What follows belongs to an exercise in optimizing a design on an open flow for small area and a short achievable clock period; a production flow would make more cautious choices. Where RTL was checked, it was by simulation tests only, not by an equivalence proof against the original. Not every run is shown, and edits may drop behaviour that the tests do not exercise. The RTL of run 2 was laid out without a check of its function.

**Run 1: routed clock nets over the placement**

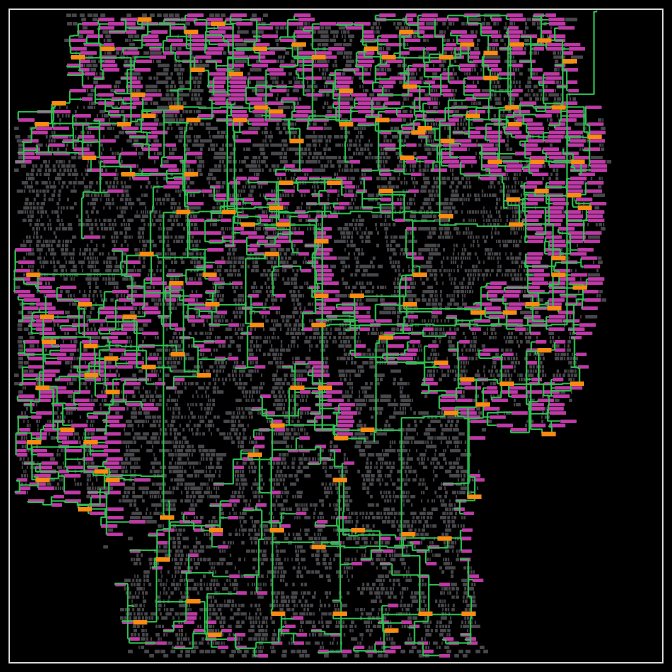
**Run 1: flops by top-level scope**

Other sequential cells in the stronger gray, the rest of the logic in the fainter gray.
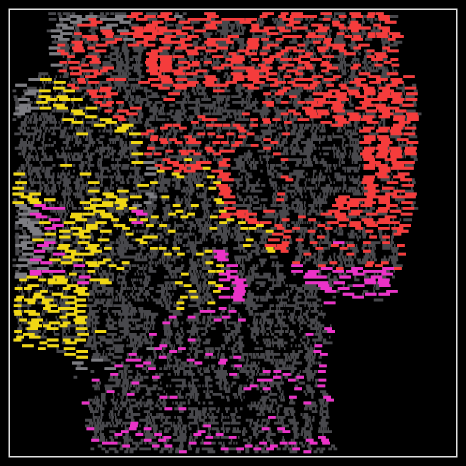
**Run 1: routed metal, one color a layer**

The bar under the picture is 100 um long. Two of the layers only.
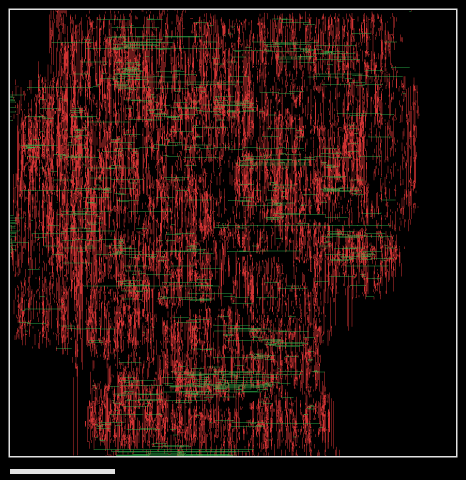
==> flow/design.v <==
module comp_64(
    input wire [64-1:0] ina,
    input wire clk,
    input wire rst_n,
    output wire [64-1:0] result,
    output reg ready_n);
    reg [64-1:0] rega;
    reg rst_n_add;
    wire ready_n_add;
    reg [2-1:0] status;
    add_64 add_64(~rega, 64'd1, clk, rst_n_add, result, ready_n_add);
    always @(posedge clk) begin
        if (!rst_n) begin
            rega <= ina;
            rst_n_add <= 0;
            ready_n <= 1;
            status <= 0;
        end else begin
            if (status == 0) begin
                if (!rst_n_add) begin
                    rst_n_add <= 1;
                    status <= 1;
                end
            end else if (status == 1) begin
                if (!ready_n_add) begin
                    status <= 2;
                end
            end else begin
                ready_n <= 0;
            end
        end
    end
endmodule
module add_64(
    input  wire [64-1:0] ina, inb,
    input  wire clk,
    input  wire rst_n,
    output reg [64-1:0] result,
    output reg ready_n);
    reg  [4-1:0] count;
    reg  status;
    reg [64-1:0] rega, regb;
    wire [9-1:0] res;
    reg  [8-1:0] a,b;
    reg carry;
    assign res = a + b + carry;
    always @(posedge clk) begin
        if (!rst_n) begin
            count  <= 0;
            status <= 0;
            result <= 0;
            carry  <= 0;
	        rega   <= ina;
	        regb   <= inb;
            a      <= ina[8-1:0];
            b      <= inb[8-1:0];
            ready_n <= 1;
        end else begin
            if (status >= 1'd1) begin
                ready_n <= 0;
            end else if (status >= 1'd0) begin
                if (count <= 4'd7) begin
                    a <= (rega >> (8*(count+1)));
                    b <= (regb >> (8*(count+1)));
                    carry <= res[9-1];
                    count <= count + 1;
                    case (count)
                        4'd0 : result[8-1:0]   <= res[8-1:0];
                        4'd1 : result[16-1:8]  <= res[8-1:0];
                        4'd2 : result[24-1:16] <= res[8-1:0];
                        4'd3 : result[32-1:24] <= res[8-1:0];
                        4'd4 : result[40-1:32] <= res[8-1:0];
                        4'd5 : result[48-1:40] <= res[8-1:0];
                        4'd6 : result[56-1:48] <= res[8-1:0];
                        4'd7 : begin 
                            result[64-1:56] <= res[8-1:0];
                            status <= status + 1;
                        end
                        default : begin end
                    endcase
                end else begin
                end
            end
        end
    end
endmodule
module sub_64(
    input  wire [64-1:0] ina, inb,
    input  wire clk,
    input  wire rst_n,
    output wire [64-1:0] result,
    output reg ready_n);
    reg  [2-1:0] status;
    reg [64-1:0] rega, regb;
    wire [64-1:0] compb;
    reg rst_n_comp, rst_n_add;
    wire ready_n_comp, ready_n_add;
    comp_64 comp_64(regb, clk, rst_n_comp, compb, ready_n_comp);
    add_64  add_64(rega, compb, clk, rst_n_add, result, ready_n_add);
    always @(posedge clk) begin
        if (!rst_n) begin 
            rst_n_comp <= 0;
            rst_n_add <= 0;
            status <= 0;
	        rega <= ina;
	        regb <= inb;
            ready_n <= 1;
        end else begin
            case (status)
                2'd0 : begin
                    if (!rst_n_comp) begin
                        rst_n_comp <= 1;
                        status <= status + 1;
                    end
                end
                2'd1 : begin
                    if (!ready_n_comp) begin
                        rst_n_add <= 1;
                        status <= status + 1;
                    end 
                end
                2'd2 : begin
                    if (!ready_n_add) begin
                        status <= status + 1;
                    end
                end
		        default : begin
                    ready_n <= 0;
                end
	        endcase
        end
    end
endmodule
module mul_648(
    input wire [64-1:0] ina,
    input wire [8-1:0]  inb,
    input wire clk,
    input wire rst_n,
    output reg [72-1:0] result,
    output reg ready_n);
    reg [64-1:0] rega;
    reg [8-1:0]  regb;
    reg [4-1:0]  count;
    reg [8-1:0]  calca;
    always @(posedge clk) begin
        if (!rst_n) begin
            result <= 0;
            count <= 0;
            rega <= ina;
            regb <= inb;
            ready_n <= 1;
            calca <= ina;
        end else begin
            if (count >= 4'd9) begin
                ready_n <= 0;
            end else begin
                calca <= (ina >> 8*(count+1));
                result <= result + ((calca*regb) << 8*count);
                count  <= count + 1;
            end
        end
    end
endmodule
module mul_328(
    input wire [32-1:0] ina,
    input wire [8-1:0]  inb,
    input wire clk,
    input wire rst_n,
    output reg [40-1:0] result,
    output reg ready_n);
    reg [32-1:0] rega;
    reg [8-1:0]  regb;
    reg [4-1:0]  count;
    reg [8-1:0]  calca;
    always @(posedge clk) begin
        if (!rst_n) begin
            result <= 0;
            count <= 0;
            rega <= ina;
            regb <= inb;
            ready_n <= 1;
            calca <= ina;
        end else begin
            if (count >= 4'd5) begin
                ready_n <= 0;
            end else begin
                calca <= (ina >> 8*(count+1));
                result <= result + ((calca*regb) << 8*count);
                count  <= count + 1;
            end
        end
    end
endmodule
module mul_3232(
    input wire [32-1:0] ina, inb,
    input wire clk,
    input wire rst_n,
    output reg [64-1:0] result,
    output reg ready_n);
    reg [32-1:0] rega, regb;
    reg [8-1:0]  calcb;
    reg [4-1:0]  count;
    wire ready_n_328; 
    reg  finish_328;  
    reg rst_n_328;
    wire [40-1:0] res_328;
    mul_328 mul_328(rega, calcb, clk, rst_n_328, res_328, ready_n_328);
    always @(posedge clk) begin
        if (!rst_n) begin
            result <= 0;
            rega <= ina;
            regb <= inb;
            calcb <= inb;
            ready_n <= 1;
            rst_n_328 <= 0;
            count <= 0;
            finish_328 <= 0;
        end else begin
            if (count >= 4'd4) begin
                ready_n <= 0;
            end else begin
                if (finish_328) begin  
                    result <= result + (res_328 << 8*(count));
                    count <= count + 1;
                    calcb <= (regb >> 8*(count+1));
                    rst_n_328 <= 0;
                    finish_328 <= 0;
                end else begin  
                    rst_n_328 <= 1;
                    if (!ready_n_328 & rst_n_328) begin
                        finish_328 <= 1;
                    end
                end
            end
        end
    end 
endmodule
module mul_6464(
    input wire [64-1:0] ina, inb,
    input wire clk,
    input wire rst_n,
    output reg [128-1:0] result,
    output reg ready_n);
    reg [64-1:0] rega, regb;
    reg [8-1:0]  calcb;
    reg [4-1:0]  count;
    wire ready_n_648; 
    reg  finish_648;  
    reg rst_n_648;
    wire [72-1:0] res_648;
    mul_648 mul_648(rega, calcb, clk, rst_n_648, res_648, ready_n_648);
    always @(posedge clk) begin
        if (!rst_n) begin
            result <= 0;
            rega <= ina;
            regb <= inb;
            calcb <= inb;
            ready_n <= 1;
            rst_n_648 <= 0;
            count <= 0;
            finish_648 <= 0;
        end else begin
            if (count >= 4'd8) begin
                ready_n <= 0;
            end else begin
                if (finish_648) begin  
                    result <= result + (res_648 << 8*(count));
                    count <= count + 1;
                    calcb <= (regb >> 8*(count+1));
                    rst_n_648 <= 0;
                    finish_648 <= 0;
                end else begin  
                    rst_n_648 <= 1;
                    if (!ready_n_648 & rst_n_648) begin
                        finish_648 <= 1;
                    end
                end
            end
        end
    end 
endmodule
module div_binary(
    input wire [64-1:0] a,b,
    input wire clk,
    input wire rst_n,
    output reg [64-1:0] q, r,
    output reg ready_n);
    reg [64-1:0] rega, regb;
    wire [8-1:0] sizea, sizeb;
    reg [2-1:0] status;
    reg rst_n_sizea, rst_n_sizeb, rst_n_sub;
    reg run_module;
    reg [8-1:0] i;
    wire [64-1:0] res_sub;
    wire ready_n_sizea, ready_n_sizeb, ready_n_sub;
    wire [64-1:0] regbshift;
    assign regbshift = regb << (i-sizeb);
    size_64 sizea_64(rega, clk, rst_n_sizea, sizea, ready_n_sizea);
    size_64 sizeb_64(regb, clk, rst_n_sizea, sizeb, ready_n_sizeb);
    sub_64  sub_64(rega, regbshift,clk, rst_n_sub, res_sub, ready_n_sub);
    always @(posedge clk) begin
        if (!rst_n) begin
            rega <= a;
            regb <= b;
            status <= 0;
            run_module <= 0;
            rst_n_sizea <= 0;
            rst_n_sizeb <= 0;
            rst_n_sub <= 0;
            ready_n <= 1;
            q <= 0;
            r <= 0;
            i <= 0;
        end else begin
            if (status == 0) begin
                if (run_module == 0) begin
                    rst_n_sizea <= 1;
                    rst_n_sizeb <= 1;
                    run_module <= 1;
                end else if (!ready_n_sizea & !ready_n_sizeb) begin
                    if (sizea >= sizeb) begin
                        status <= 1;
                        run_module <= 0;
                        i <= sizea;
                    end else begin
                        status <= 2;
                        q <= 0;
                        r <= rega;
                        run_module <= 0;
                    end
                end else begin end
            end else if (status == 1) begin
                if (run_module == 0) begin
                    rst_n_sub <= 1;
                    run_module <= 1;
                    q <= q << 1;
                end else if (!ready_n_sub) begin
                    run_module <= 0;
                    i <= i - 1;
                    if (i <= sizeb) begin
                        status <= 2;
                    end else begin 
                        status <= 1;
                        rst_n_sub <= 0;
                    end
                    if (res_sub[63] == 0) begin
                        rega <= res_sub;
                        q   <= q + 1;
                        r   <= res_sub;
                    end else begin end
                end else begin end
            end else begin
               ready_n <= 0;  
            end
        end
    end
endmodule
module size_64(
    input wire [64-1:0] a,
    input wire clk,
    input wire rst_n,
    output reg [8-1:0] size,  
    output reg ready_n);
    reg [2-1:0] status;
    always @(posedge clk) begin
        if (!rst_n) begin
            size <= 0;
            ready_n <= 1;
        end else begin
            if ((a >> size) != 0) begin 
                size <= size + 1;
            end else begin
                ready_n <= 0;
            end
        end
    end
endmodule
module gcd_32(
    input wire [32-1:0] ina, inb,
    input wire clk,
    input wire rst_n,
    output wire [32-1:0] result,
    output reg ready_n);
    reg [32-1:0] rega, regb, regg;
    reg [2-1:0]  status;
    reg rst_n_mul;
    wire ready_n_mul;
    wire [64-1:0] result_mul;
    assign result = result_mul[32-1:0];
    mul_3232 mul_3232(regb, regg, clk, rst_n_mul, result_mul, ready_n_mul);
    always @(posedge clk) begin
        if (!rst_n) begin
            regg <= 1;
            status <= 2'd0;
            rega   <= ina;
            regb   <= inb;
            ready_n <= 1;
            rst_n_mul <= 0;
        end else begin
            if (status >= 2'd2) begin
                ready_n <= 0;
            end else if (status >= 2'd1) begin
                if (!rst_n_mul) begin 
                    rst_n_mul <= 1;
                end else if (!ready_n_mul & rst_n_mul) begin
                    status <= status + 1;
                end
            end else begin
                if (rega == 32'd0) begin  
                    status <= status + 1;
                end else begin  
                    if (rega[0] == 1'b0 & regb[0] == 1'b0) begin
                        rega <= rega >> 1;
                        regb <= regb >> 1;
                        regg <= regg << 1;
                    end else if (rega[0] == 1'b0 & regb[0] == 1'b1) begin
                        rega <= rega >> 1;
                    end else if (rega[0] == 1'b1 & regb[0] == 1'b0) begin
                        regb <= regb >> 1;
                    end else begin
                        if (rega >= regb) begin
                            rega <= ((rega-regb) >> 1);
                        end else begin
                            regb <= ((regb-rega) >> 1);
                        end
                    end
                end
            end
        end
    end
endmodule 
module gcd_64(
    input wire [64-1:0] ina, inb,
    input wire clk,
    input wire rst_n,
    output wire [64-1:0] result,
    output reg ready_n);
    reg [64-1:0] rega, regb, regg;
    reg [2-1:0]  status;
    reg rst_n_mul;
    wire ready_n_mul;
    wire [128-1:0] result_mul;
    assign result = result_mul[64-1:0];
    mul_6464 mul_6464(regb, regg, clk, rst_n_mul, result_mul, ready_n_mul);
    always @(posedge clk) begin
        if (!rst_n) begin
            regg <= 1;
            status <= 2'd0;
            rega   <= ina;
            regb   <= inb;
            ready_n <= 1;
            rst_n_mul <= 0;
        end else begin
            if (status >= 2'd2) begin
                ready_n <= 0;
            end else if (status >= 2'd1) begin
                if (!rst_n_mul) begin 
                    rst_n_mul <= 1;
                end else if (!ready_n_mul & rst_n_mul) begin
                    status <= status + 1;
                end
            end else begin
                if (rega == 32'd0) begin  
                    status <= status + 1;
                end else begin  
                    if (rega[0] == 1'b0 & regb[0] == 1'b0) begin
                        rega <= rega >> 1;
                        regb <= regb >> 1;
                        regg <= regg << 1;
                    end else if (rega[0] == 1'b0 & regb[0] == 1'b1) begin
                        rega <= rega >> 1;
                    end else if (rega[0] == 1'b1 & regb[0] == 1'b0) begin
                        regb <= regb >> 1;
                    end else begin
                        if (rega >= regb) begin
                            rega <= ((rega-regb) >> 1);
                        end else begin
                            regb <= ((regb-rega) >> 1);
                        end
                    end
                end
            end
        end
    end
endmodule 
module lcm_32(
    input wire [32-1:0] ina, inb,
    input wire clk,
    input wire rst_n,
    output wire [64-1:0] result,
    output reg ready_n);
    reg [32-1:0] rega, regb;
    reg [2-1:0] status;
    reg rst_n_gcd, rst_n_div, rst_n_mul;
    wire [32-1:0] gcd;
    wire [64-1:0] q, r;
    wire ready_n_gcd, ready_n_div, ready_n_mul;
    gcd_32   gcd_32(rega, regb, clk, rst_n_gcd, gcd, ready_n_gcd);
    div_binary div_binary({32'd0, rega}, {32'd0, gcd}, clk, rst_n_div, q, r, ready_n_div);
    mul_3232 mul_3232(q[32-1:0], regb, clk, rst_n_mul, result, ready_n_mul);
    always @(posedge clk) begin
        if (!rst_n) begin
            status <= 0;
            ready_n <= 1;
            rega <= ina;
            regb <= inb;
            rst_n_gcd <= 0;
            rst_n_div <= 0;
            rst_n_mul <= 0;
        end else begin
            case(status)
               2'd0 : begin
                if (!rst_n_gcd) begin
                    rst_n_gcd <= 1;
                end else if (!ready_n_gcd) begin
                    status <= 1;
                end
               end
               2'd1 : begin
                if (!rst_n_div) begin
                    rst_n_div <= 1;
                end else if (!ready_n_div) begin
                    status <= 2;
                end
               end
               2'd2 : begin
                if (!rst_n_mul) begin
                    rst_n_mul <= 1;
                end else if (!ready_n_mul) begin
                    status <= 3;
                end
               end
               default : ready_n <= 0;
            endcase
        end
    end
endmodule 
==> flow/run.sh <==
#!/bin/bash
# synth_recipe.tcl (not shown) runs the flow's synth.tcl, then flattens the netlist and writes it again
# the make line also repeats each setting of config.mk as NAME=value (left out here)
make -C /OpenROAD-flow-scripts/flow DESIGN_CONFIG=/design/flow/config.mk WORK_HOME=/design/flow/orfs CLKGATE_MAP_FILE= SYNTH_SCRIPT=/design/flow/synth_recipe.tcl finish
==> flow/config.mk <==
export PLATFORM = sky130hd
export DESIGN_NAME = lcm_32
export DESIGN_NICKNAME = lcm_32
export VERILOG_FILES = /design/flow/design.v
export SDC_FILE = /design/flow/constraint.sdc
export NUM_CORES = 4
export LEC_CHECK = 0
export CAP_MARGIN = 20
export CORE_MARGIN = 2
export CORE_UTILIZATION = 40
export SLEW_MARGIN = 20
==> flow/constraint.sdc <==
create_clock -name core_clock -period 10.0 [get_ports {clk}]
set_input_delay 2.0000 -clock core_clock [delete_from_list [all_inputs] [get_ports {clk}]]
set_output_delay 2.0000 -clock core_clock [all_outputs]
set_load 0.01 [all_outputs]
==> impl_metrics.json, run 1 <==
{
  "slew_headroom_pct": 22.59,
  "die-width_um": 423.7,
  "max_stage_delay_ns": 0.63,
  "drc": 0,
  "ys_top_cells_by_count": "782 x nand2_1, 734 x edfxtp_1, 727 x nor2_1, 684 x a21oi_1, 481 x dfxtp_1",
  "crit_family": "compound AO/OA/AOI/OAI gates",
  "syn_area_per_cell_sq_um": 9.654,
  "cts.sinks": 1215,
  "grt_pass1_wl_mm": 310.0,
  "synth_cells": 7298,
  "place_ws_ns": 2.195,
  "min_from": "div_binary.sub_64.regb[55]",
  "period_needed_ns": 7.937,
  "maxCapViolations": 0,
  "place.gp.congestion": 0.9416,
  "inverters_excl_clock": 378,
  "grt_pass1_vias": 51710,
  "ioPinCount": 131,
  "antenna_found_initial": 3,
  "buffer_area_share_pct": 2.450,
  "ctsHtreeMaxLevel": 4,
  "viasPerCell": 5.655,
  "multiInputGateArea_sq_um": 35870,
  "coreArea_sq_um": 175500,
  "synth_fa_ha_area_share_pct": 8.634,
  "synth.area.top_cells": "edfxtp_1 31%, dfxtp_1 14%, ha_1 6.3%, a21oi_1 4.9%, nand2_1 4.2%",
  "yosysSeqAreaShare_pct": 44.95,
  "num-multi-input-gates": 5298,
  "outcome": "timing/DRC/antenna clean",
  "startpoint": "mul_3232.mul_328.calca[1]",
  "grt_overflow": 0,
  "reg2reg_to": "mul_3232.mul_328.result[39]",
  "wl_met2_mm": 91.28,
  "final-setup-viol-count": 0,
  "synthesis.area_sq_um": 70460,
  "synthXorXnorAreaFrac_pct": 2.747,
  "crit_end": "mul_3232.mul_328.result[39]",
  "clkTransAtPathRegs_ns": 0.06,
  "buffers": 213,
  "yosysTopAreaCell": "edfxtp_1"
}
Notes on 'routed clock nets over the placement' above:
legend:
  orange:
    item: clock drivers
    count: 136
  magenta:
    item: flip-flops
    count: 1215
  green:
    item: clock wires
    length: 16500 um
routed clock nets: 137
Clock Skews: 0.05353 ns

Notes on 'flops by top-level scope' above:
legend:
  magenta:
    scope: mul_3232
    flops: 196
  yellow:
    scope: gcd_32
    flops: 256
  red:
    scope: div_binary
    flops: 693
not colored: 70
fin util: 44.75%
Final Non-Filler Cells: 9693
total die area: 179500 sq um

Notes on 'routed metal, one color a layer' above:
legend:
  green:
    layer: metal 3
    wire_length: 11900 um
  red:
    layer: metal 2
    wire_length: 91.3 mm
GRT Total Usage: 21.80%
DR vias: 54.81k
Routed Wire Length: 200.5 mm
routed len/inst: 20.68 um

--- run 2 (diff from run 1) ---
==> flow/design.v (replaced) <==
module lcm_32(
    input wire [32-1:0] ina, inb,
    input wire clk,
    input wire rst_n,
    output wire [64-1:0] result,
    output reg ready_n);
    localparam GCD = 2'd0, DIV = 2'd1, MUL = 2'd2, FIN = 2'd3;
    reg [1:0]  ph;
    reg [31:0] u, v;
    reg [5:0]  cnt;
    wire [32:0] duv = {1'b0, u} - {1'b0, v};
    wire [31:0] dvu = v - u;
    wire [32:0] s   = {1'b0, v} + {1'b0, inb};
    assign result = {v, u};
    always @(posedge clk) begin
        if (!rst_n) begin
            ph      <= GCD;
            u       <= ina;
            v       <= inb;
            cnt     <= 6'd0;
            ready_n <= 1'b1;
        end else begin
            case (ph)
            GCD: begin
                if (u == 32'd0) begin
                    u      <= ina;
                    cnt[5] <= 1'b1;
                    ph     <= DIV;
                end else if (!u[0] && !v[0]) begin
                    u   <= u >> 1;
                    v   <= v >> 1;
                    cnt <= cnt + 6'd1;
                end else if (!u[0]) begin
                    u <= u >> 1;
                end else if (!v[0]) begin
                    v <= v >> 1;
                end else if (!duv[32]) begin
                    u <= {1'b0, duv[31:1]};
                end else begin
                    v <= {1'b0, dvu[31:1]};
                end
            end
            DIV: begin
                if (u == 32'd0) begin  
                    v       <= 32'd0;
                    ph      <= FIN;
                    ready_n <= 1'b0;
                end else begin
                    u   <= u[0] ? {1'b1, duv[31:1]} : {1'b0, u[31:1]};
                    cnt <= cnt - 6'd1;
                    if (cnt == 6'd1) begin
                        v   <= 32'd0;
                        cnt <= 6'd32;
                        ph  <= MUL;
                    end
                end
            end
            MUL: begin
                {v, u} <= u[0] ? {s, u[31:1]} : {1'b0, v, u[31:1]};
                cnt    <= cnt - 6'd1;
                if (cnt == 6'd1) begin
                    ph      <= FIN;
                    ready_n <= 1'b0;
                end
            end
            default: ;
            endcase
        end
    end
endmodule
==> impl_metrics.json, run 2 <==
{
  "vias": 9705,
  "die-width_um": 158.4,
  "syn_area_per_cell_sq_um": 7.957,
  "clkTransAtPathRegs_ns": 0.07,
  "yosysTopAreaCell": "edfxtp_1",
  "wl_met2_mm": 16.37,
  "ctsHtreeMaxLevel": 3,
  "maxCapViolations": 0,
  "synth_cells": 1199,
  "synth.area.top_cells": "edfxtp_1 20%, ha_1 13%, a21oi_1 5.6%, xnor2_1 5.0%, a21o_1 5.0%",
  "ioPinCount": 131,
  "synth_fa_ha_area_share_pct": 13.74,
  "wl_per_cell_um": 21.97,
  "inverters_excl_clock": 82,
  "outcome": "timing/DRC/antenna clean",
  "ys.flop_type": "edfxtp_1",
  "startpoint": "inb[0]",
  "die_area_sq_um": 25100,
  "crit_end": "v[27]",
  "place.gp.congestion": 0.9351,
  "ys_top_cells_by_count": "106 x a21oi_1, 100 x ha_1, 93 x o21ai_0, 88 x nor2_1, 84 x nand2_1",
  "slew_headroom_pct": 20.18,
  "antenna_found_initial": 0,
  "grtUsageTotal_pct": 28.42,
  "synthXorXnorAreaFrac_pct": 7.528,
  "fin_skew_ns": 0.009716,
  "final-setup-viol-count": 0,
  "buffer_area_share_pct": 12.15,
  "reg2reg_to": "u[30]",
  "crit_family": "compound AO/OA/AOI/OAI gates",
  "rrSetupSlack_ns": 5.07,
  "yosysSeqAreaShare_pct": 22.03,
  "buffers": 141,
  "layout_commonest_cell": "clkdlybuf4s50_1",
  "period_needed_ns": 5.172,
  "cts.sinks": 73,
  "max_stage_delay_ns": 0.48,
  "synthesis.area_sq_um": 9540,
  "wirelength_mm": 35.42,
  "viasPerCell": 6.020,
  "multiInputGateArea_sq_um": 6892,
  "num-multi-input-gates": 981,
  "place_ws_ns": 4.565
}
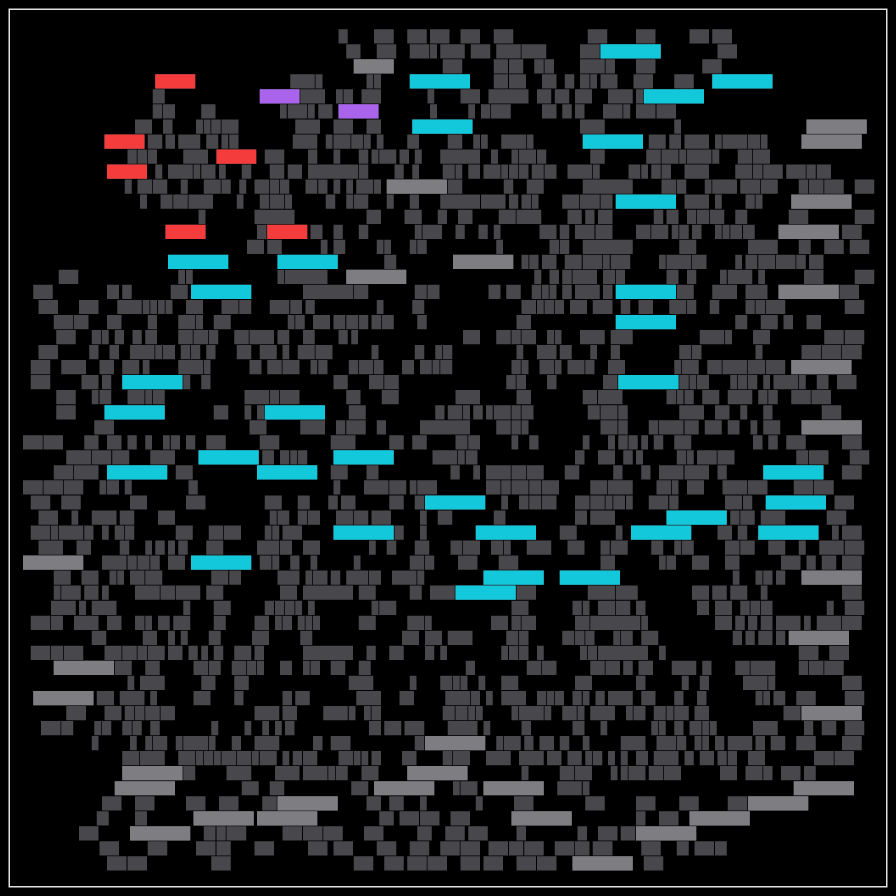
**Above:** run 2 (where the registers sit).
Other sequential cells in the stronger gray, the rest of the logic in the fainter gray.
legend:
  red:
    netlist_name: cnt
    flops: 6
    where: top left
  purple:
    netlist_name: ph
    flops: 2
  cyan:
    netlist_name: v
    flops: 32
not colored: 33
FF/Latch Area: 2102 sq um
fin util: 48.36%

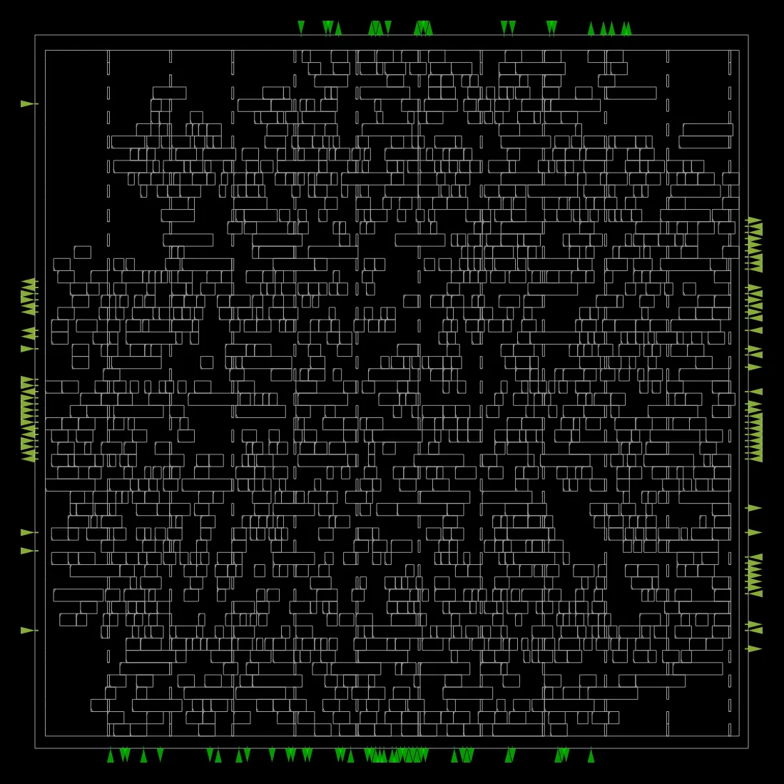
**Above:** run 2 (cell placement).
CORE AREA: 23470 sq um
Final Non-Filler Cells: 1612
fillcell total: 2390
Well Taps: 319

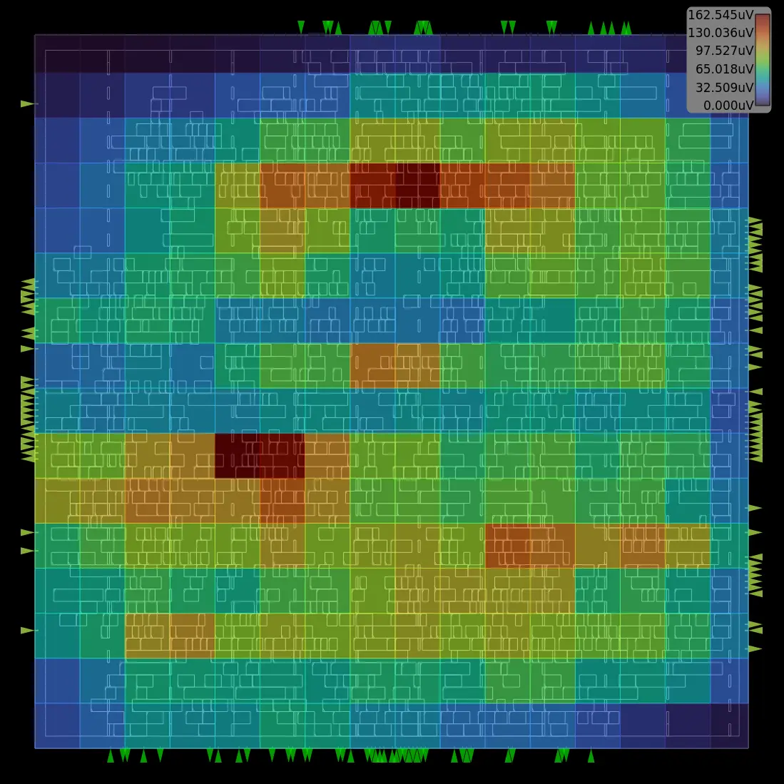
**Above:** run 2 (static IR drop).

--- run 3 (diff from run 2) ---
==> flow/design.v (replaced) <==
module lcm_32(
    input wire [32-1:0] ina, inb,
    input wire clk,
    input wire rst_n,
    output wire [64-1:0] result,
    output reg ready_n);
    localparam GCD = 2'd0, DIV = 2'd1, MUL = 2'd2;
    reg [1:0]  ph;
    reg [31:0] u, v, w;
    reg [5:0]  cnt;
    wire        mul = (ph == MUL);
    wire        en  = mul ? w[0] : u[0];
    wire        sub = en & ~mul;
    wire [31:0] y   = {32{en}} & (v ^ {32{sub}});
    wire [32:0] a   = {1'b0, u} + {1'b0, y} + {32'd0, sub};
    wire [31:0] ash = {a[32] & mul, a[31:1]};
    assign result = {u, w};
    always @(posedge clk) begin
        if (!rst_n) begin
            ph      <= GCD;
            u       <= ina;
            v       <= inb;
            cnt     <= 6'd0;
            ready_n <= 1'b1;
        end else if (ready_n) begin
            case (ph)
            GCD: begin
                if (u == 32'd0) begin
                    u      <= ina;
                    cnt[5] <= 1'b1;
                    ph     <= DIV;
                end else if (!u[0]) begin
                    u <= ash;
                    if (!v[0]) begin
                        v   <= v >> 1;
                        cnt <= cnt + 6'd1;
                    end
                end else if (!v[0]) begin
                    v <= v >> 1;
                end else if (a[32]) begin  
                    u <= ash;
                end else begin
                    u <= v;
                    v <= u;
                end
            end
            DIV: begin
                u   <= ash;
                w   <= {u[0], w[31:1]};
                cnt <= cnt - 6'd1;
                if (cnt == 6'd1) begin
                    v   <= inb;
                    cnt <= 6'd32;
                    ph  <= MUL;
                end
            end
            default: begin  
                u   <= ash;
                w   <= {a[0], w[31:1]};
                cnt <= cnt - 6'd1;
                if (cnt == 6'd1) ready_n <= 1'b0;
            end
            endcase
        end
    end
endmodule
==> impl_metrics.json, run 3 <==
{
  "buffer_area_share_pct": 16.10,
  "place.gp.congestion": 0.8680,
  "inverters_excl_clock": 15,
  "buffers": 140,
  "crit_type": "reg -> reg",
  "place_ws_ns": 4.598,
  "num-multi-input-gates": 576,
  "r2r_cells": 17,
  "wl_met2_mm": 9.302,
  "multiInputGateArea_sq_um": 3585,
  "vias": 6076,
  "coreArea_sq_um": 16700,
  "synthXorXnorAreaFrac_pct": 3.446,
  "reg2reg_to": "u[18]",
  "top_area_cell_class": "multi-input combinational cells",
  "wirelength_mm": 19.60,
  "cts-resized-gates": 0,
  "wl_per_cell_um": 18.28,
  "crit_end": "u[18]",
  "ys.flop_type": "edfxtp_1",
  "synth_top_area_share_pct": 42.01,
  "crit_family": "compound AO/OA/AOI/OAI gates",
  "startpoint": "ph[1]",
  "die-width_um": 135.0,
  "layout_commonest_cell": "clkdlybuf4s50_1",
  "drc": 0,
  "synthesis.area_sq_um": 6863,
  "final-setup-viol-count": 0,
  "antenna_found_initial": 0,
  "synth_fa_ha_area_share_pct": 6.782,
  "first_pass_iters": 6,
  "synth.area.top_cells": "edfxtp_1 42%, o21ai_0 7.4%, ha_1 6.2%, nand2_1 6.0%, a21oi_1 4.5%",
  "setup.worst_path.end_class": "flip-flop",
  "synth-simple-area-share_pct": 16.23,
  "reg_top3": "u x32, v x32, w x32",
  "outcome": "timing/DRC/antenna clean",
  "grtUsageTotal_pct": 21.79,
  "yosysTopAreaCell": "edfxtp_1",
  "min_to": "w[0]",
  "synthArstFlopShare_pct": 0,
  "maxUsedRoutingLayer": "met4",
  "synth_cells": 740,
  "slew_headroom_pct": 37.63,
  "ctsHtreeMaxLevel": 3,
  "ioPinCount": 131,
  "yosysSeqAreaShare_pct": 44.63,
  "ff_latch_area_sq_um": 3063,
  "viasPerCell": 5.668,
  "period_needed_ns": 5.072,
  "clkTransAtPathRegs_ns": 0.08,
  "max_stage_delay_ns": 0.66,
  "cts.sinks": 105,
  "rrSetupSlack_ns": 4.93,
  "instances_no_fill": 1072,
  "taps": 220
}
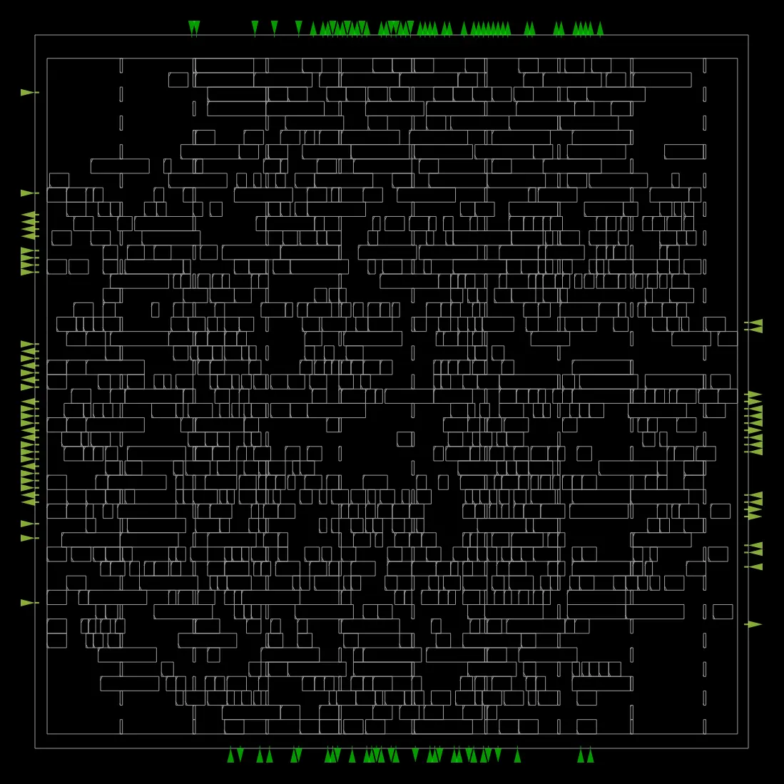
**Above:** run 3 (cell placement).
fin util: 51.93%
fillcell total: 1535

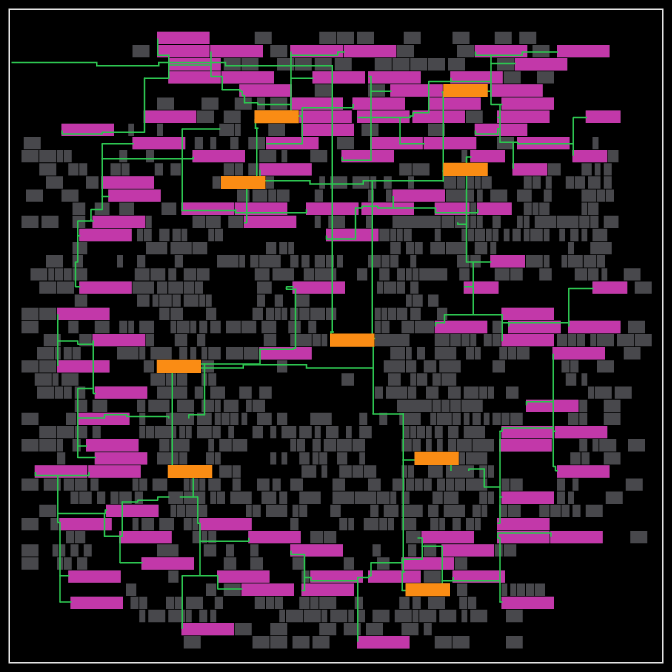
**Above:** run 3 (routed clock nets over the placement).
legend:
  magenta:
    item: flip-flops
    count: 105
  green:
    item: clock wires
    length: 1390 um
  orange:
    item: clock drivers
    count: 9
flops lie: all over the die
routed clock nets: 10
Clock Skews: 0.01044 ns
worst skew pair latency: 0.36 ns

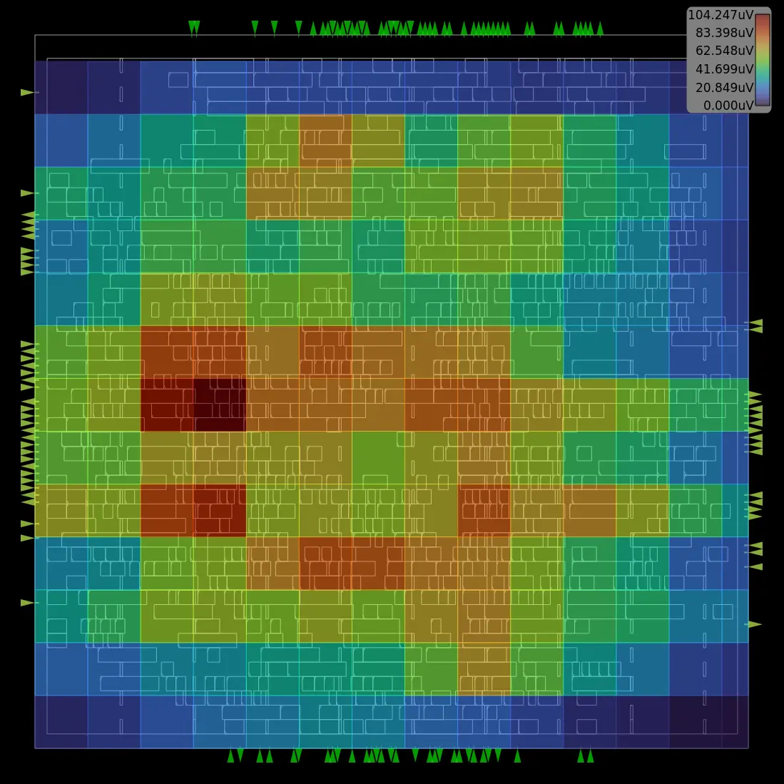
**Above:** run 3 (static IR drop).

--- run 4 (diff from run 3) ---
==> flow/flow/run.sh (new file) <==
#!/bin/bash
# The standard layout (standard.sh: the standard flow's synthesis and ORFS steps, unchanged
# constraints), with ORFS's timing repair asked to leave a larger setup margin
# so that it works the paths below the design's clock period as well.
set -euo pipefail
MARGIN=${MARGIN:-7}
bash standard.sh SETUP_SLACK_MARGIN=$MARGIN TNS_END_PERCENT=100 finish > standard_flow.log 2>&1
==> flow/standard.sh (new file) <==
#!/bin/bash
# synth_recipe.tcl (not shown) runs the flow's synth.tcl, then flattens the netlist and writes it again
# the make line also repeats each setting of config.mk as NAME=value (left out here)
make -C /OpenROAD-flow-scripts/flow DESIGN_CONFIG=/design/flow/config.mk WORK_HOME=/design/flow/orfs CLKGATE_MAP_FILE= SYNTH_SCRIPT=/design/flow/synth_recipe.tcl "${@:-finish}"
removed: flow/run.sh
==> impl_metrics.json, run 4 <==
{
  "outcome": "timing/DRC/antenna clean",
  "place_ws_ns": 5.244,
  "vias": 6677,
  "buffer_area_share_pct": 23.45,
  "synthXorXnorAreaFrac_pct": 3.446,
  "final-setup-viol-count": 0,
  "synth.area.top_cells": "edfxtp_1 42%, o21ai_0 7.4%, ha_1 6.2%, nand2_1 6.0%, a21oi_1 4.5%",
  "first_pass_iters": 7,
  "startpoint": "ph[1]",
  "viasPerCell": 5.602,
  "wl_per_cell_um": 19.07,
  "clkTransAtPathRegs_ns": 0.09,
  "crit_type": "reg -> reg",
  "setup.worst_path.end_class": "flip-flop",
  "antenna_found_initial": 0,
  "layout_commonest_cell": "nand2_1",
  "synthesis.area_sq_um": 6863,
  "ff_latch_area_sq_um": 3072,
  "yosysSeqAreaShare_pct": 44.63,
  "grtUsageTotal_pct": 24.45,
  "inverters_excl_clock": 15,
  "ys.flop_type": "edfxtp_1",
  "r2r_cells": 18,
  "die-width_um": 135.0,
  "taps": 220,
  "synthArstFlopShare_pct": 0,
  "crit_end": "u[18]",
  "buffers": 258,
  "period_needed_ns": 3.812,
  "drc": 0,
  "instances_no_fill": 1192,
  "fin_skew_ns": 0.01308,
  "multiInputGateArea_sq_um": 3844,
  "cts-resized-gates": 338,
  "num-multi-input-gates": 578,
  "wl_met2_mm": 10.69,
  "max_stage_delay_ns": 0.37
}
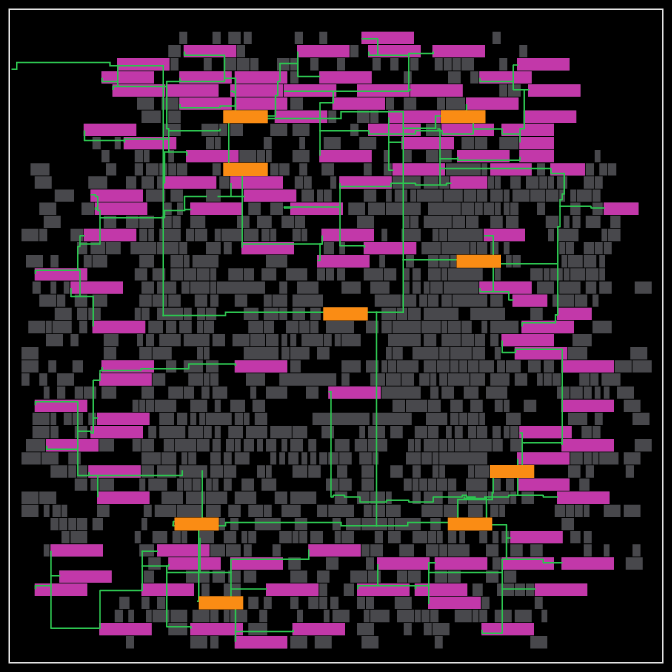
**Above:** run 4 (routed clock nets over the placement).
legend:
  orange:
    item: clock drivers
    count: 9
  green:
    item: clock wires
    length: 1560 um
  magenta:
    item: flip-flops
    count: 105
routed clock nets: 10
worst skew pair latency: 0.37 ns

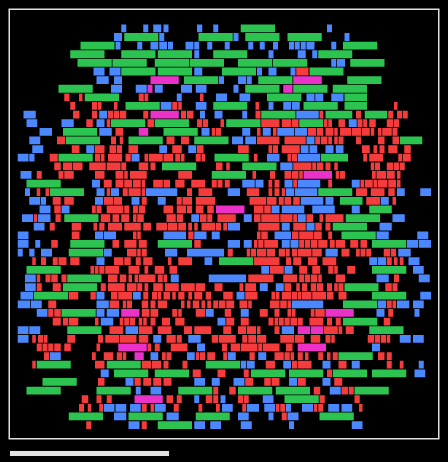
**Above:** run 4 (cell classes on the final placement).
The bar under the picture is 50 um long.
legend:
  blue:
    class: remaining buffers and delay cells
    cells: 258
    share_of_their_area: 24%
  red:
    class: combinational and other logic
    cells: 593
    share_of_their_area: 41%
  magenta:
    class: clock drivers and dummy loads
    cells: 16
    share_of_their_area: 3.1%
  green:
    class: sequential cells
    cells: 105
    share_of_their_area: 32%
Seq area share: 31.15%
fin util: 59.04%
Final Instance Area: 9859 sq um
CORE AREA: 16700 sq um
# rows: 47

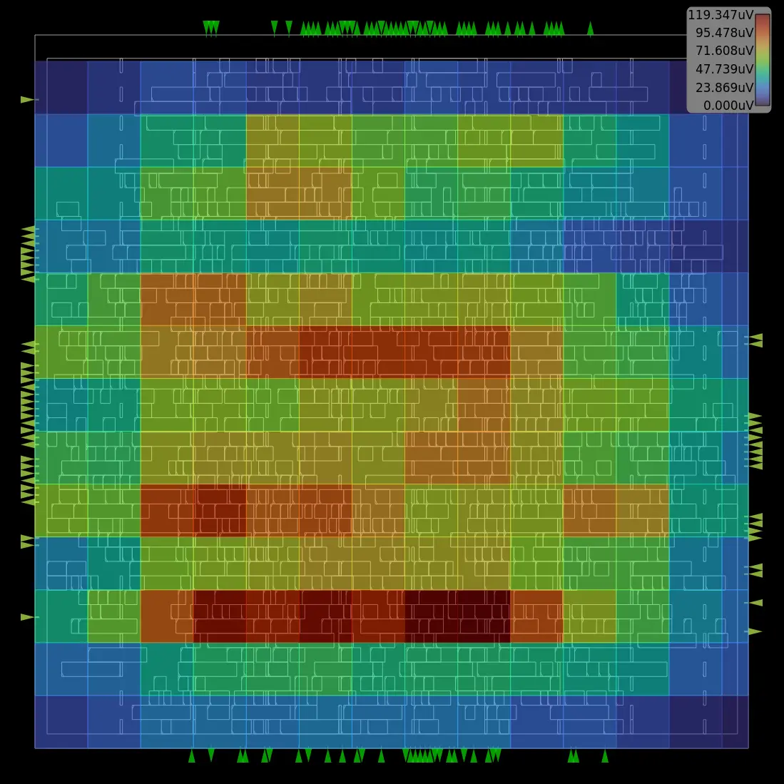
**Above:** run 4 (static IR drop).

--- run 5 (diff from run 4) ---
==> flow/design.v (replaced) <==
module lcm_32(
    input wire [32-1:0] ina, inb,
    input wire clk,
    input wire rst_n,
    output wire [64-1:0] result,
    output reg ready_n);
    reg        gcd_ph, div_ph, mul_ph;    
    reg [31:0] u, v, w;
    reg [5:0]  cnt;
    wire [31:0] y   = mul_ph ? (v & {32{w[0]}}) : (~v & {32{u[0]}});
    wire        cin = ~mul_ph & u[0];
    wire [32:0] a   = {1'b0, u} + {1'b0, y} + {32'd0, cin};
    wire [31:0] ash = {a[32] & mul_ph, a[31:1]};
    assign result = {u, w};
    always @(posedge clk) begin
        if (!rst_n) begin
            gcd_ph  <= 1'b1;
            div_ph  <= 1'b0;
            mul_ph  <= 1'b0;
            u       <= ina;
            v       <= inb;
            cnt     <= 6'd0;
            ready_n <= 1'b1;
        end else if (gcd_ph) begin
            if (u == 32'd0) begin
                u      <= ina;
                cnt[5] <= 1'b1;
                gcd_ph <= 1'b0;
                div_ph <= 1'b1;
            end else if (!u[0]) begin
                u <= ash;
                if (!v[0]) begin
                    v   <= v >> 1;
                    cnt <= cnt + 6'd1;
                end
            end else if (!v[0]) begin
                v <= v >> 1;
            end else if (a[32]) begin  
                u <= ash;
            end else begin
                u <= v;
                v <= u;
            end
        end else if (div_ph) begin
            u   <= ash;
            w   <= {u[0], w[31:1]};
            cnt <= cnt - 6'd1;
            if (cnt == 6'd1) begin
                v      <= inb;
                cnt    <= 6'd32;
                div_ph <= 1'b0;
                mul_ph <= 1'b1;
            end
        end else if (mul_ph) begin
            u   <= ash;
            w   <= {a[0], w[31:1]};
            cnt <= cnt - 6'd1;
            if (cnt == 6'd1) begin
                mul_ph  <= 1'b0;
                ready_n <= 1'b0;
            end
        end
    end
endmodule
==> impl_metrics.json, run 5 <==
{
  "outcome": "timing/DRC/antenna clean",
  "setup.worst_path.end_class": "flip-flop",
  "fin_crit_sh_pct": 35.91,
  "row_count": 48,
  "num-multi-input-gates": 585,
  "final-setup-viol-count": 0,
  "first_pass_iters": 5,
  "final_util_pct": 58.46,
  "crit_end": "u[11]",
  "antenna_found_initial": 0,
  "fin_skew_ns": 0.01688,
  "buffers": 258,
  "instances_no_fill": 1208,
  "startpoint": "v[0]",
  "nets": 1080,
  "synthXorXnorAreaFrac_pct": 4.049,
  "ys_top_cells_by_count": "96 x edfxtp_1, 79 x o21ai_0, 77 x nand2_1, 73 x a21oi_1, 71 x nor2_1",
  "crit_family": "compound AO/OA/AOI/OAI gates",
  "taps": 225,
  "final_cell_area_sq_um": 10010,
  "crit_type": "reg -> reg",
  "rsz0062_at_grt": "yes",
  "synthesis.area_sq_um": 6922,
  "coreArea_sq_um": 17120,
  "die-width_um": 135.5,
  "place_ws_ns": 4.995,
  "hold_viol": 0,
  "ctsHtreeMaxLevel": 3,
  "period_needed_ns": 3.591,
  "synthArstFlopShare_pct": 0,
  "synth.area.top_cells": "edfxtp_1 42%, a22oi_1 6.2%, ha_1 6.1%, o21ai_0 5.7%, a21oi_1 5.3%",
  "yosys_warnings": 1,
  "synth_compound_area_share_pct": 26.37,
  "seq_cells": 106,
  "layout_commonest_cell": "buf_4",
  "drc": 0,
  "top_area_cell_class": "multi-input combinational cells",
  "multiInputGateArea_sq_um": 4043,
  "ioPinCount": 131,
  "r2r_cells": 15,
  "viasPerCell": 5.795,
  "max_stage_delay_ns": 0.43,
  "clkTransAtPathRegs_ns": 0.07,
  "wl_met2_mm": 11.73,
  "inverters_excl_clock": 18,
  "insertion_delay_ns": 0.37,
  "finalSetupTns_ns": 0,
  "ys.flop_type": "edfxtp_1",
  "cts-resized-gates": 293,
  "hold_ws_ns": 0.4521,
  "yosysSeqAreaShare_pct": 44.54
}
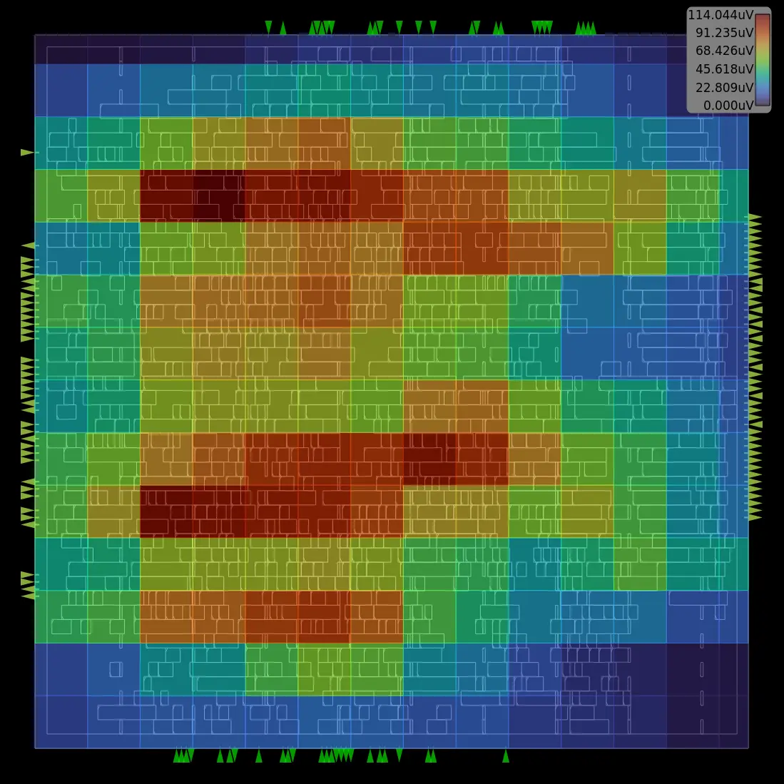
**Above:** run 5 (static IR drop).

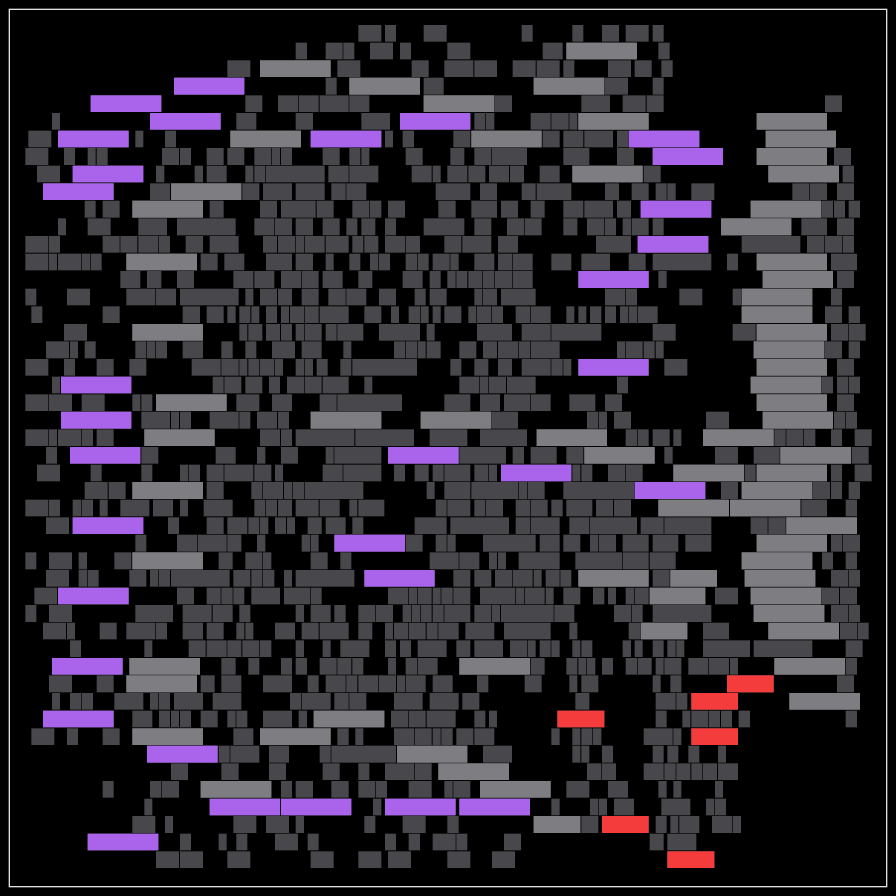
**Above:** run 5 (where the registers sit).
Other sequential cells in the stronger gray, the rest of the logic in the fainter gray.
legend:
  red:
    netlist_name: cnt
    flops: 6
    where: bottom right
  purple:
    netlist_name: v
    flops: 32
    where: all over the die
not colored: 68
Seq area share: 30.85%

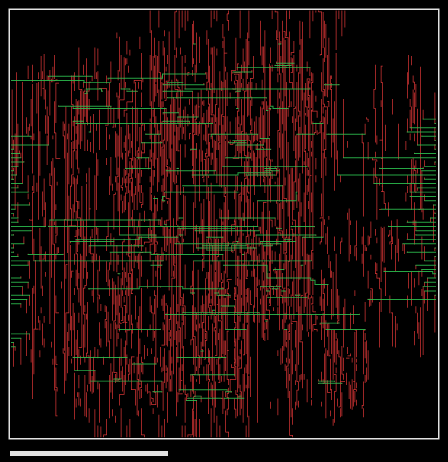
**Above:** run 5 (routed metal, one color a layer).
The bar under the picture is 50 um long. Two of the layers only.
legend:
  green:
    layer: metal 3
    wire_length: 1930 um
  red:
    layer: metal 2
    wire_length: 11700 um
routed len/inst: 20.79 um
GRT Total Usage: 26.70%
DR vias: 7000
Routed Wire Length: 25.11 mm

--- run 6 (diff from run 5) ---
==> flow/flow/run.sh (replaced) <==
#!/bin/bash
# The standard layout (standard.sh: the standard flow's synthesis and the ORFS steps, with
# the design's constraints unchanged), with two settings changed:
#  - ORFS's timing repair is asked to leave a setup margin, so that it also
#    works the paths that already meet the design's clock period;
#  - the buffer put on every input and output port is buf_1.
# standard.sh's full output goes to standard_flow.log.
set -euo pipefail
MARGIN=${MARGIN:-7}
bash standard.sh \
    SETUP_SLACK_MARGIN=$MARGIN \
    TNS_END_PERCENT=100 \
    "BUFFER_PORTS_ARGS=-buffer_cell sky130_fd_sc_hd__buf_1" \
    finish > standard_flow.log 2>&1
==> impl_metrics.json, run 6 <==
{
  "cts-resized-gates": 79,
  "max_stage_delay_ns": 0.42,
  "place_ws_ns": 5.333,
  "nets": 1058,
  "synth_compound_area_share_pct": 26.37,
  "antenna_found_initial": 0,
  "die-width_um": 135.5,
  "ys_top_cells_by_count": "96 x edfxtp_1, 79 x o21ai_0, 77 x nand2_1, 73 x a21oi_1, 71 x nor2_1",
  "hold_viol": 0,
  "period_needed_ns": 3.593,
  "yosys_warnings": 1,
  "ctsHtreeMaxLevel": 3,
  "outcome": "timing/DRC/antenna clean",
  "setup.worst_path.end_class": "flip-flop",
  "startpoint": "w[0]",
  "multiInputGateArea_sq_um": 4066,
  "crit_end": "u[25]",
  "buffers": 238,
  "viasPerCell": 5.835,
  "synthArstFlopShare_pct": 0,
  "taps": 225,
  "fin_crit_sh_pct": 35.93
}
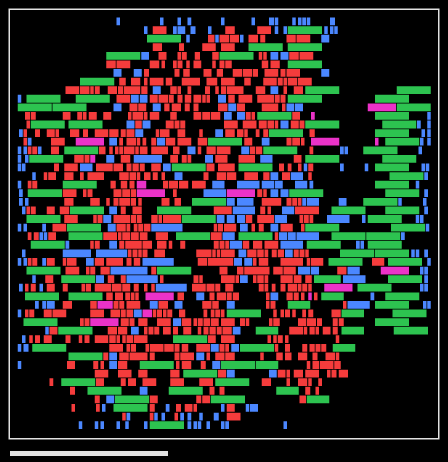
**Above:** run 6 (cell classes on the final placement).
The bar under the picture is 50 um long.
legend:
  red:
    class: combinational and other logic
    cells: 601
    share_of_their_area: 45%
  green:
    class: sequential cells
    cells: 106
    share_of_their_area: 34%
  magenta:
    class: clock drivers and dummy loads
    cells: 16
    share_of_their_area: 3.0%
  blue:
    class: remaining buffers and delay cells
    cells: 238
    share_of_their_area: 18%
Seq area share: 32.82%
CORE AREA: 17120 sq um

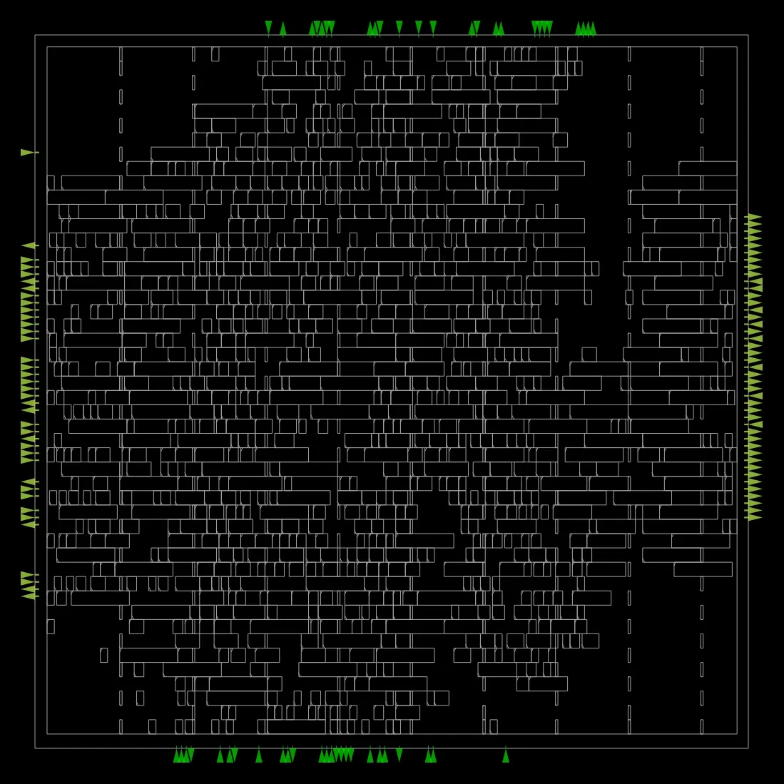
**Above:** run 6 (cell placement).
# rows: 48
num sequential: 106
Final Non-Filler Cells: 1186
fin util: 54.94%

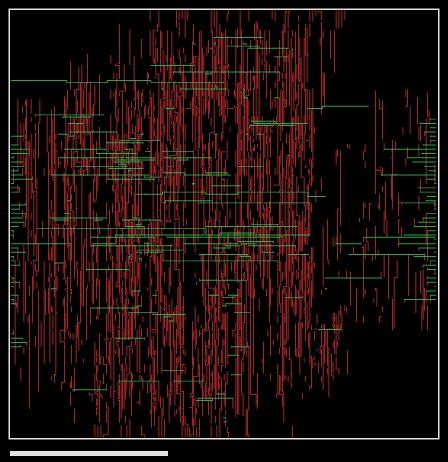
**Above:** run 6 (routed metal, one color a layer).
The bar under the picture is 50 um long. Two of the layers only.
legend:
  red:
    layer: metal 2
    wire_length: 10700 um
  green:
    layer: metal 3
    wire_length: 1690 um
DR vias: 6920
routed len/inst: 19.46 um
Routed Wire Length: 23.07 mm
GRT Total Usage: 24.64%

--- run 7 (diff from run 6) ---
--- a/flow/flow/run.sh
+++ b/flow/flow/run.sh
@@ -7,5 +7,5 @@
 # standard.sh's full output goes to standard_flow.log.
 set -euo pipefail
-MARGIN=${MARGIN:-7}
+MARGIN=${MARGIN:-6.3}
 bash standard.sh \
     SETUP_SLACK_MARGIN=$MARGIN \
==> impl_metrics.json, run 7 <==
{
  "hold_viol": 0,
  "grt_pass1_vias": 6071,
  "start_util_pct": 40.44,
  "crit_type": "reg -> reg",
  "crit_end": "u[25]",
  "row_count": 48,
  "ys_top_cells_by_count": "96 x edfxtp_1, 79 x o21ai_0, 77 x nand2_1, 73 x a21oi_1, 71 x nor2_1",
  "coreArea_sq_um": 17120,
  "setup.worst_path.end_class": "flip-flop",
  "fin_crit_sh_pct": 37.22,
  "seq_share_pct": 36.15,
  "multiInputGateArea_sq_um": 3837,
  "layout_common_cells": "129 x buf_1, 96 x edfxtp_1, 74 x nand2_1, 73 x a21oi_1, 70 x nor2_1",
  "nets": 981,
  "viasPerCell": 5.790,
  "place_ws_ns": 5.040,
  "outcome": "timing/DRC/antenna clean",
  "grt_pass1_wl_mm": 33.06,
  "cts-resized-gates": 25,
  "startpoint": "v[0]",
  "die-width_um": 135.5,
  "synth_compound_area_share_pct": 26.37,
  "synthArstFlopShare_pct": 0,
  "rrSetupSlack_ns": 6.28,
  "ff_latch_area_sq_um": 3087,
  "seq_cells": 106,
  "antenna_found_initial": 0,
  "buffers": 165,
  "max_stage_delay_ns": 0.42,
  "cts_setup_buffers": 9
}
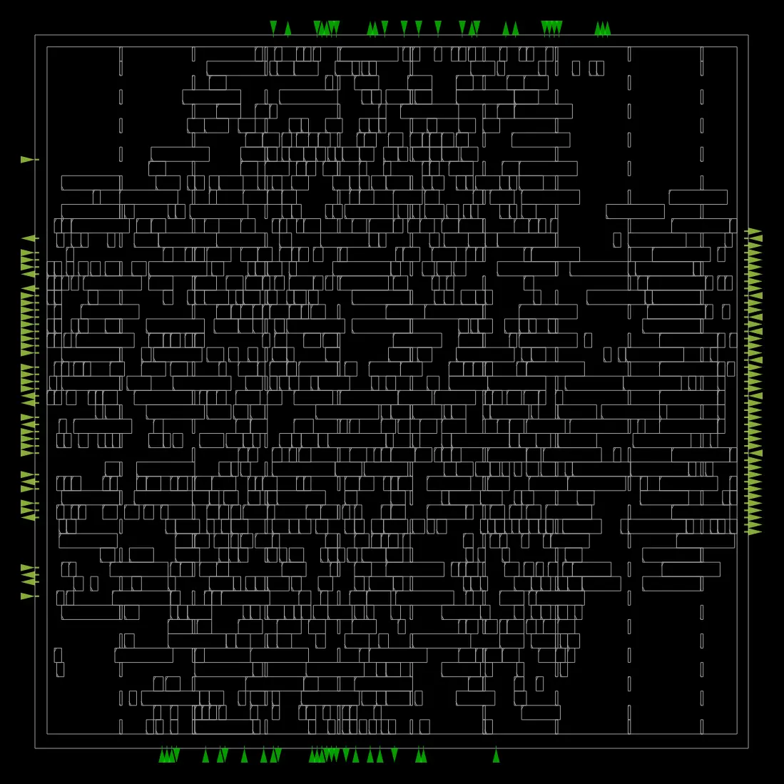
**Above:** run 7 (cell placement).
Well Taps: 225
fin util: 49.88%
Final Non-Filler Cells: 1109

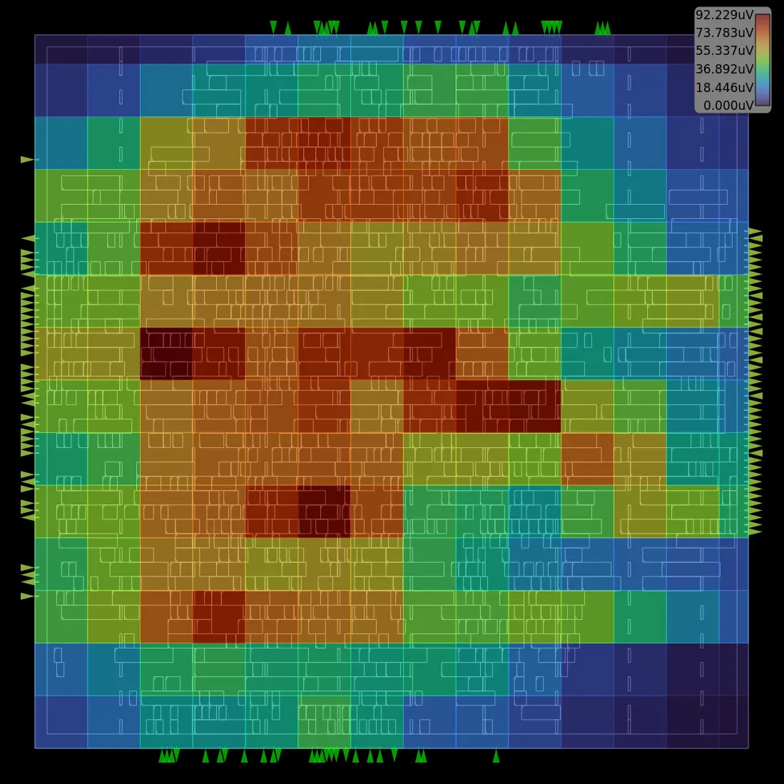
**Above:** run 7 (static IR drop).

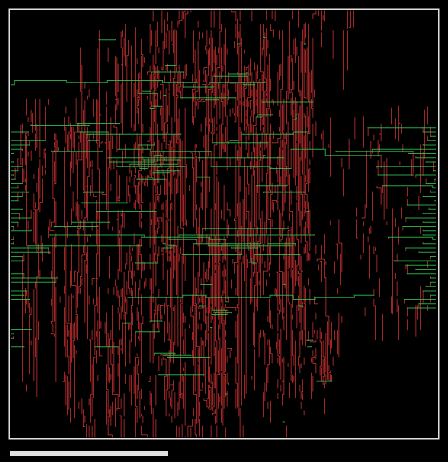
**Above:** run 7 (routed metal, one color a layer).
The bar under the picture is 50 um long. Two of the layers only.
legend:
  red:
    layer: metal 2
    wire_length: 9950 um
  green:
    layer: metal 3
    wire_length: 1590 um
Routed Wire Length: 21.89 mm
routed len/inst: 19.74 um

--- run 8 (diff from run 7) ---
--- a/flow/flow/run.sh
+++ b/flow/flow/run.sh
@@ -7,5 +7,5 @@
 # standard.sh's full output goes to standard_flow.log.
 set -euo pipefail
-MARGIN=${MARGIN:-6.3}
+MARGIN=${MARGIN:-6.5}
 bash standard.sh \
     SETUP_SLACK_MARGIN=$MARGIN \
==> impl_metrics.json, run 8 <==
{
  "outcome": "timing/DRC/antenna clean",
  "tightest_slew_ns": 0.8237,
  "buffers": 185,
  "seq_cells": 106,
  "hold_viol": 0,
  "crit_end": "u[28]",
  "layout_common_cells": "129 x buf_1, 96 x edfxtp_1, 73 x nand2_1, 70 x a21oi_1, 70 x nor2_1",
  "die-width_um": 135.5,
  "drc": 0,
  "wl_per_cell_um": 20.49,
  "max_stage_delay_ns": 0.43,
  "placed_cells": 1064,
  "path_cells": "and2_4, buf_12, nand2_4, o21ai_4, fa_2, buf_4, buf_4, a211oi_1, nor4_1, nor2_1, a211oi_2, a41o_1, a41oi_1, xor2_1, o21ai_2",
  "layout_commonest_cell": "buf_1",
  "rrSetupSlack_ns": 6.36,
  "start_util_pct": 40.44,
  "antenna_found_initial": 0,
  "cts-resized-gates": 55,
  "ys_top_cells_by_count": "96 x edfxtp_1, 79 x o21ai_0, 77 x nand2_1, 73 x a21oi_1, 71 x nor2_1",
  "instances_no_fill": 1130,
  "cp_max_fo": 5,
  "grt_pass1_vias": 6143,
  "taps": 225,
  "multiInputGateArea_sq_um": 3973,
  "fmaxAchievable_mhz": 274.4,
  "crit_type": "reg -> reg",
  "coreArea_sq_um": 17120,
  "viasPerCell": 5.862,
  "fin_crit_sh_pct": 36.44,
  "grt_pass1_wl_mm": 33.78,
  "nets": 1002,
  "row_count": 48,
  "setup.worst_path.end_class": "flip-flop",
  "synth_fa_ha_area_share_pct": 6.725,
  "synthArstFlopShare_pct": 0,
  "synth_compound_area_share_pct": 26.37,
  "cts_setup_buffers": 24,
  "rsz0062_at_grt": "yes",
  "ff_latch_area_sq_um": 3087,
  "startpoint": "w[0]",
  "yosysTopAreaCell": "edfxtp_1",
  "place_ws_ns": 5.430
}
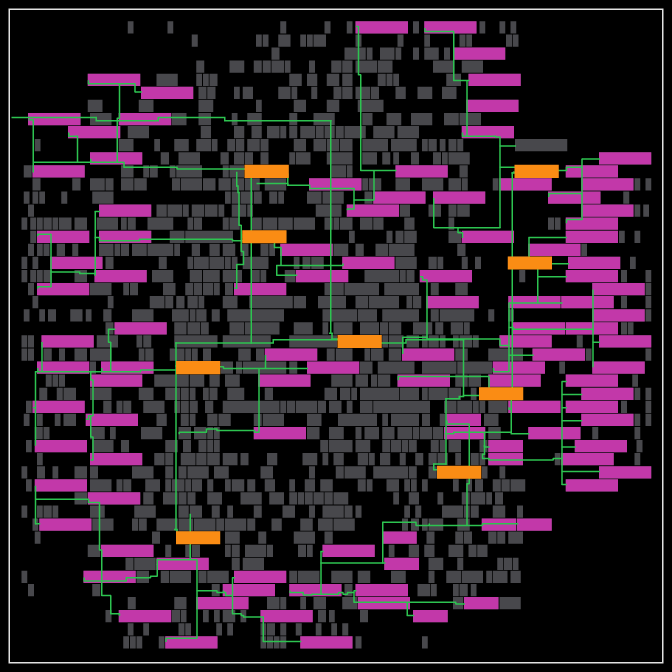
**Above:** run 8 (routed clock nets over the placement).
legend:
  magenta:
    item: flip-flops
    count: 106
  orange:
    item: clock drivers
    count: 9
  green:
    item: clock wires
    length: 1490 um
flops lie: all over the die
routed clock nets: 10

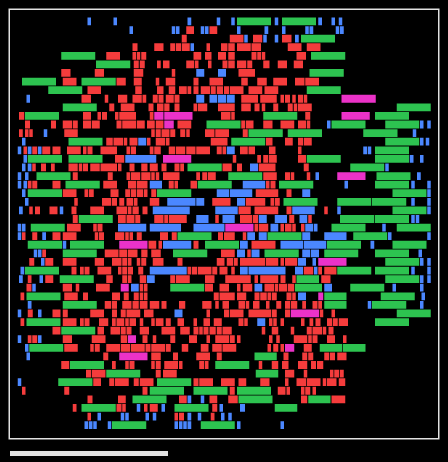
**Above:** run 8 (cell classes on the final placement).
The bar under the picture is 50 um long.
legend:
  blue:
    class: remaining buffers and delay cells
    cells: 185
    share_of_their_area: 14%
  magenta:
    class: clock drivers and dummy loads
    cells: 16
    share_of_their_area: 3.5%
  red:
    class: combinational and other logic
    cells: 598
    share_of_their_area: 47%
  green:
    class: sequential cells
    cells: 106
    share_of_their_area: 36%
fin util: 52.03%
Final Instance Area: 8906 sq um
Seq area share: 34.66%

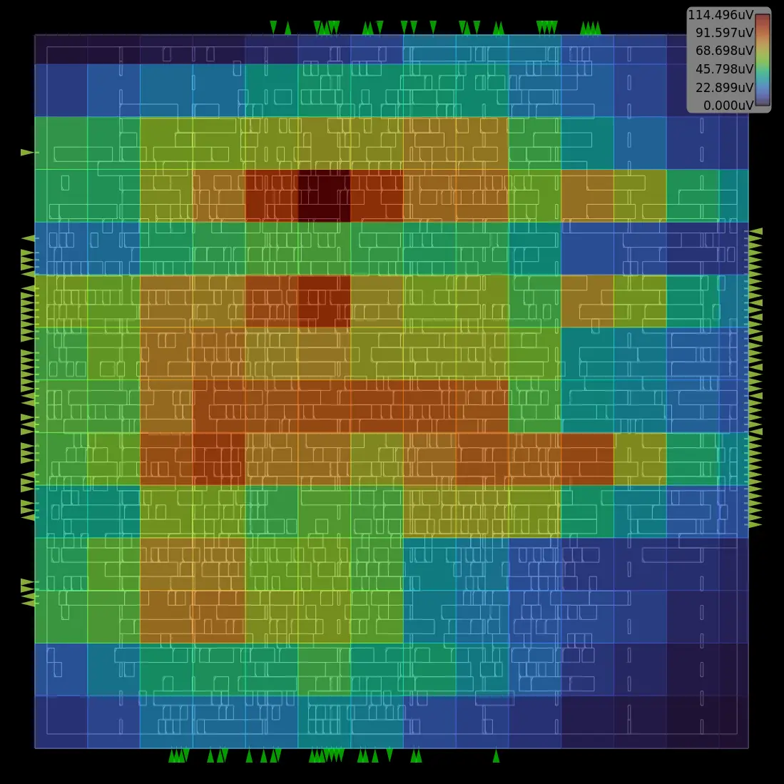
**Above:** run 8 (static IR drop).

--- run 9 (diff from run 8) ---
--- a/flow/flow/run.sh
+++ b/flow/flow/run.sh
@@ -7,5 +7,5 @@
 # standard.sh's full output goes to standard_flow.log.
 set -euo pipefail
-MARGIN=${MARGIN:-6.5}
+MARGIN=${MARGIN:-6.7}
 bash standard.sh \
     SETUP_SLACK_MARGIN=$MARGIN \
==> impl_metrics.json, run 9 <==
{
  "cts_setup_buffers": 22,
  "clock_area_share_pct": 3.355,
  "max_stage_delay_ns": 0.38,
  "coreArea_sq_um": 17120,
  "crit_cells": 16,
  "cp_max_fo": 29,
  "synth_compound_area_share_pct": 26.37,
  "hold_viol": 0,
  "startpoint": "mul_ph",
  "row_count": 48,
  "grt_pass1_wl_mm": 33.33,
  "rrSetupSlack_ns": 6.42,
  "crit_end": "u[25]",
  "ff_latch_area_sq_um": 3087,
  "maxCapViolations": 0,
  "final_cell_area_sq_um": 8653,
  "multiInputGateArea_sq_um": 3866,
  "grt_pass1_vias": 6060,
  "layout_common_cells": "129 x buf_1, 96 x edfxtp_1, 74 x nand2_1, 72 x a21oi_1, 70 x nor2_1",
  "rsz0062_at_grt": "yes",
  "seq_cells": 106,
  "drc": 0,
  "tightest_slew_ns": 0.8073,
  "outcome": "timing/DRC/antenna clean",
  "buffers": 175,
  "crit_type": "reg -> reg",
  "synth_fa_ha_area_share_pct": 6.725,
  "placed_cells": 1064,
  "cts-resized-gates": 59,
  "antenna_found_initial": 0,
  "min_path_cells": 0,
  "taps": 225,
  "fmaxAchievable_mhz": 279.2,
  "setup.worst_path.end_class": "flip-flop",
  "layout_commonest_cell": "buf_1",
  "period_needed_ns": 3.582
}
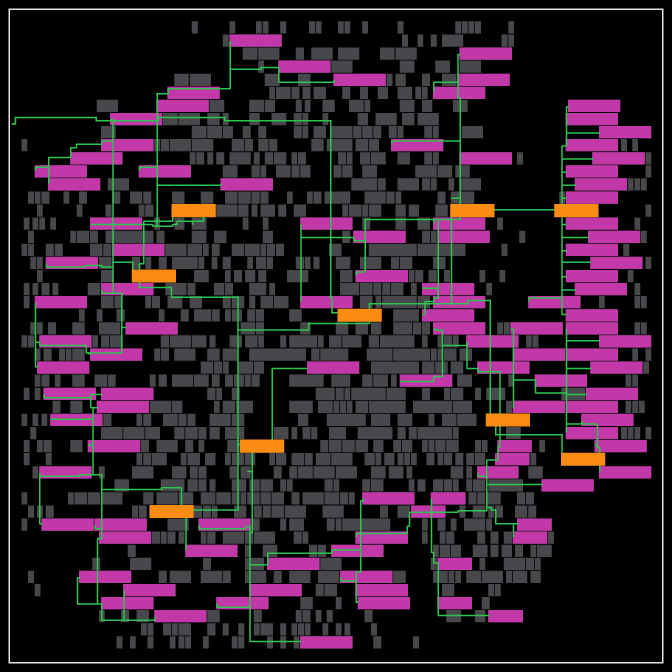
**Above:** run 9 (routed clock nets over the placement).
legend:
  green:
    item: clock wires
    length: 1450 um
  orange:
    item: clock drivers
    count: 9
  magenta:
    item: flip-flops
    count: 106
routed clock nets: 10
flops lie: all over the die
worst skew pair latency: 0.36 ns
Clock Skews: 0.01258 ns

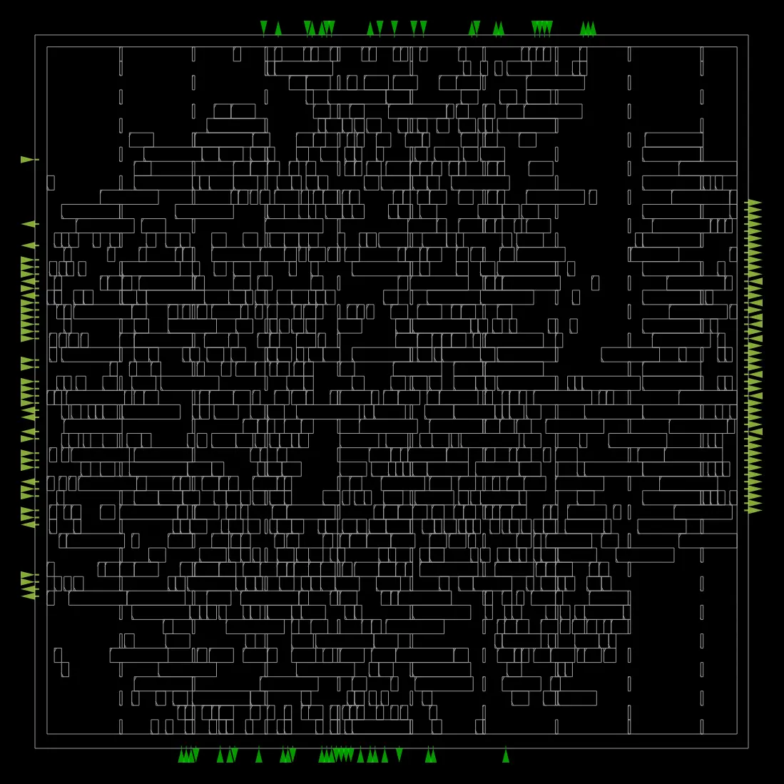
**Above:** run 9 (cell placement).
Seq area share: 35.67%
fillcell total: 1642
fin util: 50.56%
Final Non-Filler Cells: 1120

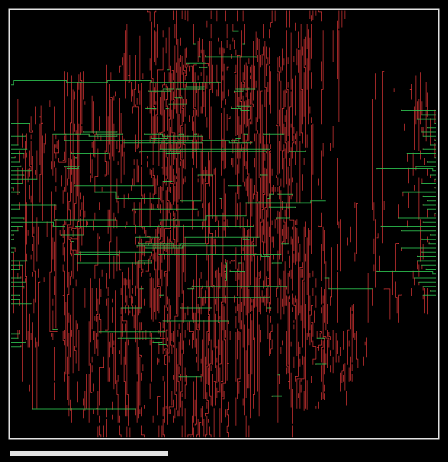
**Above:** run 9 (routed metal, one color a layer).
The bar under the picture is 50 um long. Two of the layers only.
legend:
  green:
    layer: metal 3
    wire_length: 1460 um
  red:
    layer: metal 2
    wire_length: 9880 um
Routed Wire Length: 21.78 mm
routed len/inst: 19.45 um
GRT Total Usage: 23.60%
DR vias: 6438

--- run 10 (diff from run 9) ---
--- a/flow/config.mk
+++ b/flow/config.mk
@@ -8,4 +8,5 @@
 export CAP_MARGIN = 20
 export CORE_MARGIN = 2
-export CORE_UTILIZATION = 40
+export CORE_UTILIZATION = 60
+export CTS_BUF_LIST = sky130_fd_sc_hd__clkbuf_8
 export SLEW_MARGIN = 20
==> impl_metrics.json, run 10 <==
{
  "crit_type": "reg -> reg",
  "ioPinCount": 131,
  "wirelength_mm": 21.91,
  "layout_common_cells": "128 x buf_1, 96 x edfxtp_1, 72 x nand2_1, 70 x a21oi_1, 70 x nor2_1",
  "rrSetupSlack_ns": 6.25,
  "min_path_cells": 2,
  "grt_pass1_vias": 6597,
  "crit_cells": 16,
  "startpoint": "v[0]",
  "maxCapViolations": 0,
  "antenna_found_initial": 0,
  "placed_cells": 979,
  "portBuffers": 130,
  "setup.worst_path.end_class": "flip-flop",
  "n_fill_cell": 834,
  "period_needed_ns": 3.748,
  "buffers": 183,
  "insertion_delay_ns": 0.41,
  "layout_commonest_cell": "buf_1",
  "maxUsedRoutingLayer": "met4",
  "synth_fa_ha_area_share_pct": 6.725,
  "outcome": "timing/DRC/antenna clean",
  "multiInputGateArea_sq_um": 3939,
  "max_stage_delay_ns": 0.47,
  "fin_skew_ns": 0.01118,
  "die-width_um": 111.4,
  "tightest_slew_ns": 1.013,
  "grt_pass1_wl_mm": 33.38,
  "synth_compound_area_share_pct": 26.37,
  "cts-resized-gates": 60,
  "cp_max_fo": 8,
  "rsz0062_at_grt": "yes",
  "crit_end": "u[14]",
  "drc": 0,
  "clock_area_share_pct": 2.223,
  "seq_cells": 106,
  "cts_setup_buffers": 36,
  "slew_viol_final": 0,
  "min_to": "ready_n",
  "grtUsageTotal_pct": 33.86,
  "hold_viol": 0,
  "reg2reg_to": "u[14]",
  "fmaxAchievable_mhz": 266.8,
  "ff_latch_area_sq_um": 3087
}
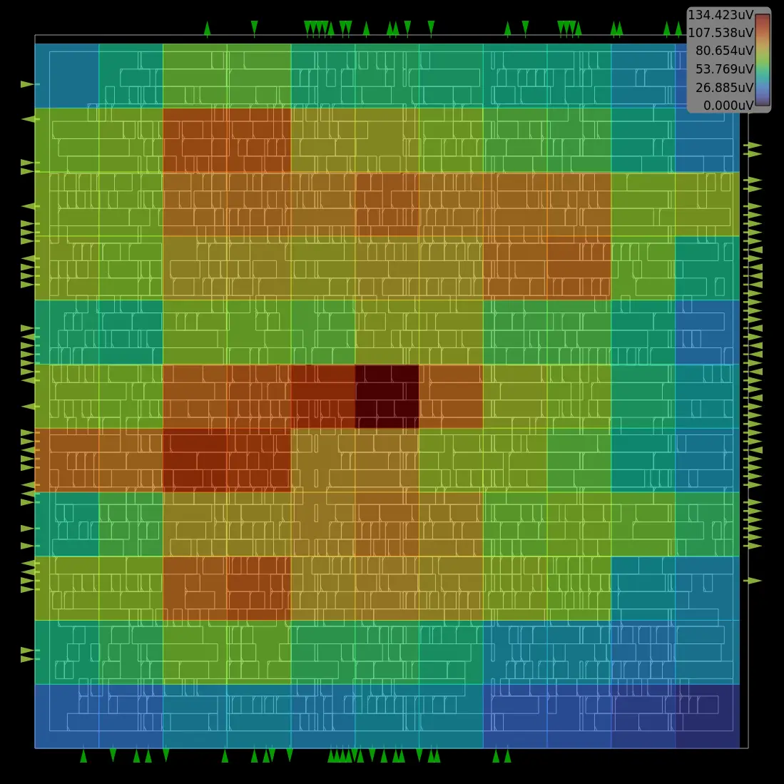
**Above:** run 10 (static IR drop).

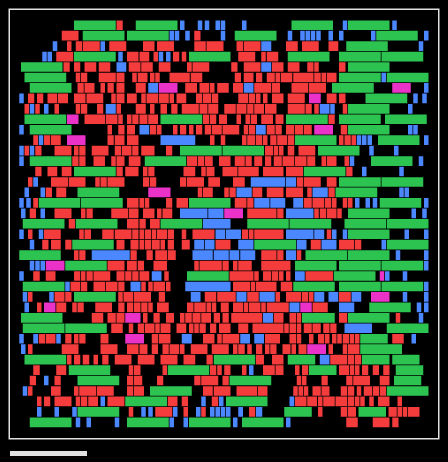
**Above:** run 10 (cell classes on the final placement).
The bar under the picture is 20 um long.
legend:
  green:
    class: sequential cells
    cells: 106
    share_of_their_area: 37%
  magenta:
    class: clock drivers and dummy loads
    cells: 16
    share_of_their_area: 2.3%
  blue:
    class: remaining buffers and delay cells
    cells: 183
    share_of_their_area: 13%
  red:
    class: combinational and other logic
    cells: 600
    share_of_their_area: 48%
# rows: 39
Final Instance Area: 8557 sq um
Seq area share: 36.07%
CORE AREA: 11320 sq um
fin util: 75.59%

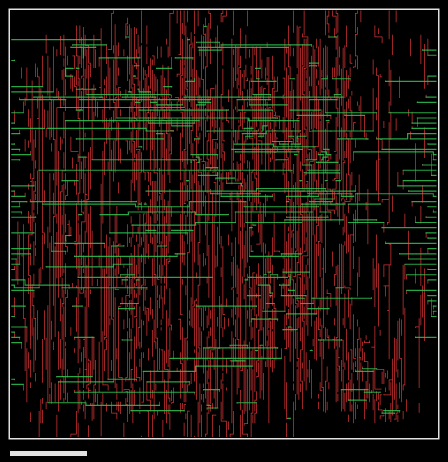
**Above:** run 10 (routed metal, one color a layer).
The bar under the picture is 20 um long. Two of the layers only.
legend:
  green:
    layer: metal 3
    wire_length: 2310 um
  red:
    layer: metal 2
    wire_length: 10000 um
routed len/inst: 20.91 um
DR vias: 6869

--- run 11 (diff from run 10) ---
--- a/flow/design.v
+++ b/flow/design.v
@@ -8,7 +8,6 @@
     reg [31:0] u, v, w;
     reg [5:0]  cnt;
-    wire [31:0] y   = mul_ph ? (v & {32{w[0]}}) : (~v & {32{u[0]}});
-    wire        cin = ~mul_ph & u[0];
-    wire [32:0] a   = {1'b0, u} + {1'b0, y} + {32'd0, cin};
+    wire [31:0] y   = mul_ph ? (v & {32{w[0]}}) : ({~v[31:1], 1'b1} & {32{u[0]}});
+    wire [32:0] a   = {1'b0, u} + {1'b0, y};
     wire [31:0] ash = {a[32] & mul_ph, a[31:1]};
     assign result = {u, w};
--- a/flow/config.mk
+++ b/flow/config.mk
@@ -8,5 +8,4 @@
 export CAP_MARGIN = 20
 export CORE_MARGIN = 2
-export CORE_UTILIZATION = 60
-export CTS_BUF_LIST = sky130_fd_sc_hd__clkbuf_8
+export CORE_UTILIZATION = 40
 export SLEW_MARGIN = 20
==> impl_metrics.json, run 11 <==
{
  "outcome": "timing/DRC/antenna clean",
  "final_cell_area_sq_um": 9112,
  "buffers": 214,
  "min_to": "w[20]",
  "synth_compound_area_share_pct": 23.97,
  "ff_latch_area_sq_um": 3087,
  "grt_pass1_wl_mm": 35.89,
  "cp_max_fo": 28,
  "start_util_pct": 40.86,
  "hold_viol": 0,
  "final_util_pct": 54.95,
  "crit_end": "u[8]",
  "crit_cells": 15,
  "cts_setup_buffers": 62,
  "crit_type": "reg -> reg",
  "synth_fa_ha_area_share_pct": 7.313,
  "maxCapViolations": 0,
  "fmaxAchievable_mhz": 294.4,
  "layout_common_cells": "129 x buf_1, 96 x edfxtp_1, 74 x nor2_1, 67 x nand2_1, 65 x buf_4",
  "n_fill_cell": 1462,
  "viasPerCell": 6.028,
  "cts-resized-gates": 58,
  "ioPinCount": 131,
  "seq_cells": 106,
  "startpoint": "w[0]",
  "period_needed_ns": 3.397,
  "clock_area_share_pct": 3.501,
  "insertion_delay_ns": 0.37,
  "fin_skew_ns": 0.01386,
  "die-width_um": 134.1,
  "reg2reg_to": "u[8]",
  "grt_pass1_vias": 6566,
  "tightest_slew_ns": 0.8559,
  "setup.worst_path.end_class": "flip-flop",
  "row_count": 47,
  "drt-initial-drc-count": 782,
  "maxUsedRoutingLayer": "met4",
  "multiInputGateArea_sq_um": 4001,
  "placed_cells": 1009,
  "top_area_cell_class": "multi-input combinational cells",
  "max_stage_delay_ns": 0.40,
  "slew_viol_final": 0
}
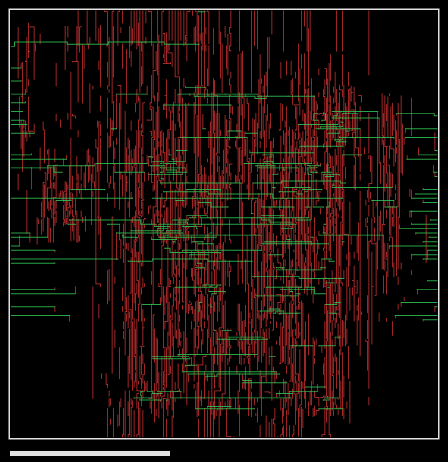
**Above:** run 11 (routed metal, one color a layer).
The bar under the picture is 50 um long. Two of the layers only.
legend:
  red:
    layer: metal 2
    wire_length: 11200 um
  green:
    layer: metal 3
    wire_length: 2090 um
GRT Total Usage: 25.37%
DR vias: 6685
routed len/inst: 21.13 um
Routed Wire Length: 23.44 mm

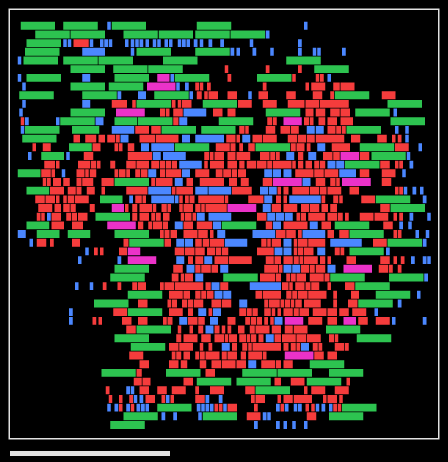
**Above:** run 11 (cell classes on the final placement).
The bar under the picture is 50 um long.
legend:
  blue:
    class: remaining buffers and delay cells
    cells: 214
    share_of_their_area: 16%
  magenta:
    class: clock drivers and dummy loads
    cells: 16
    share_of_their_area: 3.6%
  red:
    class: combinational and other logic
    cells: 553
    share_of_their_area: 46%
  green:
    class: sequential cells
    cells: 106
    share_of_their_area: 35%
CORE AREA: 16580 sq um
Seq area share: 33.87%

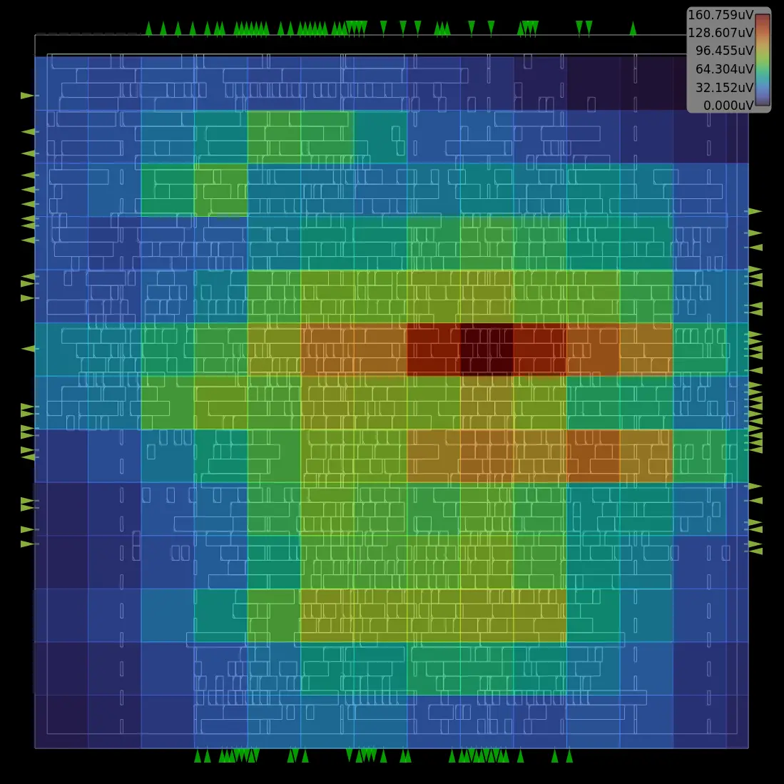
**Above:** run 11 (static IR drop).

--- run 12 (diff from run 11) ---
--- a/flow/flow/run.sh
+++ b/flow/flow/run.sh
@@ -7,5 +7,5 @@
 # standard.sh's full output goes to standard_flow.log.
 set -euo pipefail
-MARGIN=${MARGIN:-6.7}
+MARGIN=${MARGIN:-6.1}
 bash standard.sh \
     SETUP_SLACK_MARGIN=$MARGIN \
==> impl_metrics.json, run 12 <==
{
  "start_util_pct": 40.86,
  "wl_per_cell_um": 19.81,
  "final-setup-viol-count": 0,
  "ys_top_cells_by_count": "96 x edfxtp_1, 80 x nor2_1, 76 x nand2_1, 58 x o21ai_0",
  "top_area_cell_class": "multi-input combinational cells",
  "max_stage_delay_ns": 0.66,
  "maxUsedRoutingLayer": "met4",
  "crit_cells": 6,
  "synth_compound_area_share_pct": 23.97,
  "n_fill_cell": 1599,
  "setup.worst_path.end_class": "flip-flop",
  "hold_buffers": 0,
  "cts_setup_buffers": 4,
  "fmaxAchievable_mhz": 263.2,
  "vias": 6095,
  "drt-initial-drc-count": 738,
  "tightest_slew_ns": 0.9147,
  "die-width_um": 134.1,
  "maxCapViolations": 0,
  "grtUsageTotal_pct": 22.10,
  "reg2reg_to": "u[16]",
  "coreArea_sq_um": 16580,
  "crit_end": "u[24]",
  "cp_max_fo": 36,
  "seq_cells": 106,
  "cts-resized-gates": 12,
  "clock_area_share_pct": 4.075,
  "period_needed_ns": 3.800,
  "instances_no_fill": 1036,
  "buffers": 144,
  "multiInputGateArea_sq_um": 3547,
  "wirelength_mm": 20.52,
  "hold_viol": 0,
  "crit_type": "in -> reg",
  "slew_viol_final": 0,
  "critPathRequiredTime_ns": 10.12,
  "grt_start_max_net_pins": 37,
  "layout_common_cells": "130 x buf_1, 96 x edfxtp_1, 79 x nor2_1, 75 x nand2_1, 57 x o21ai_0",
  "grt_pass1_wl_mm": 31.60,
  "yosysSeqAreaShare_pct": 45.50,
  "outcome": "timing/DRC/antenna clean",
  "startpoint": "rst_n",
  "grt_pass1_vias": 5900,
  "min_to": "w[14]"
}
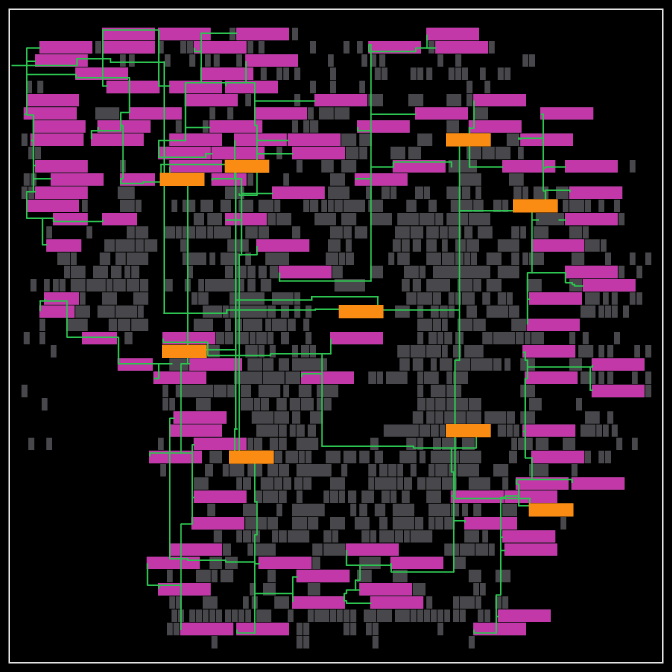
**Above:** run 12 (routed clock nets over the placement).
legend:
  magenta:
    item: flip-flops
    count: 106
  orange:
    item: clock drivers
    count: 9
  green:
    item: clock wires
    length: 1570 um
flops lie: all over the die
routed clock nets: 10
Clock Skews: 0.01897 ns
worst skew pair latency: 0.37 ns

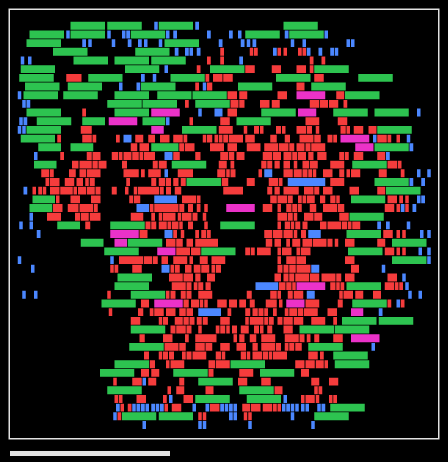
**Above:** run 12 (cell classes on the final placement).
The bar under the picture is 50 um long.
legend:
  red:
    class: combinational and other logic
    cells: 550
    share_of_their_area: 47%
  green:
    class: sequential cells
    cells: 106
    share_of_their_area: 40%
  magenta:
    class: clock drivers and dummy loads
    cells: 16
    share_of_their_area: 4.2%
  blue:
    class: remaining buffers and delay cells
    cells: 144
    share_of_their_area: 8.6%
Final Instance Area: 7953 sq um
Seq area share: 38.81%
# rows: 47
fin util: 47.96%

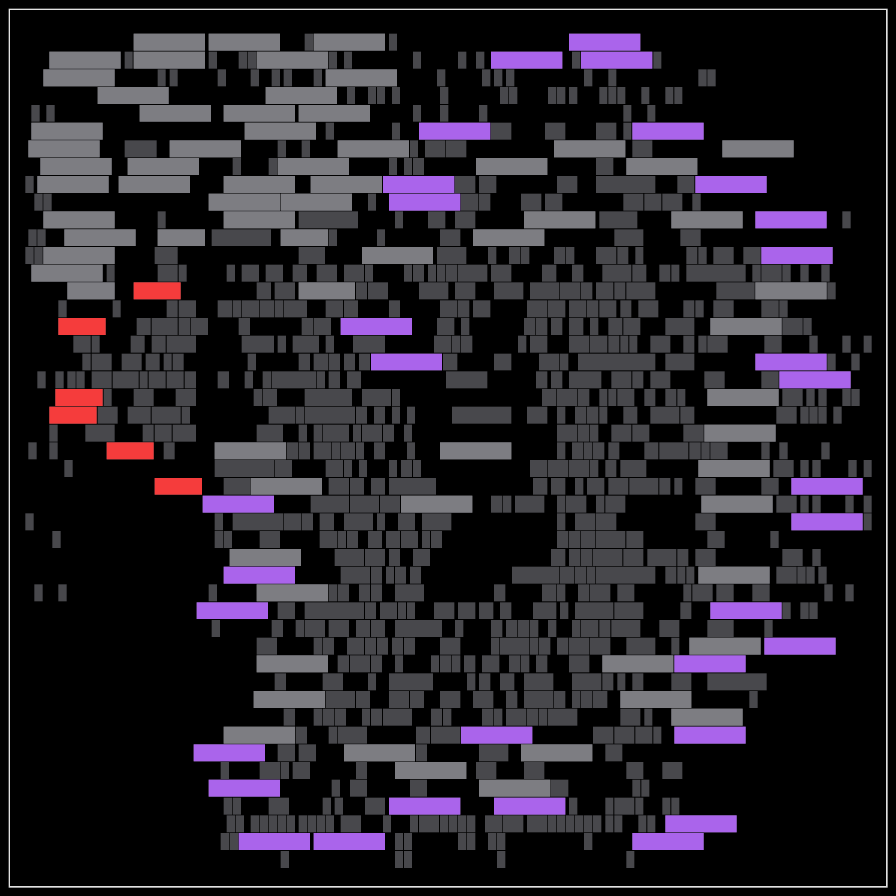
**Above:** run 12 (where the registers sit).
Other sequential cells in the stronger gray, the rest of the logic in the fainter gray.
legend:
  red:
    netlist_name: cnt
    flops: 6
    where: left middle
  purple:
    netlist_name: v
    flops: 32
    where: all over the die
FF/Latch Area: 3087 sq um

--- run 13 (diff from run 12) ---
--- a/flow/flow/run.sh
+++ b/flow/flow/run.sh
@@ -7,5 +7,5 @@
 # standard.sh's full output goes to standard_flow.log.
 set -euo pipefail
-MARGIN=${MARGIN:-6.1}
+MARGIN=${MARGIN:-6.55}
 bash standard.sh \
     SETUP_SLACK_MARGIN=$MARGIN \
==> impl_metrics.json, run 13 <==
{
  "period_needed_ns": 3.490,
  "start_util_pct": 40.86,
  "buffers": 182,
  "row_count": 47,
  "hold_buffers": 0,
  "clock_area_share_pct": 3.626,
  "grt_start_max_net_pins": 37,
  "cp_max_fo": 8,
  "critPathRequiredTime_ns": 10.11,
  "ys_top_cells_by_count": "96 x edfxtp_1, 80 x nor2_1, 76 x nand2_1, 58 x o21ai_0",
  "drt-initial-drc-count": 834,
  "insertion_delay_ns": 0.37,
  "setup.worst_path.end_class": "flip-flop",
  "reg2reg_to": "u[23]",
  "vias": 6351,
  "slew_viol_final": 0,
  "grt_pass1_vias": 6059,
  "maxCapViolations": 0,
  "multiInputGateArea_sq_um": 3755,
  "coreArea_sq_um": 16580,
  "ff_latch_area_sq_um": 3087,
  "tightest_slew_ns": 0.7195,
  "final-setup-viol-count": 0,
  "hold_viol": 0,
  "top_area_cell_class": "multi-input combinational cells",
  "cts_setup_buffers": 35,
  "startpoint": "w[0]",
  "layout_common_cells": "129 x buf_1, 96 x edfxtp_1, 77 x nor2_1, 71 x nand2_1, 51 x o21ai_0",
  "min_to": "w[26]",
  "yosysSeqAreaShare_pct": 45.50,
  "crit_end": "u[23]",
  "crit_cells": 18,
  "outcome": "timing/DRC/antenna clean",
  "die-width_um": 134.1,
  "maxUsedRoutingLayer": "met4",
  "final_cell_area_sq_um": 8558,
  "max_stage_delay_ns": 0.39,
  "crit_type": "reg -> reg",
  "grt_pass1_wl_mm": 33.25,
  "fmaxAchievable_mhz": 286.5
}
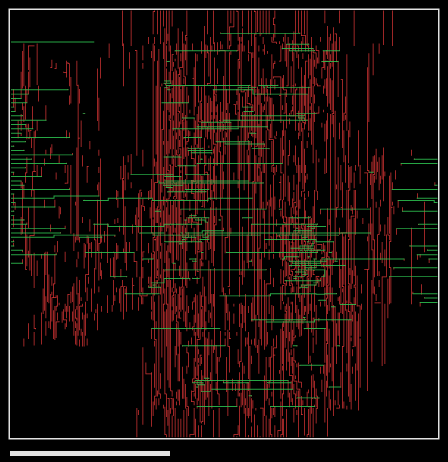
**Above:** run 13 (routed metal, one color a layer).
The bar under the picture is 50 um long. Two of the layers only.
legend:
  red:
    layer: metal 2
    wire_length: 10300 um
  green:
    layer: metal 3
    wire_length: 1860 um
GRT Total Usage: 23.49%
routed len/inst: 20.32 um
Routed Wire Length: 21.91 mm

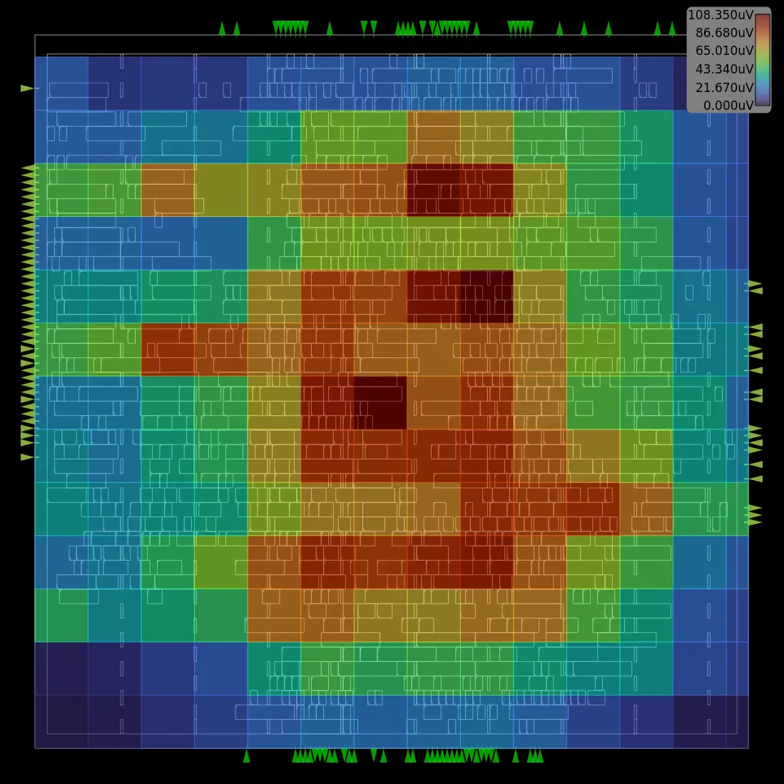
**Above:** run 13 (static IR drop).

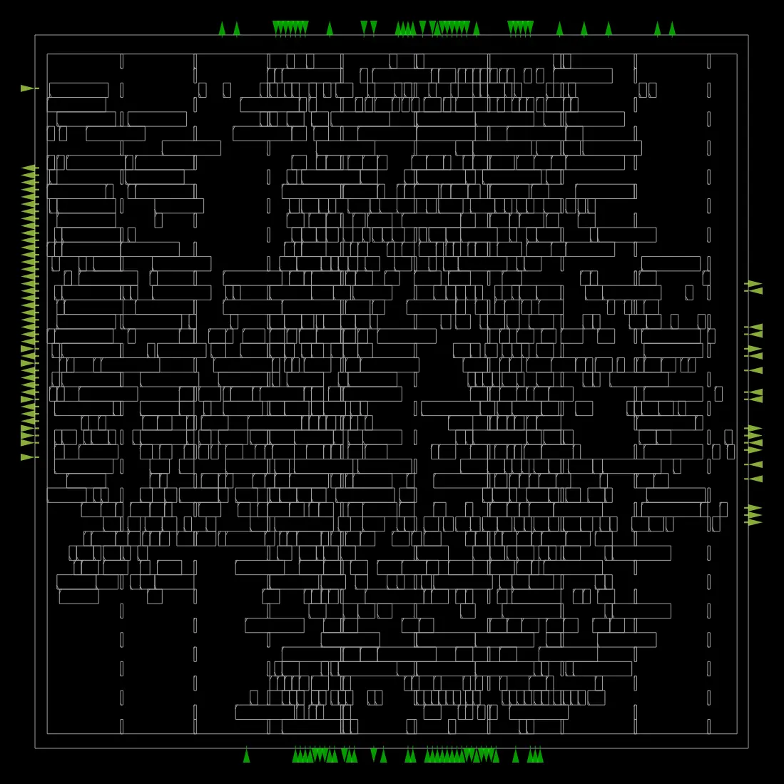
**Above:** run 13 (cell placement).
Seq area share: 36.07%
Final Non-Filler Cells: 1078
fillcell total: 1516
Well Taps: 220
fin util: 51.61%

--- run 14 (diff from run 13) ---
--- a/flow/flow/run.sh
+++ b/flow/flow/run.sh
@@ -7,5 +7,5 @@
 # standard.sh's full output goes to standard_flow.log.
 set -euo pipefail
-MARGIN=${MARGIN:-6.55}
+MARGIN=${MARGIN:-6.4}
 bash standard.sh \
     SETUP_SLACK_MARGIN=$MARGIN \
==> impl_metrics.json, run 14 <==
{
  "startpoint": "mul_ph",
  "slew_viol_final": 0,
  "taps": 220,
  "multiInputGateArea_sq_um": 3643,
  "grt_pass1_wl_mm": 32.02,
  "layout_common_cells": "129 x buf_1, 96 x edfxtp_1, 79 x nor2_1, 74 x nand2_1, 52 x o21ai_0",
  "maxUsedRoutingLayer": "met4",
  "max_stage_delay_ns": 0.36,
  "die-width_um": 134.1,
  "insertion_delay_ns": 0.37,
  "hold_buffers": 0,
  "reg2reg_to": "u[5]",
  "hold_viol": 0,
  "vias": 6111,
  "final_cell_area_sq_um": 8229,
  "grt_pass1_vias": 5886,
  "fmaxAchievable_mhz": 284.2,
  "yosysSeqAreaShare_pct": 45.50,
  "min_to": "w[27]",
  "ff_latch_area_sq_um": 3087,
  "row_count": 47,
  "wirelength_mm": 20.97,
  "setup.worst_path.end_class": "flip-flop",
  "cts_setup_buffers": 10,
  "buffers": 162,
  "critPathRequiredTime_ns": 10.11,
  "period_needed_ns": 3.519,
  "wl_per_cell_um": 19.88,
  "final-setup-viol-count": 0,
  "drc": 0,
  "cp_max_fo": 11,
  "outcome": "timing/DRC/antenna clean",
  "drt-initial-drc-count": 596,
  "top_area_cell_class": "multi-input combinational cells",
  "crit_cells": 15,
  "start_util_pct": 40.86,
  "ys_top_cells_by_count": "96 x edfxtp_1, 80 x nor2_1, 76 x nand2_1, 58 x o21ai_0",
  "crit_type": "reg -> reg"
}
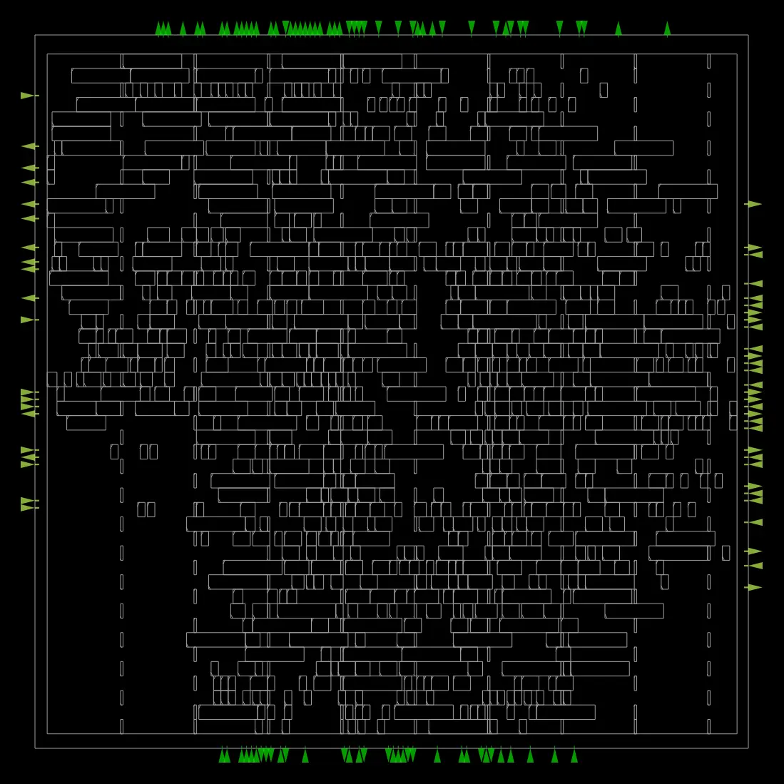
**Above:** run 14 (cell placement).
Final Non-Filler Cells: 1055
fillcell total: 1556
Seq area share: 37.51%
fin util: 49.62%

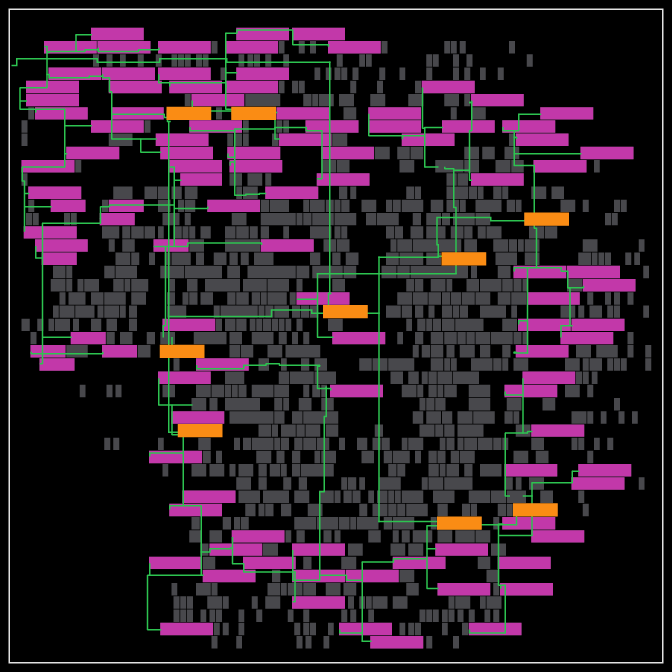
**Above:** run 14 (routed clock nets over the placement).
legend:
  magenta:
    item: flip-flops
    count: 106
  green:
    item: clock wires
    length: 1510 um
  orange:
    item: clock drivers
    count: 9
flops lie: all over the die
Clock Skews: 0.008603 ns

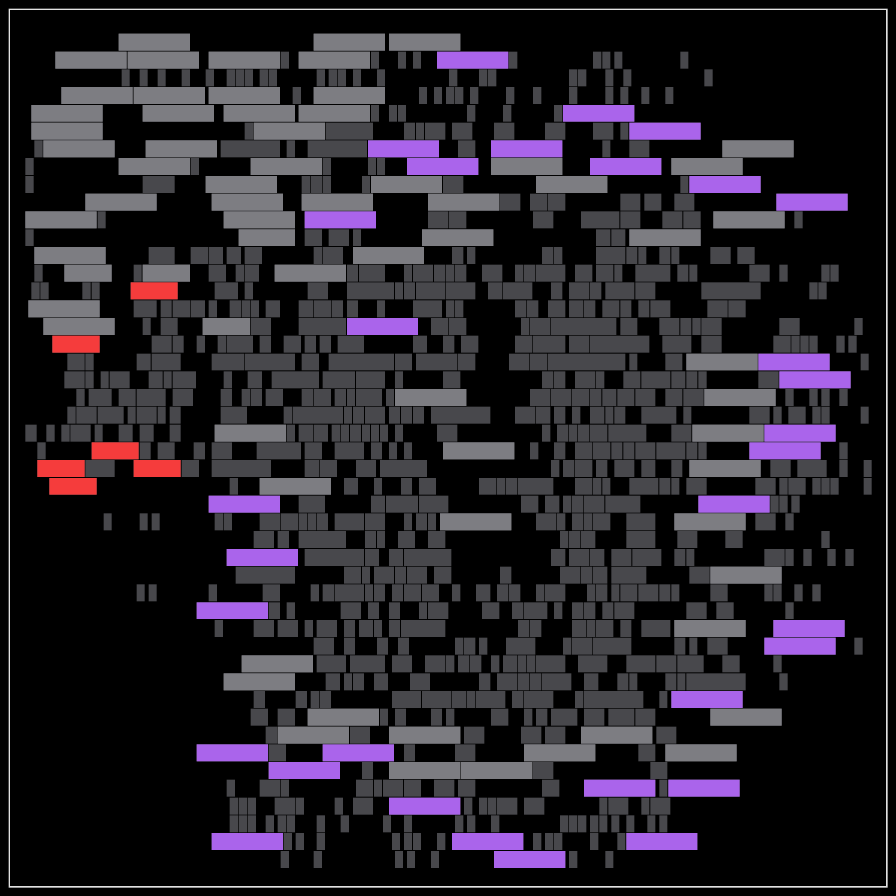
**Above:** run 14 (where the registers sit).
Other sequential cells in the stronger gray, the rest of the logic in the fainter gray.
legend:
  red:
    netlist_name: cnt
    flops: 6
    where: left middle
  purple:
    netlist_name: v
    flops: 32
    where: all over the die
not colored: 68

--- run 15 (diff from run 14) ---
--- a/flow/config.mk
+++ b/flow/config.mk
@@ -8,4 +8,4 @@
 export CAP_MARGIN = 20
 export CORE_MARGIN = 2
-export CORE_UTILIZATION = 40
+export CORE_UTILIZATION = 55
 export SLEW_MARGIN = 20
==> impl_metrics.json, run 15 <==
{
  "critPathRequiredTime_ns": 10.12,
  "ys_top_cells_by_count": "96 x edfxtp_1, 80 x nor2_1, 76 x nand2_1, 58 x o21ai_0",
  "instances_no_fill": 998,
  "n_fill_cell": 963,
  "buffers": 176,
  "fmaxAchievable_mhz": 275.1,
  "hold_buffers": 0,
  "max_stage_delay_ns": 0.51,
  "cp_max_fo": 6,
  "vias": 6403,
  "yosysSeqAreaShare_pct": 45.50,
  "wl_per_cell_um": 21.05,
  "multiInputGateArea_sq_um": 3701,
  "crit_type": "reg -> reg",
  "ff_latch_area_sq_um": 3087,
  "cts_setup_buffers": 9,
  "period_needed_ns": 3.635,
  "startpoint": "w[0]",
  "top_area_cell_class": "multi-input combinational cells",
  "layout_common_cells": "130 x buf_1, 96 x edfxtp_1, 78 x nor2_1, 75 x nand2_1, 46 x o21ai_0",
  "hold_viol": 0,
  "min_to": "w[25]",
  "die-width_um": 115.0,
  "maxUsedRoutingLayer": "met4",
  "outcome": "timing/DRC/antenna clean",
  "reg2reg_to": "u[24]"
}
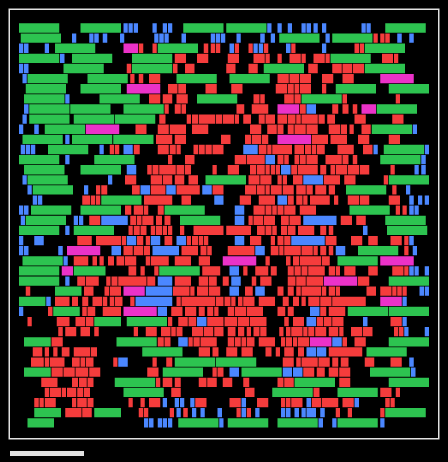
**Above:** run 15 (cell classes on the final placement).
The bar under the picture is 20 um long.
legend:
  green:
    class: sequential cells
    cells: 106
    share_of_their_area: 38%
  blue:
    class: remaining buffers and delay cells
    cells: 176
    share_of_their_area: 12%
  magenta:
    class: clock drivers and dummy loads
    cells: 16
    share_of_their_area: 4.0%
  red:
    class: combinational and other logic
    cells: 553
    share_of_their_area: 46%
Final Instance Area: 8290 sq um
CORE AREA: 12010 sq um
# rows: 40
Seq area share: 37.23%
fin util: 69.02%

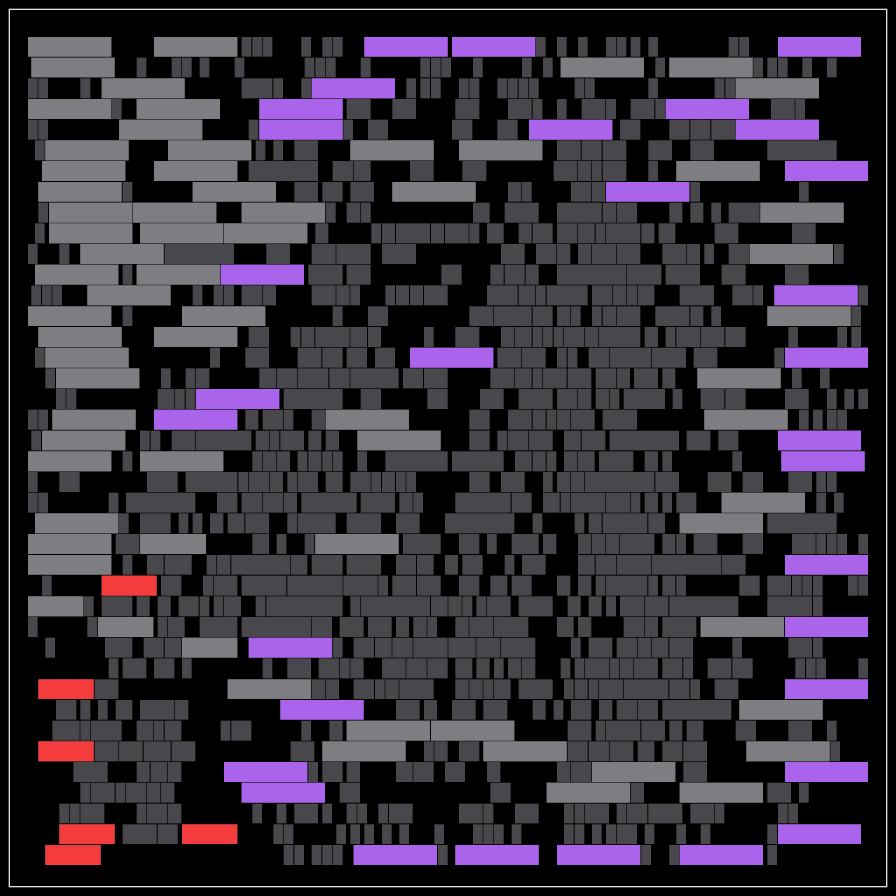
**Above:** run 15 (where the registers sit).
Other sequential cells in the stronger gray, the rest of the logic in the fainter gray.
legend:
  purple:
    netlist_name: v
    flops: 32
    where: all over the die
  red:
    netlist_name: cnt
    flops: 6
    where: bottom left
not colored: 68

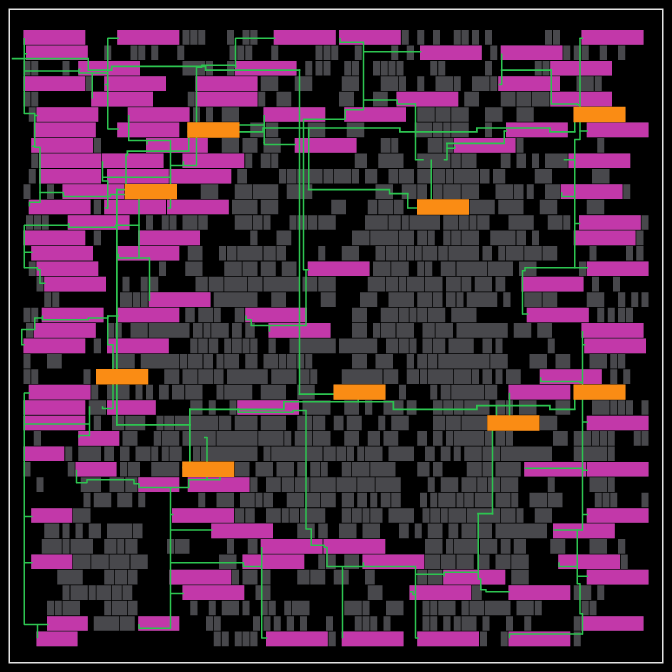
**Above:** run 15 (routed clock nets over the placement).
legend:
  orange:
    item: clock drivers
    count: 9
  green:
    item: clock wires
    length: 1400 um
  magenta:
    item: flip-flops
    count: 106
flops lie: all over the die
Clock Skews: 0.01342 ns


## Gallery

Cell classes on the final placement.
(a)
The bar under the picture is 50 um long.
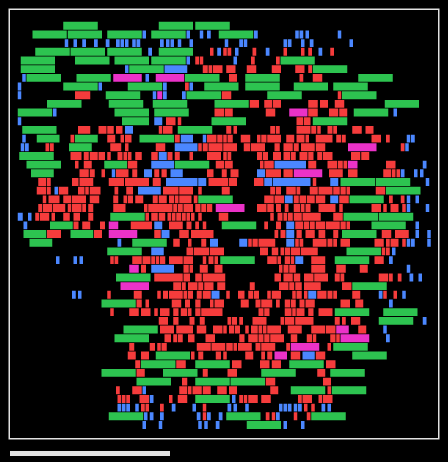
(b)
The bar under the picture is 50 um long.
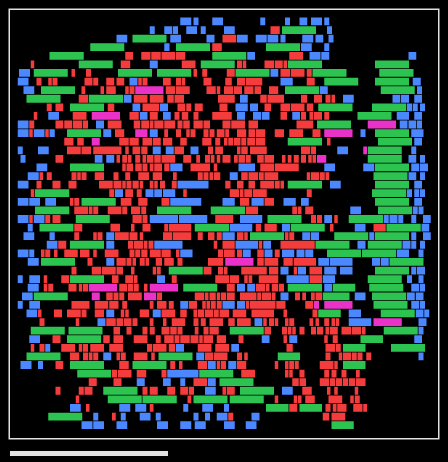
(c)
The bar under the picture is 100 um long.
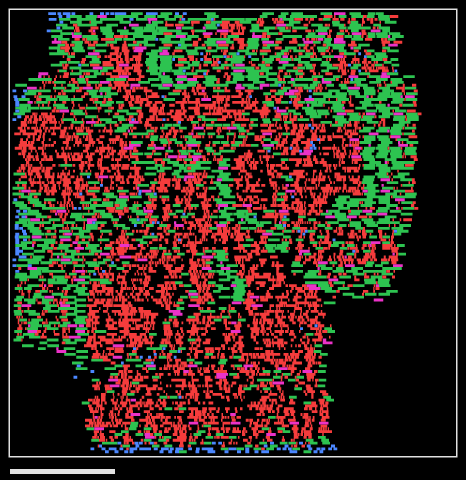
(d)
The bar under the picture is 50 um long.
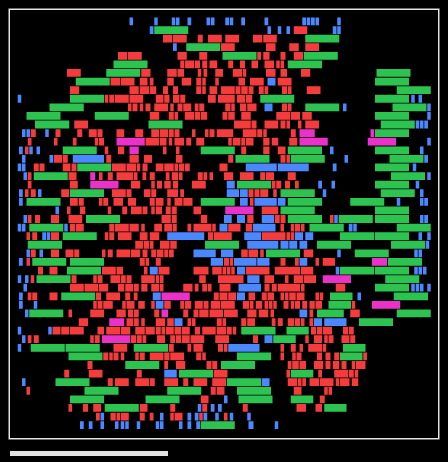
(e)
The bar under the picture is 50 um long.
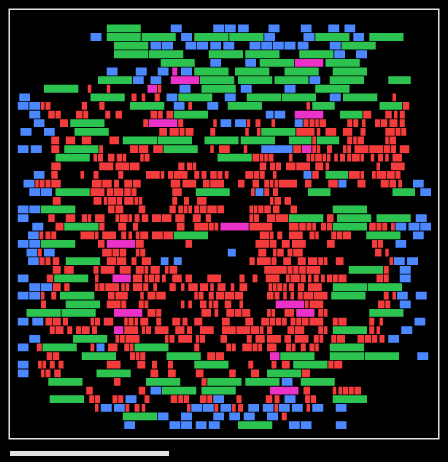
(f)
The bar under the picture is 50 um long.
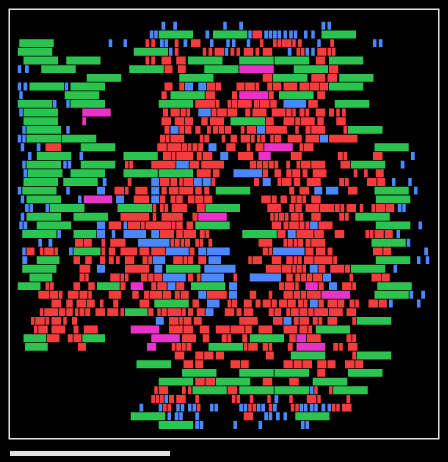
The one with the most cells is (c).
The one with the most sequential cells is (c).
For run 1, see (c).
For run 14, see (a).
For run 9, see (d).
For run 5, see (b).
For run 3, see (e).
For run 13, see (f).


==> layout pictures side by side <==
Cell placement.
picture 1
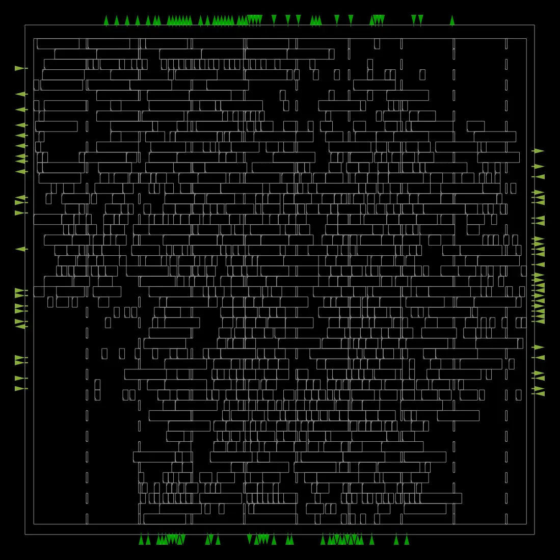
picture 2
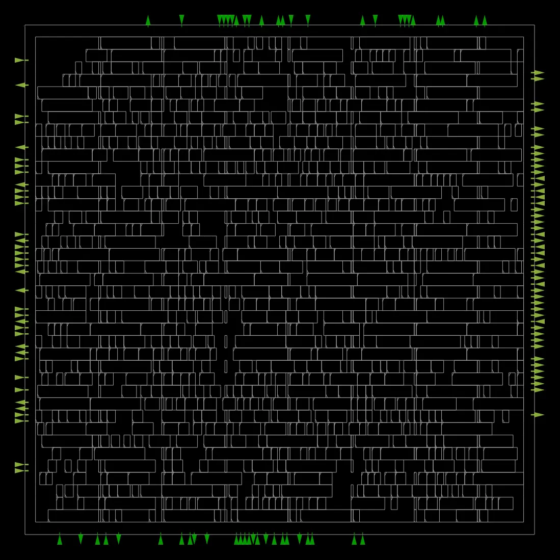
picture 3
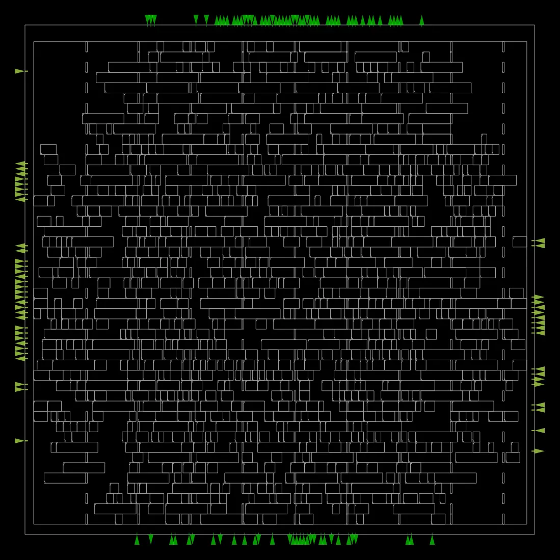
picture 4
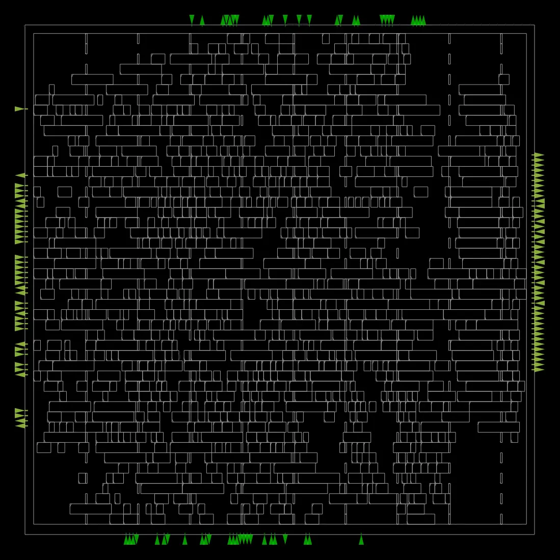
picture 5
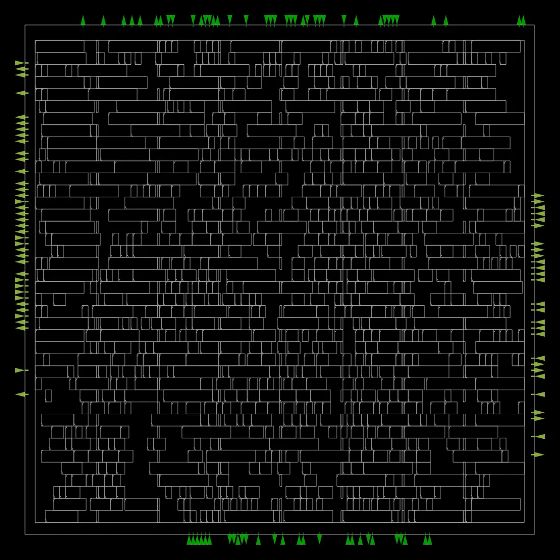
picture 6
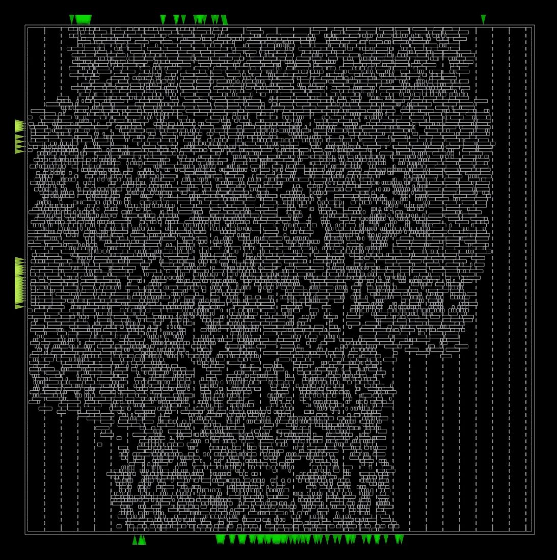
Picture 1 comes from run 11.
Picture 5 comes from run 15.
Picture 3 comes from run 4.
Picture 4 comes from run 5.
Picture 2 comes from run 10.
Picture 6 comes from run 1.
The one with the most sequential cells is picture 6.

## static timing again, ports no longer ideal
The results above use ideal ports. As a check the final layouts listed here were re-extracted and re-timed, cells and wires unchanged.
Step 1 assumes that a clkbuf_16 drives the clock port and a buf_2 every other input.
Step 2 times the ports against the registers' clock, not the clock port: input delays grow and output delays shrink by t, the midpoint of the rising clock arrivals with the driver on.
Three values: no drivers, after step 1, after step 2; two values: the first two.
run | t (ns) | setup WS [ns] | slew at the worst register clock pin (ns)
run 1 | 0.875 | 2.063 / 2.063 / 2.063 | 0.07 / 0.07
run 2 | 0.399 | 4.828 / 4.854 / 4.455 | 0.07 / 0.07
run 3 | 0.398 | 4.928 / 4.928 / 4.928 | 0.08 / 0.08
run 4 | 0.410 | 6.188 / 6.188 / 6.188 | 0.09 / 0.09
run 5 | 0.408 | 6.409 / 6.409 / 6.357 | 0.08 / 0.08
run 6 | 0.397 | 6.407 / 6.407 / 6.407 | 0.08 / 0.08
run 7 | 0.404 | 6.278 / 6.278 / 6.025 | 0.08 / 0.08
run 8 | 0.401 | 6.356 / 6.356 / 6.022 | 0.08 / 0.08
run 9 | 0.394 | 6.418 / 6.418 / 6.318 | 0.07 / 0.07
run 10 | 0.442 | 6.252 / 6.252 / 6.054 | 0.11 / 0.11
run 11 | 0.411 | 6.603 / 6.603 / 6.427 | 0.10 / 0.10
run 12 | 0.409 | 6.200 / 6.206 / 5.809 | 0.09 / 0.09
run 13 | 0.401 | 6.510 / 6.510 / 6.170 | 0.08 / 0.08
run 14 | 0.407 | 6.481 / 6.481 / 6.186 | 0.08 / 0.08
run 15 | 0.411 | 6.365 / 6.365 / 6.130 | 0.09 / 0.09
After both steps every run listed still meets setup and hold. For run 12, which loses most, drivers alone change the setup slack by +0.006 ns; drivers and shift together by -0.391 ns.
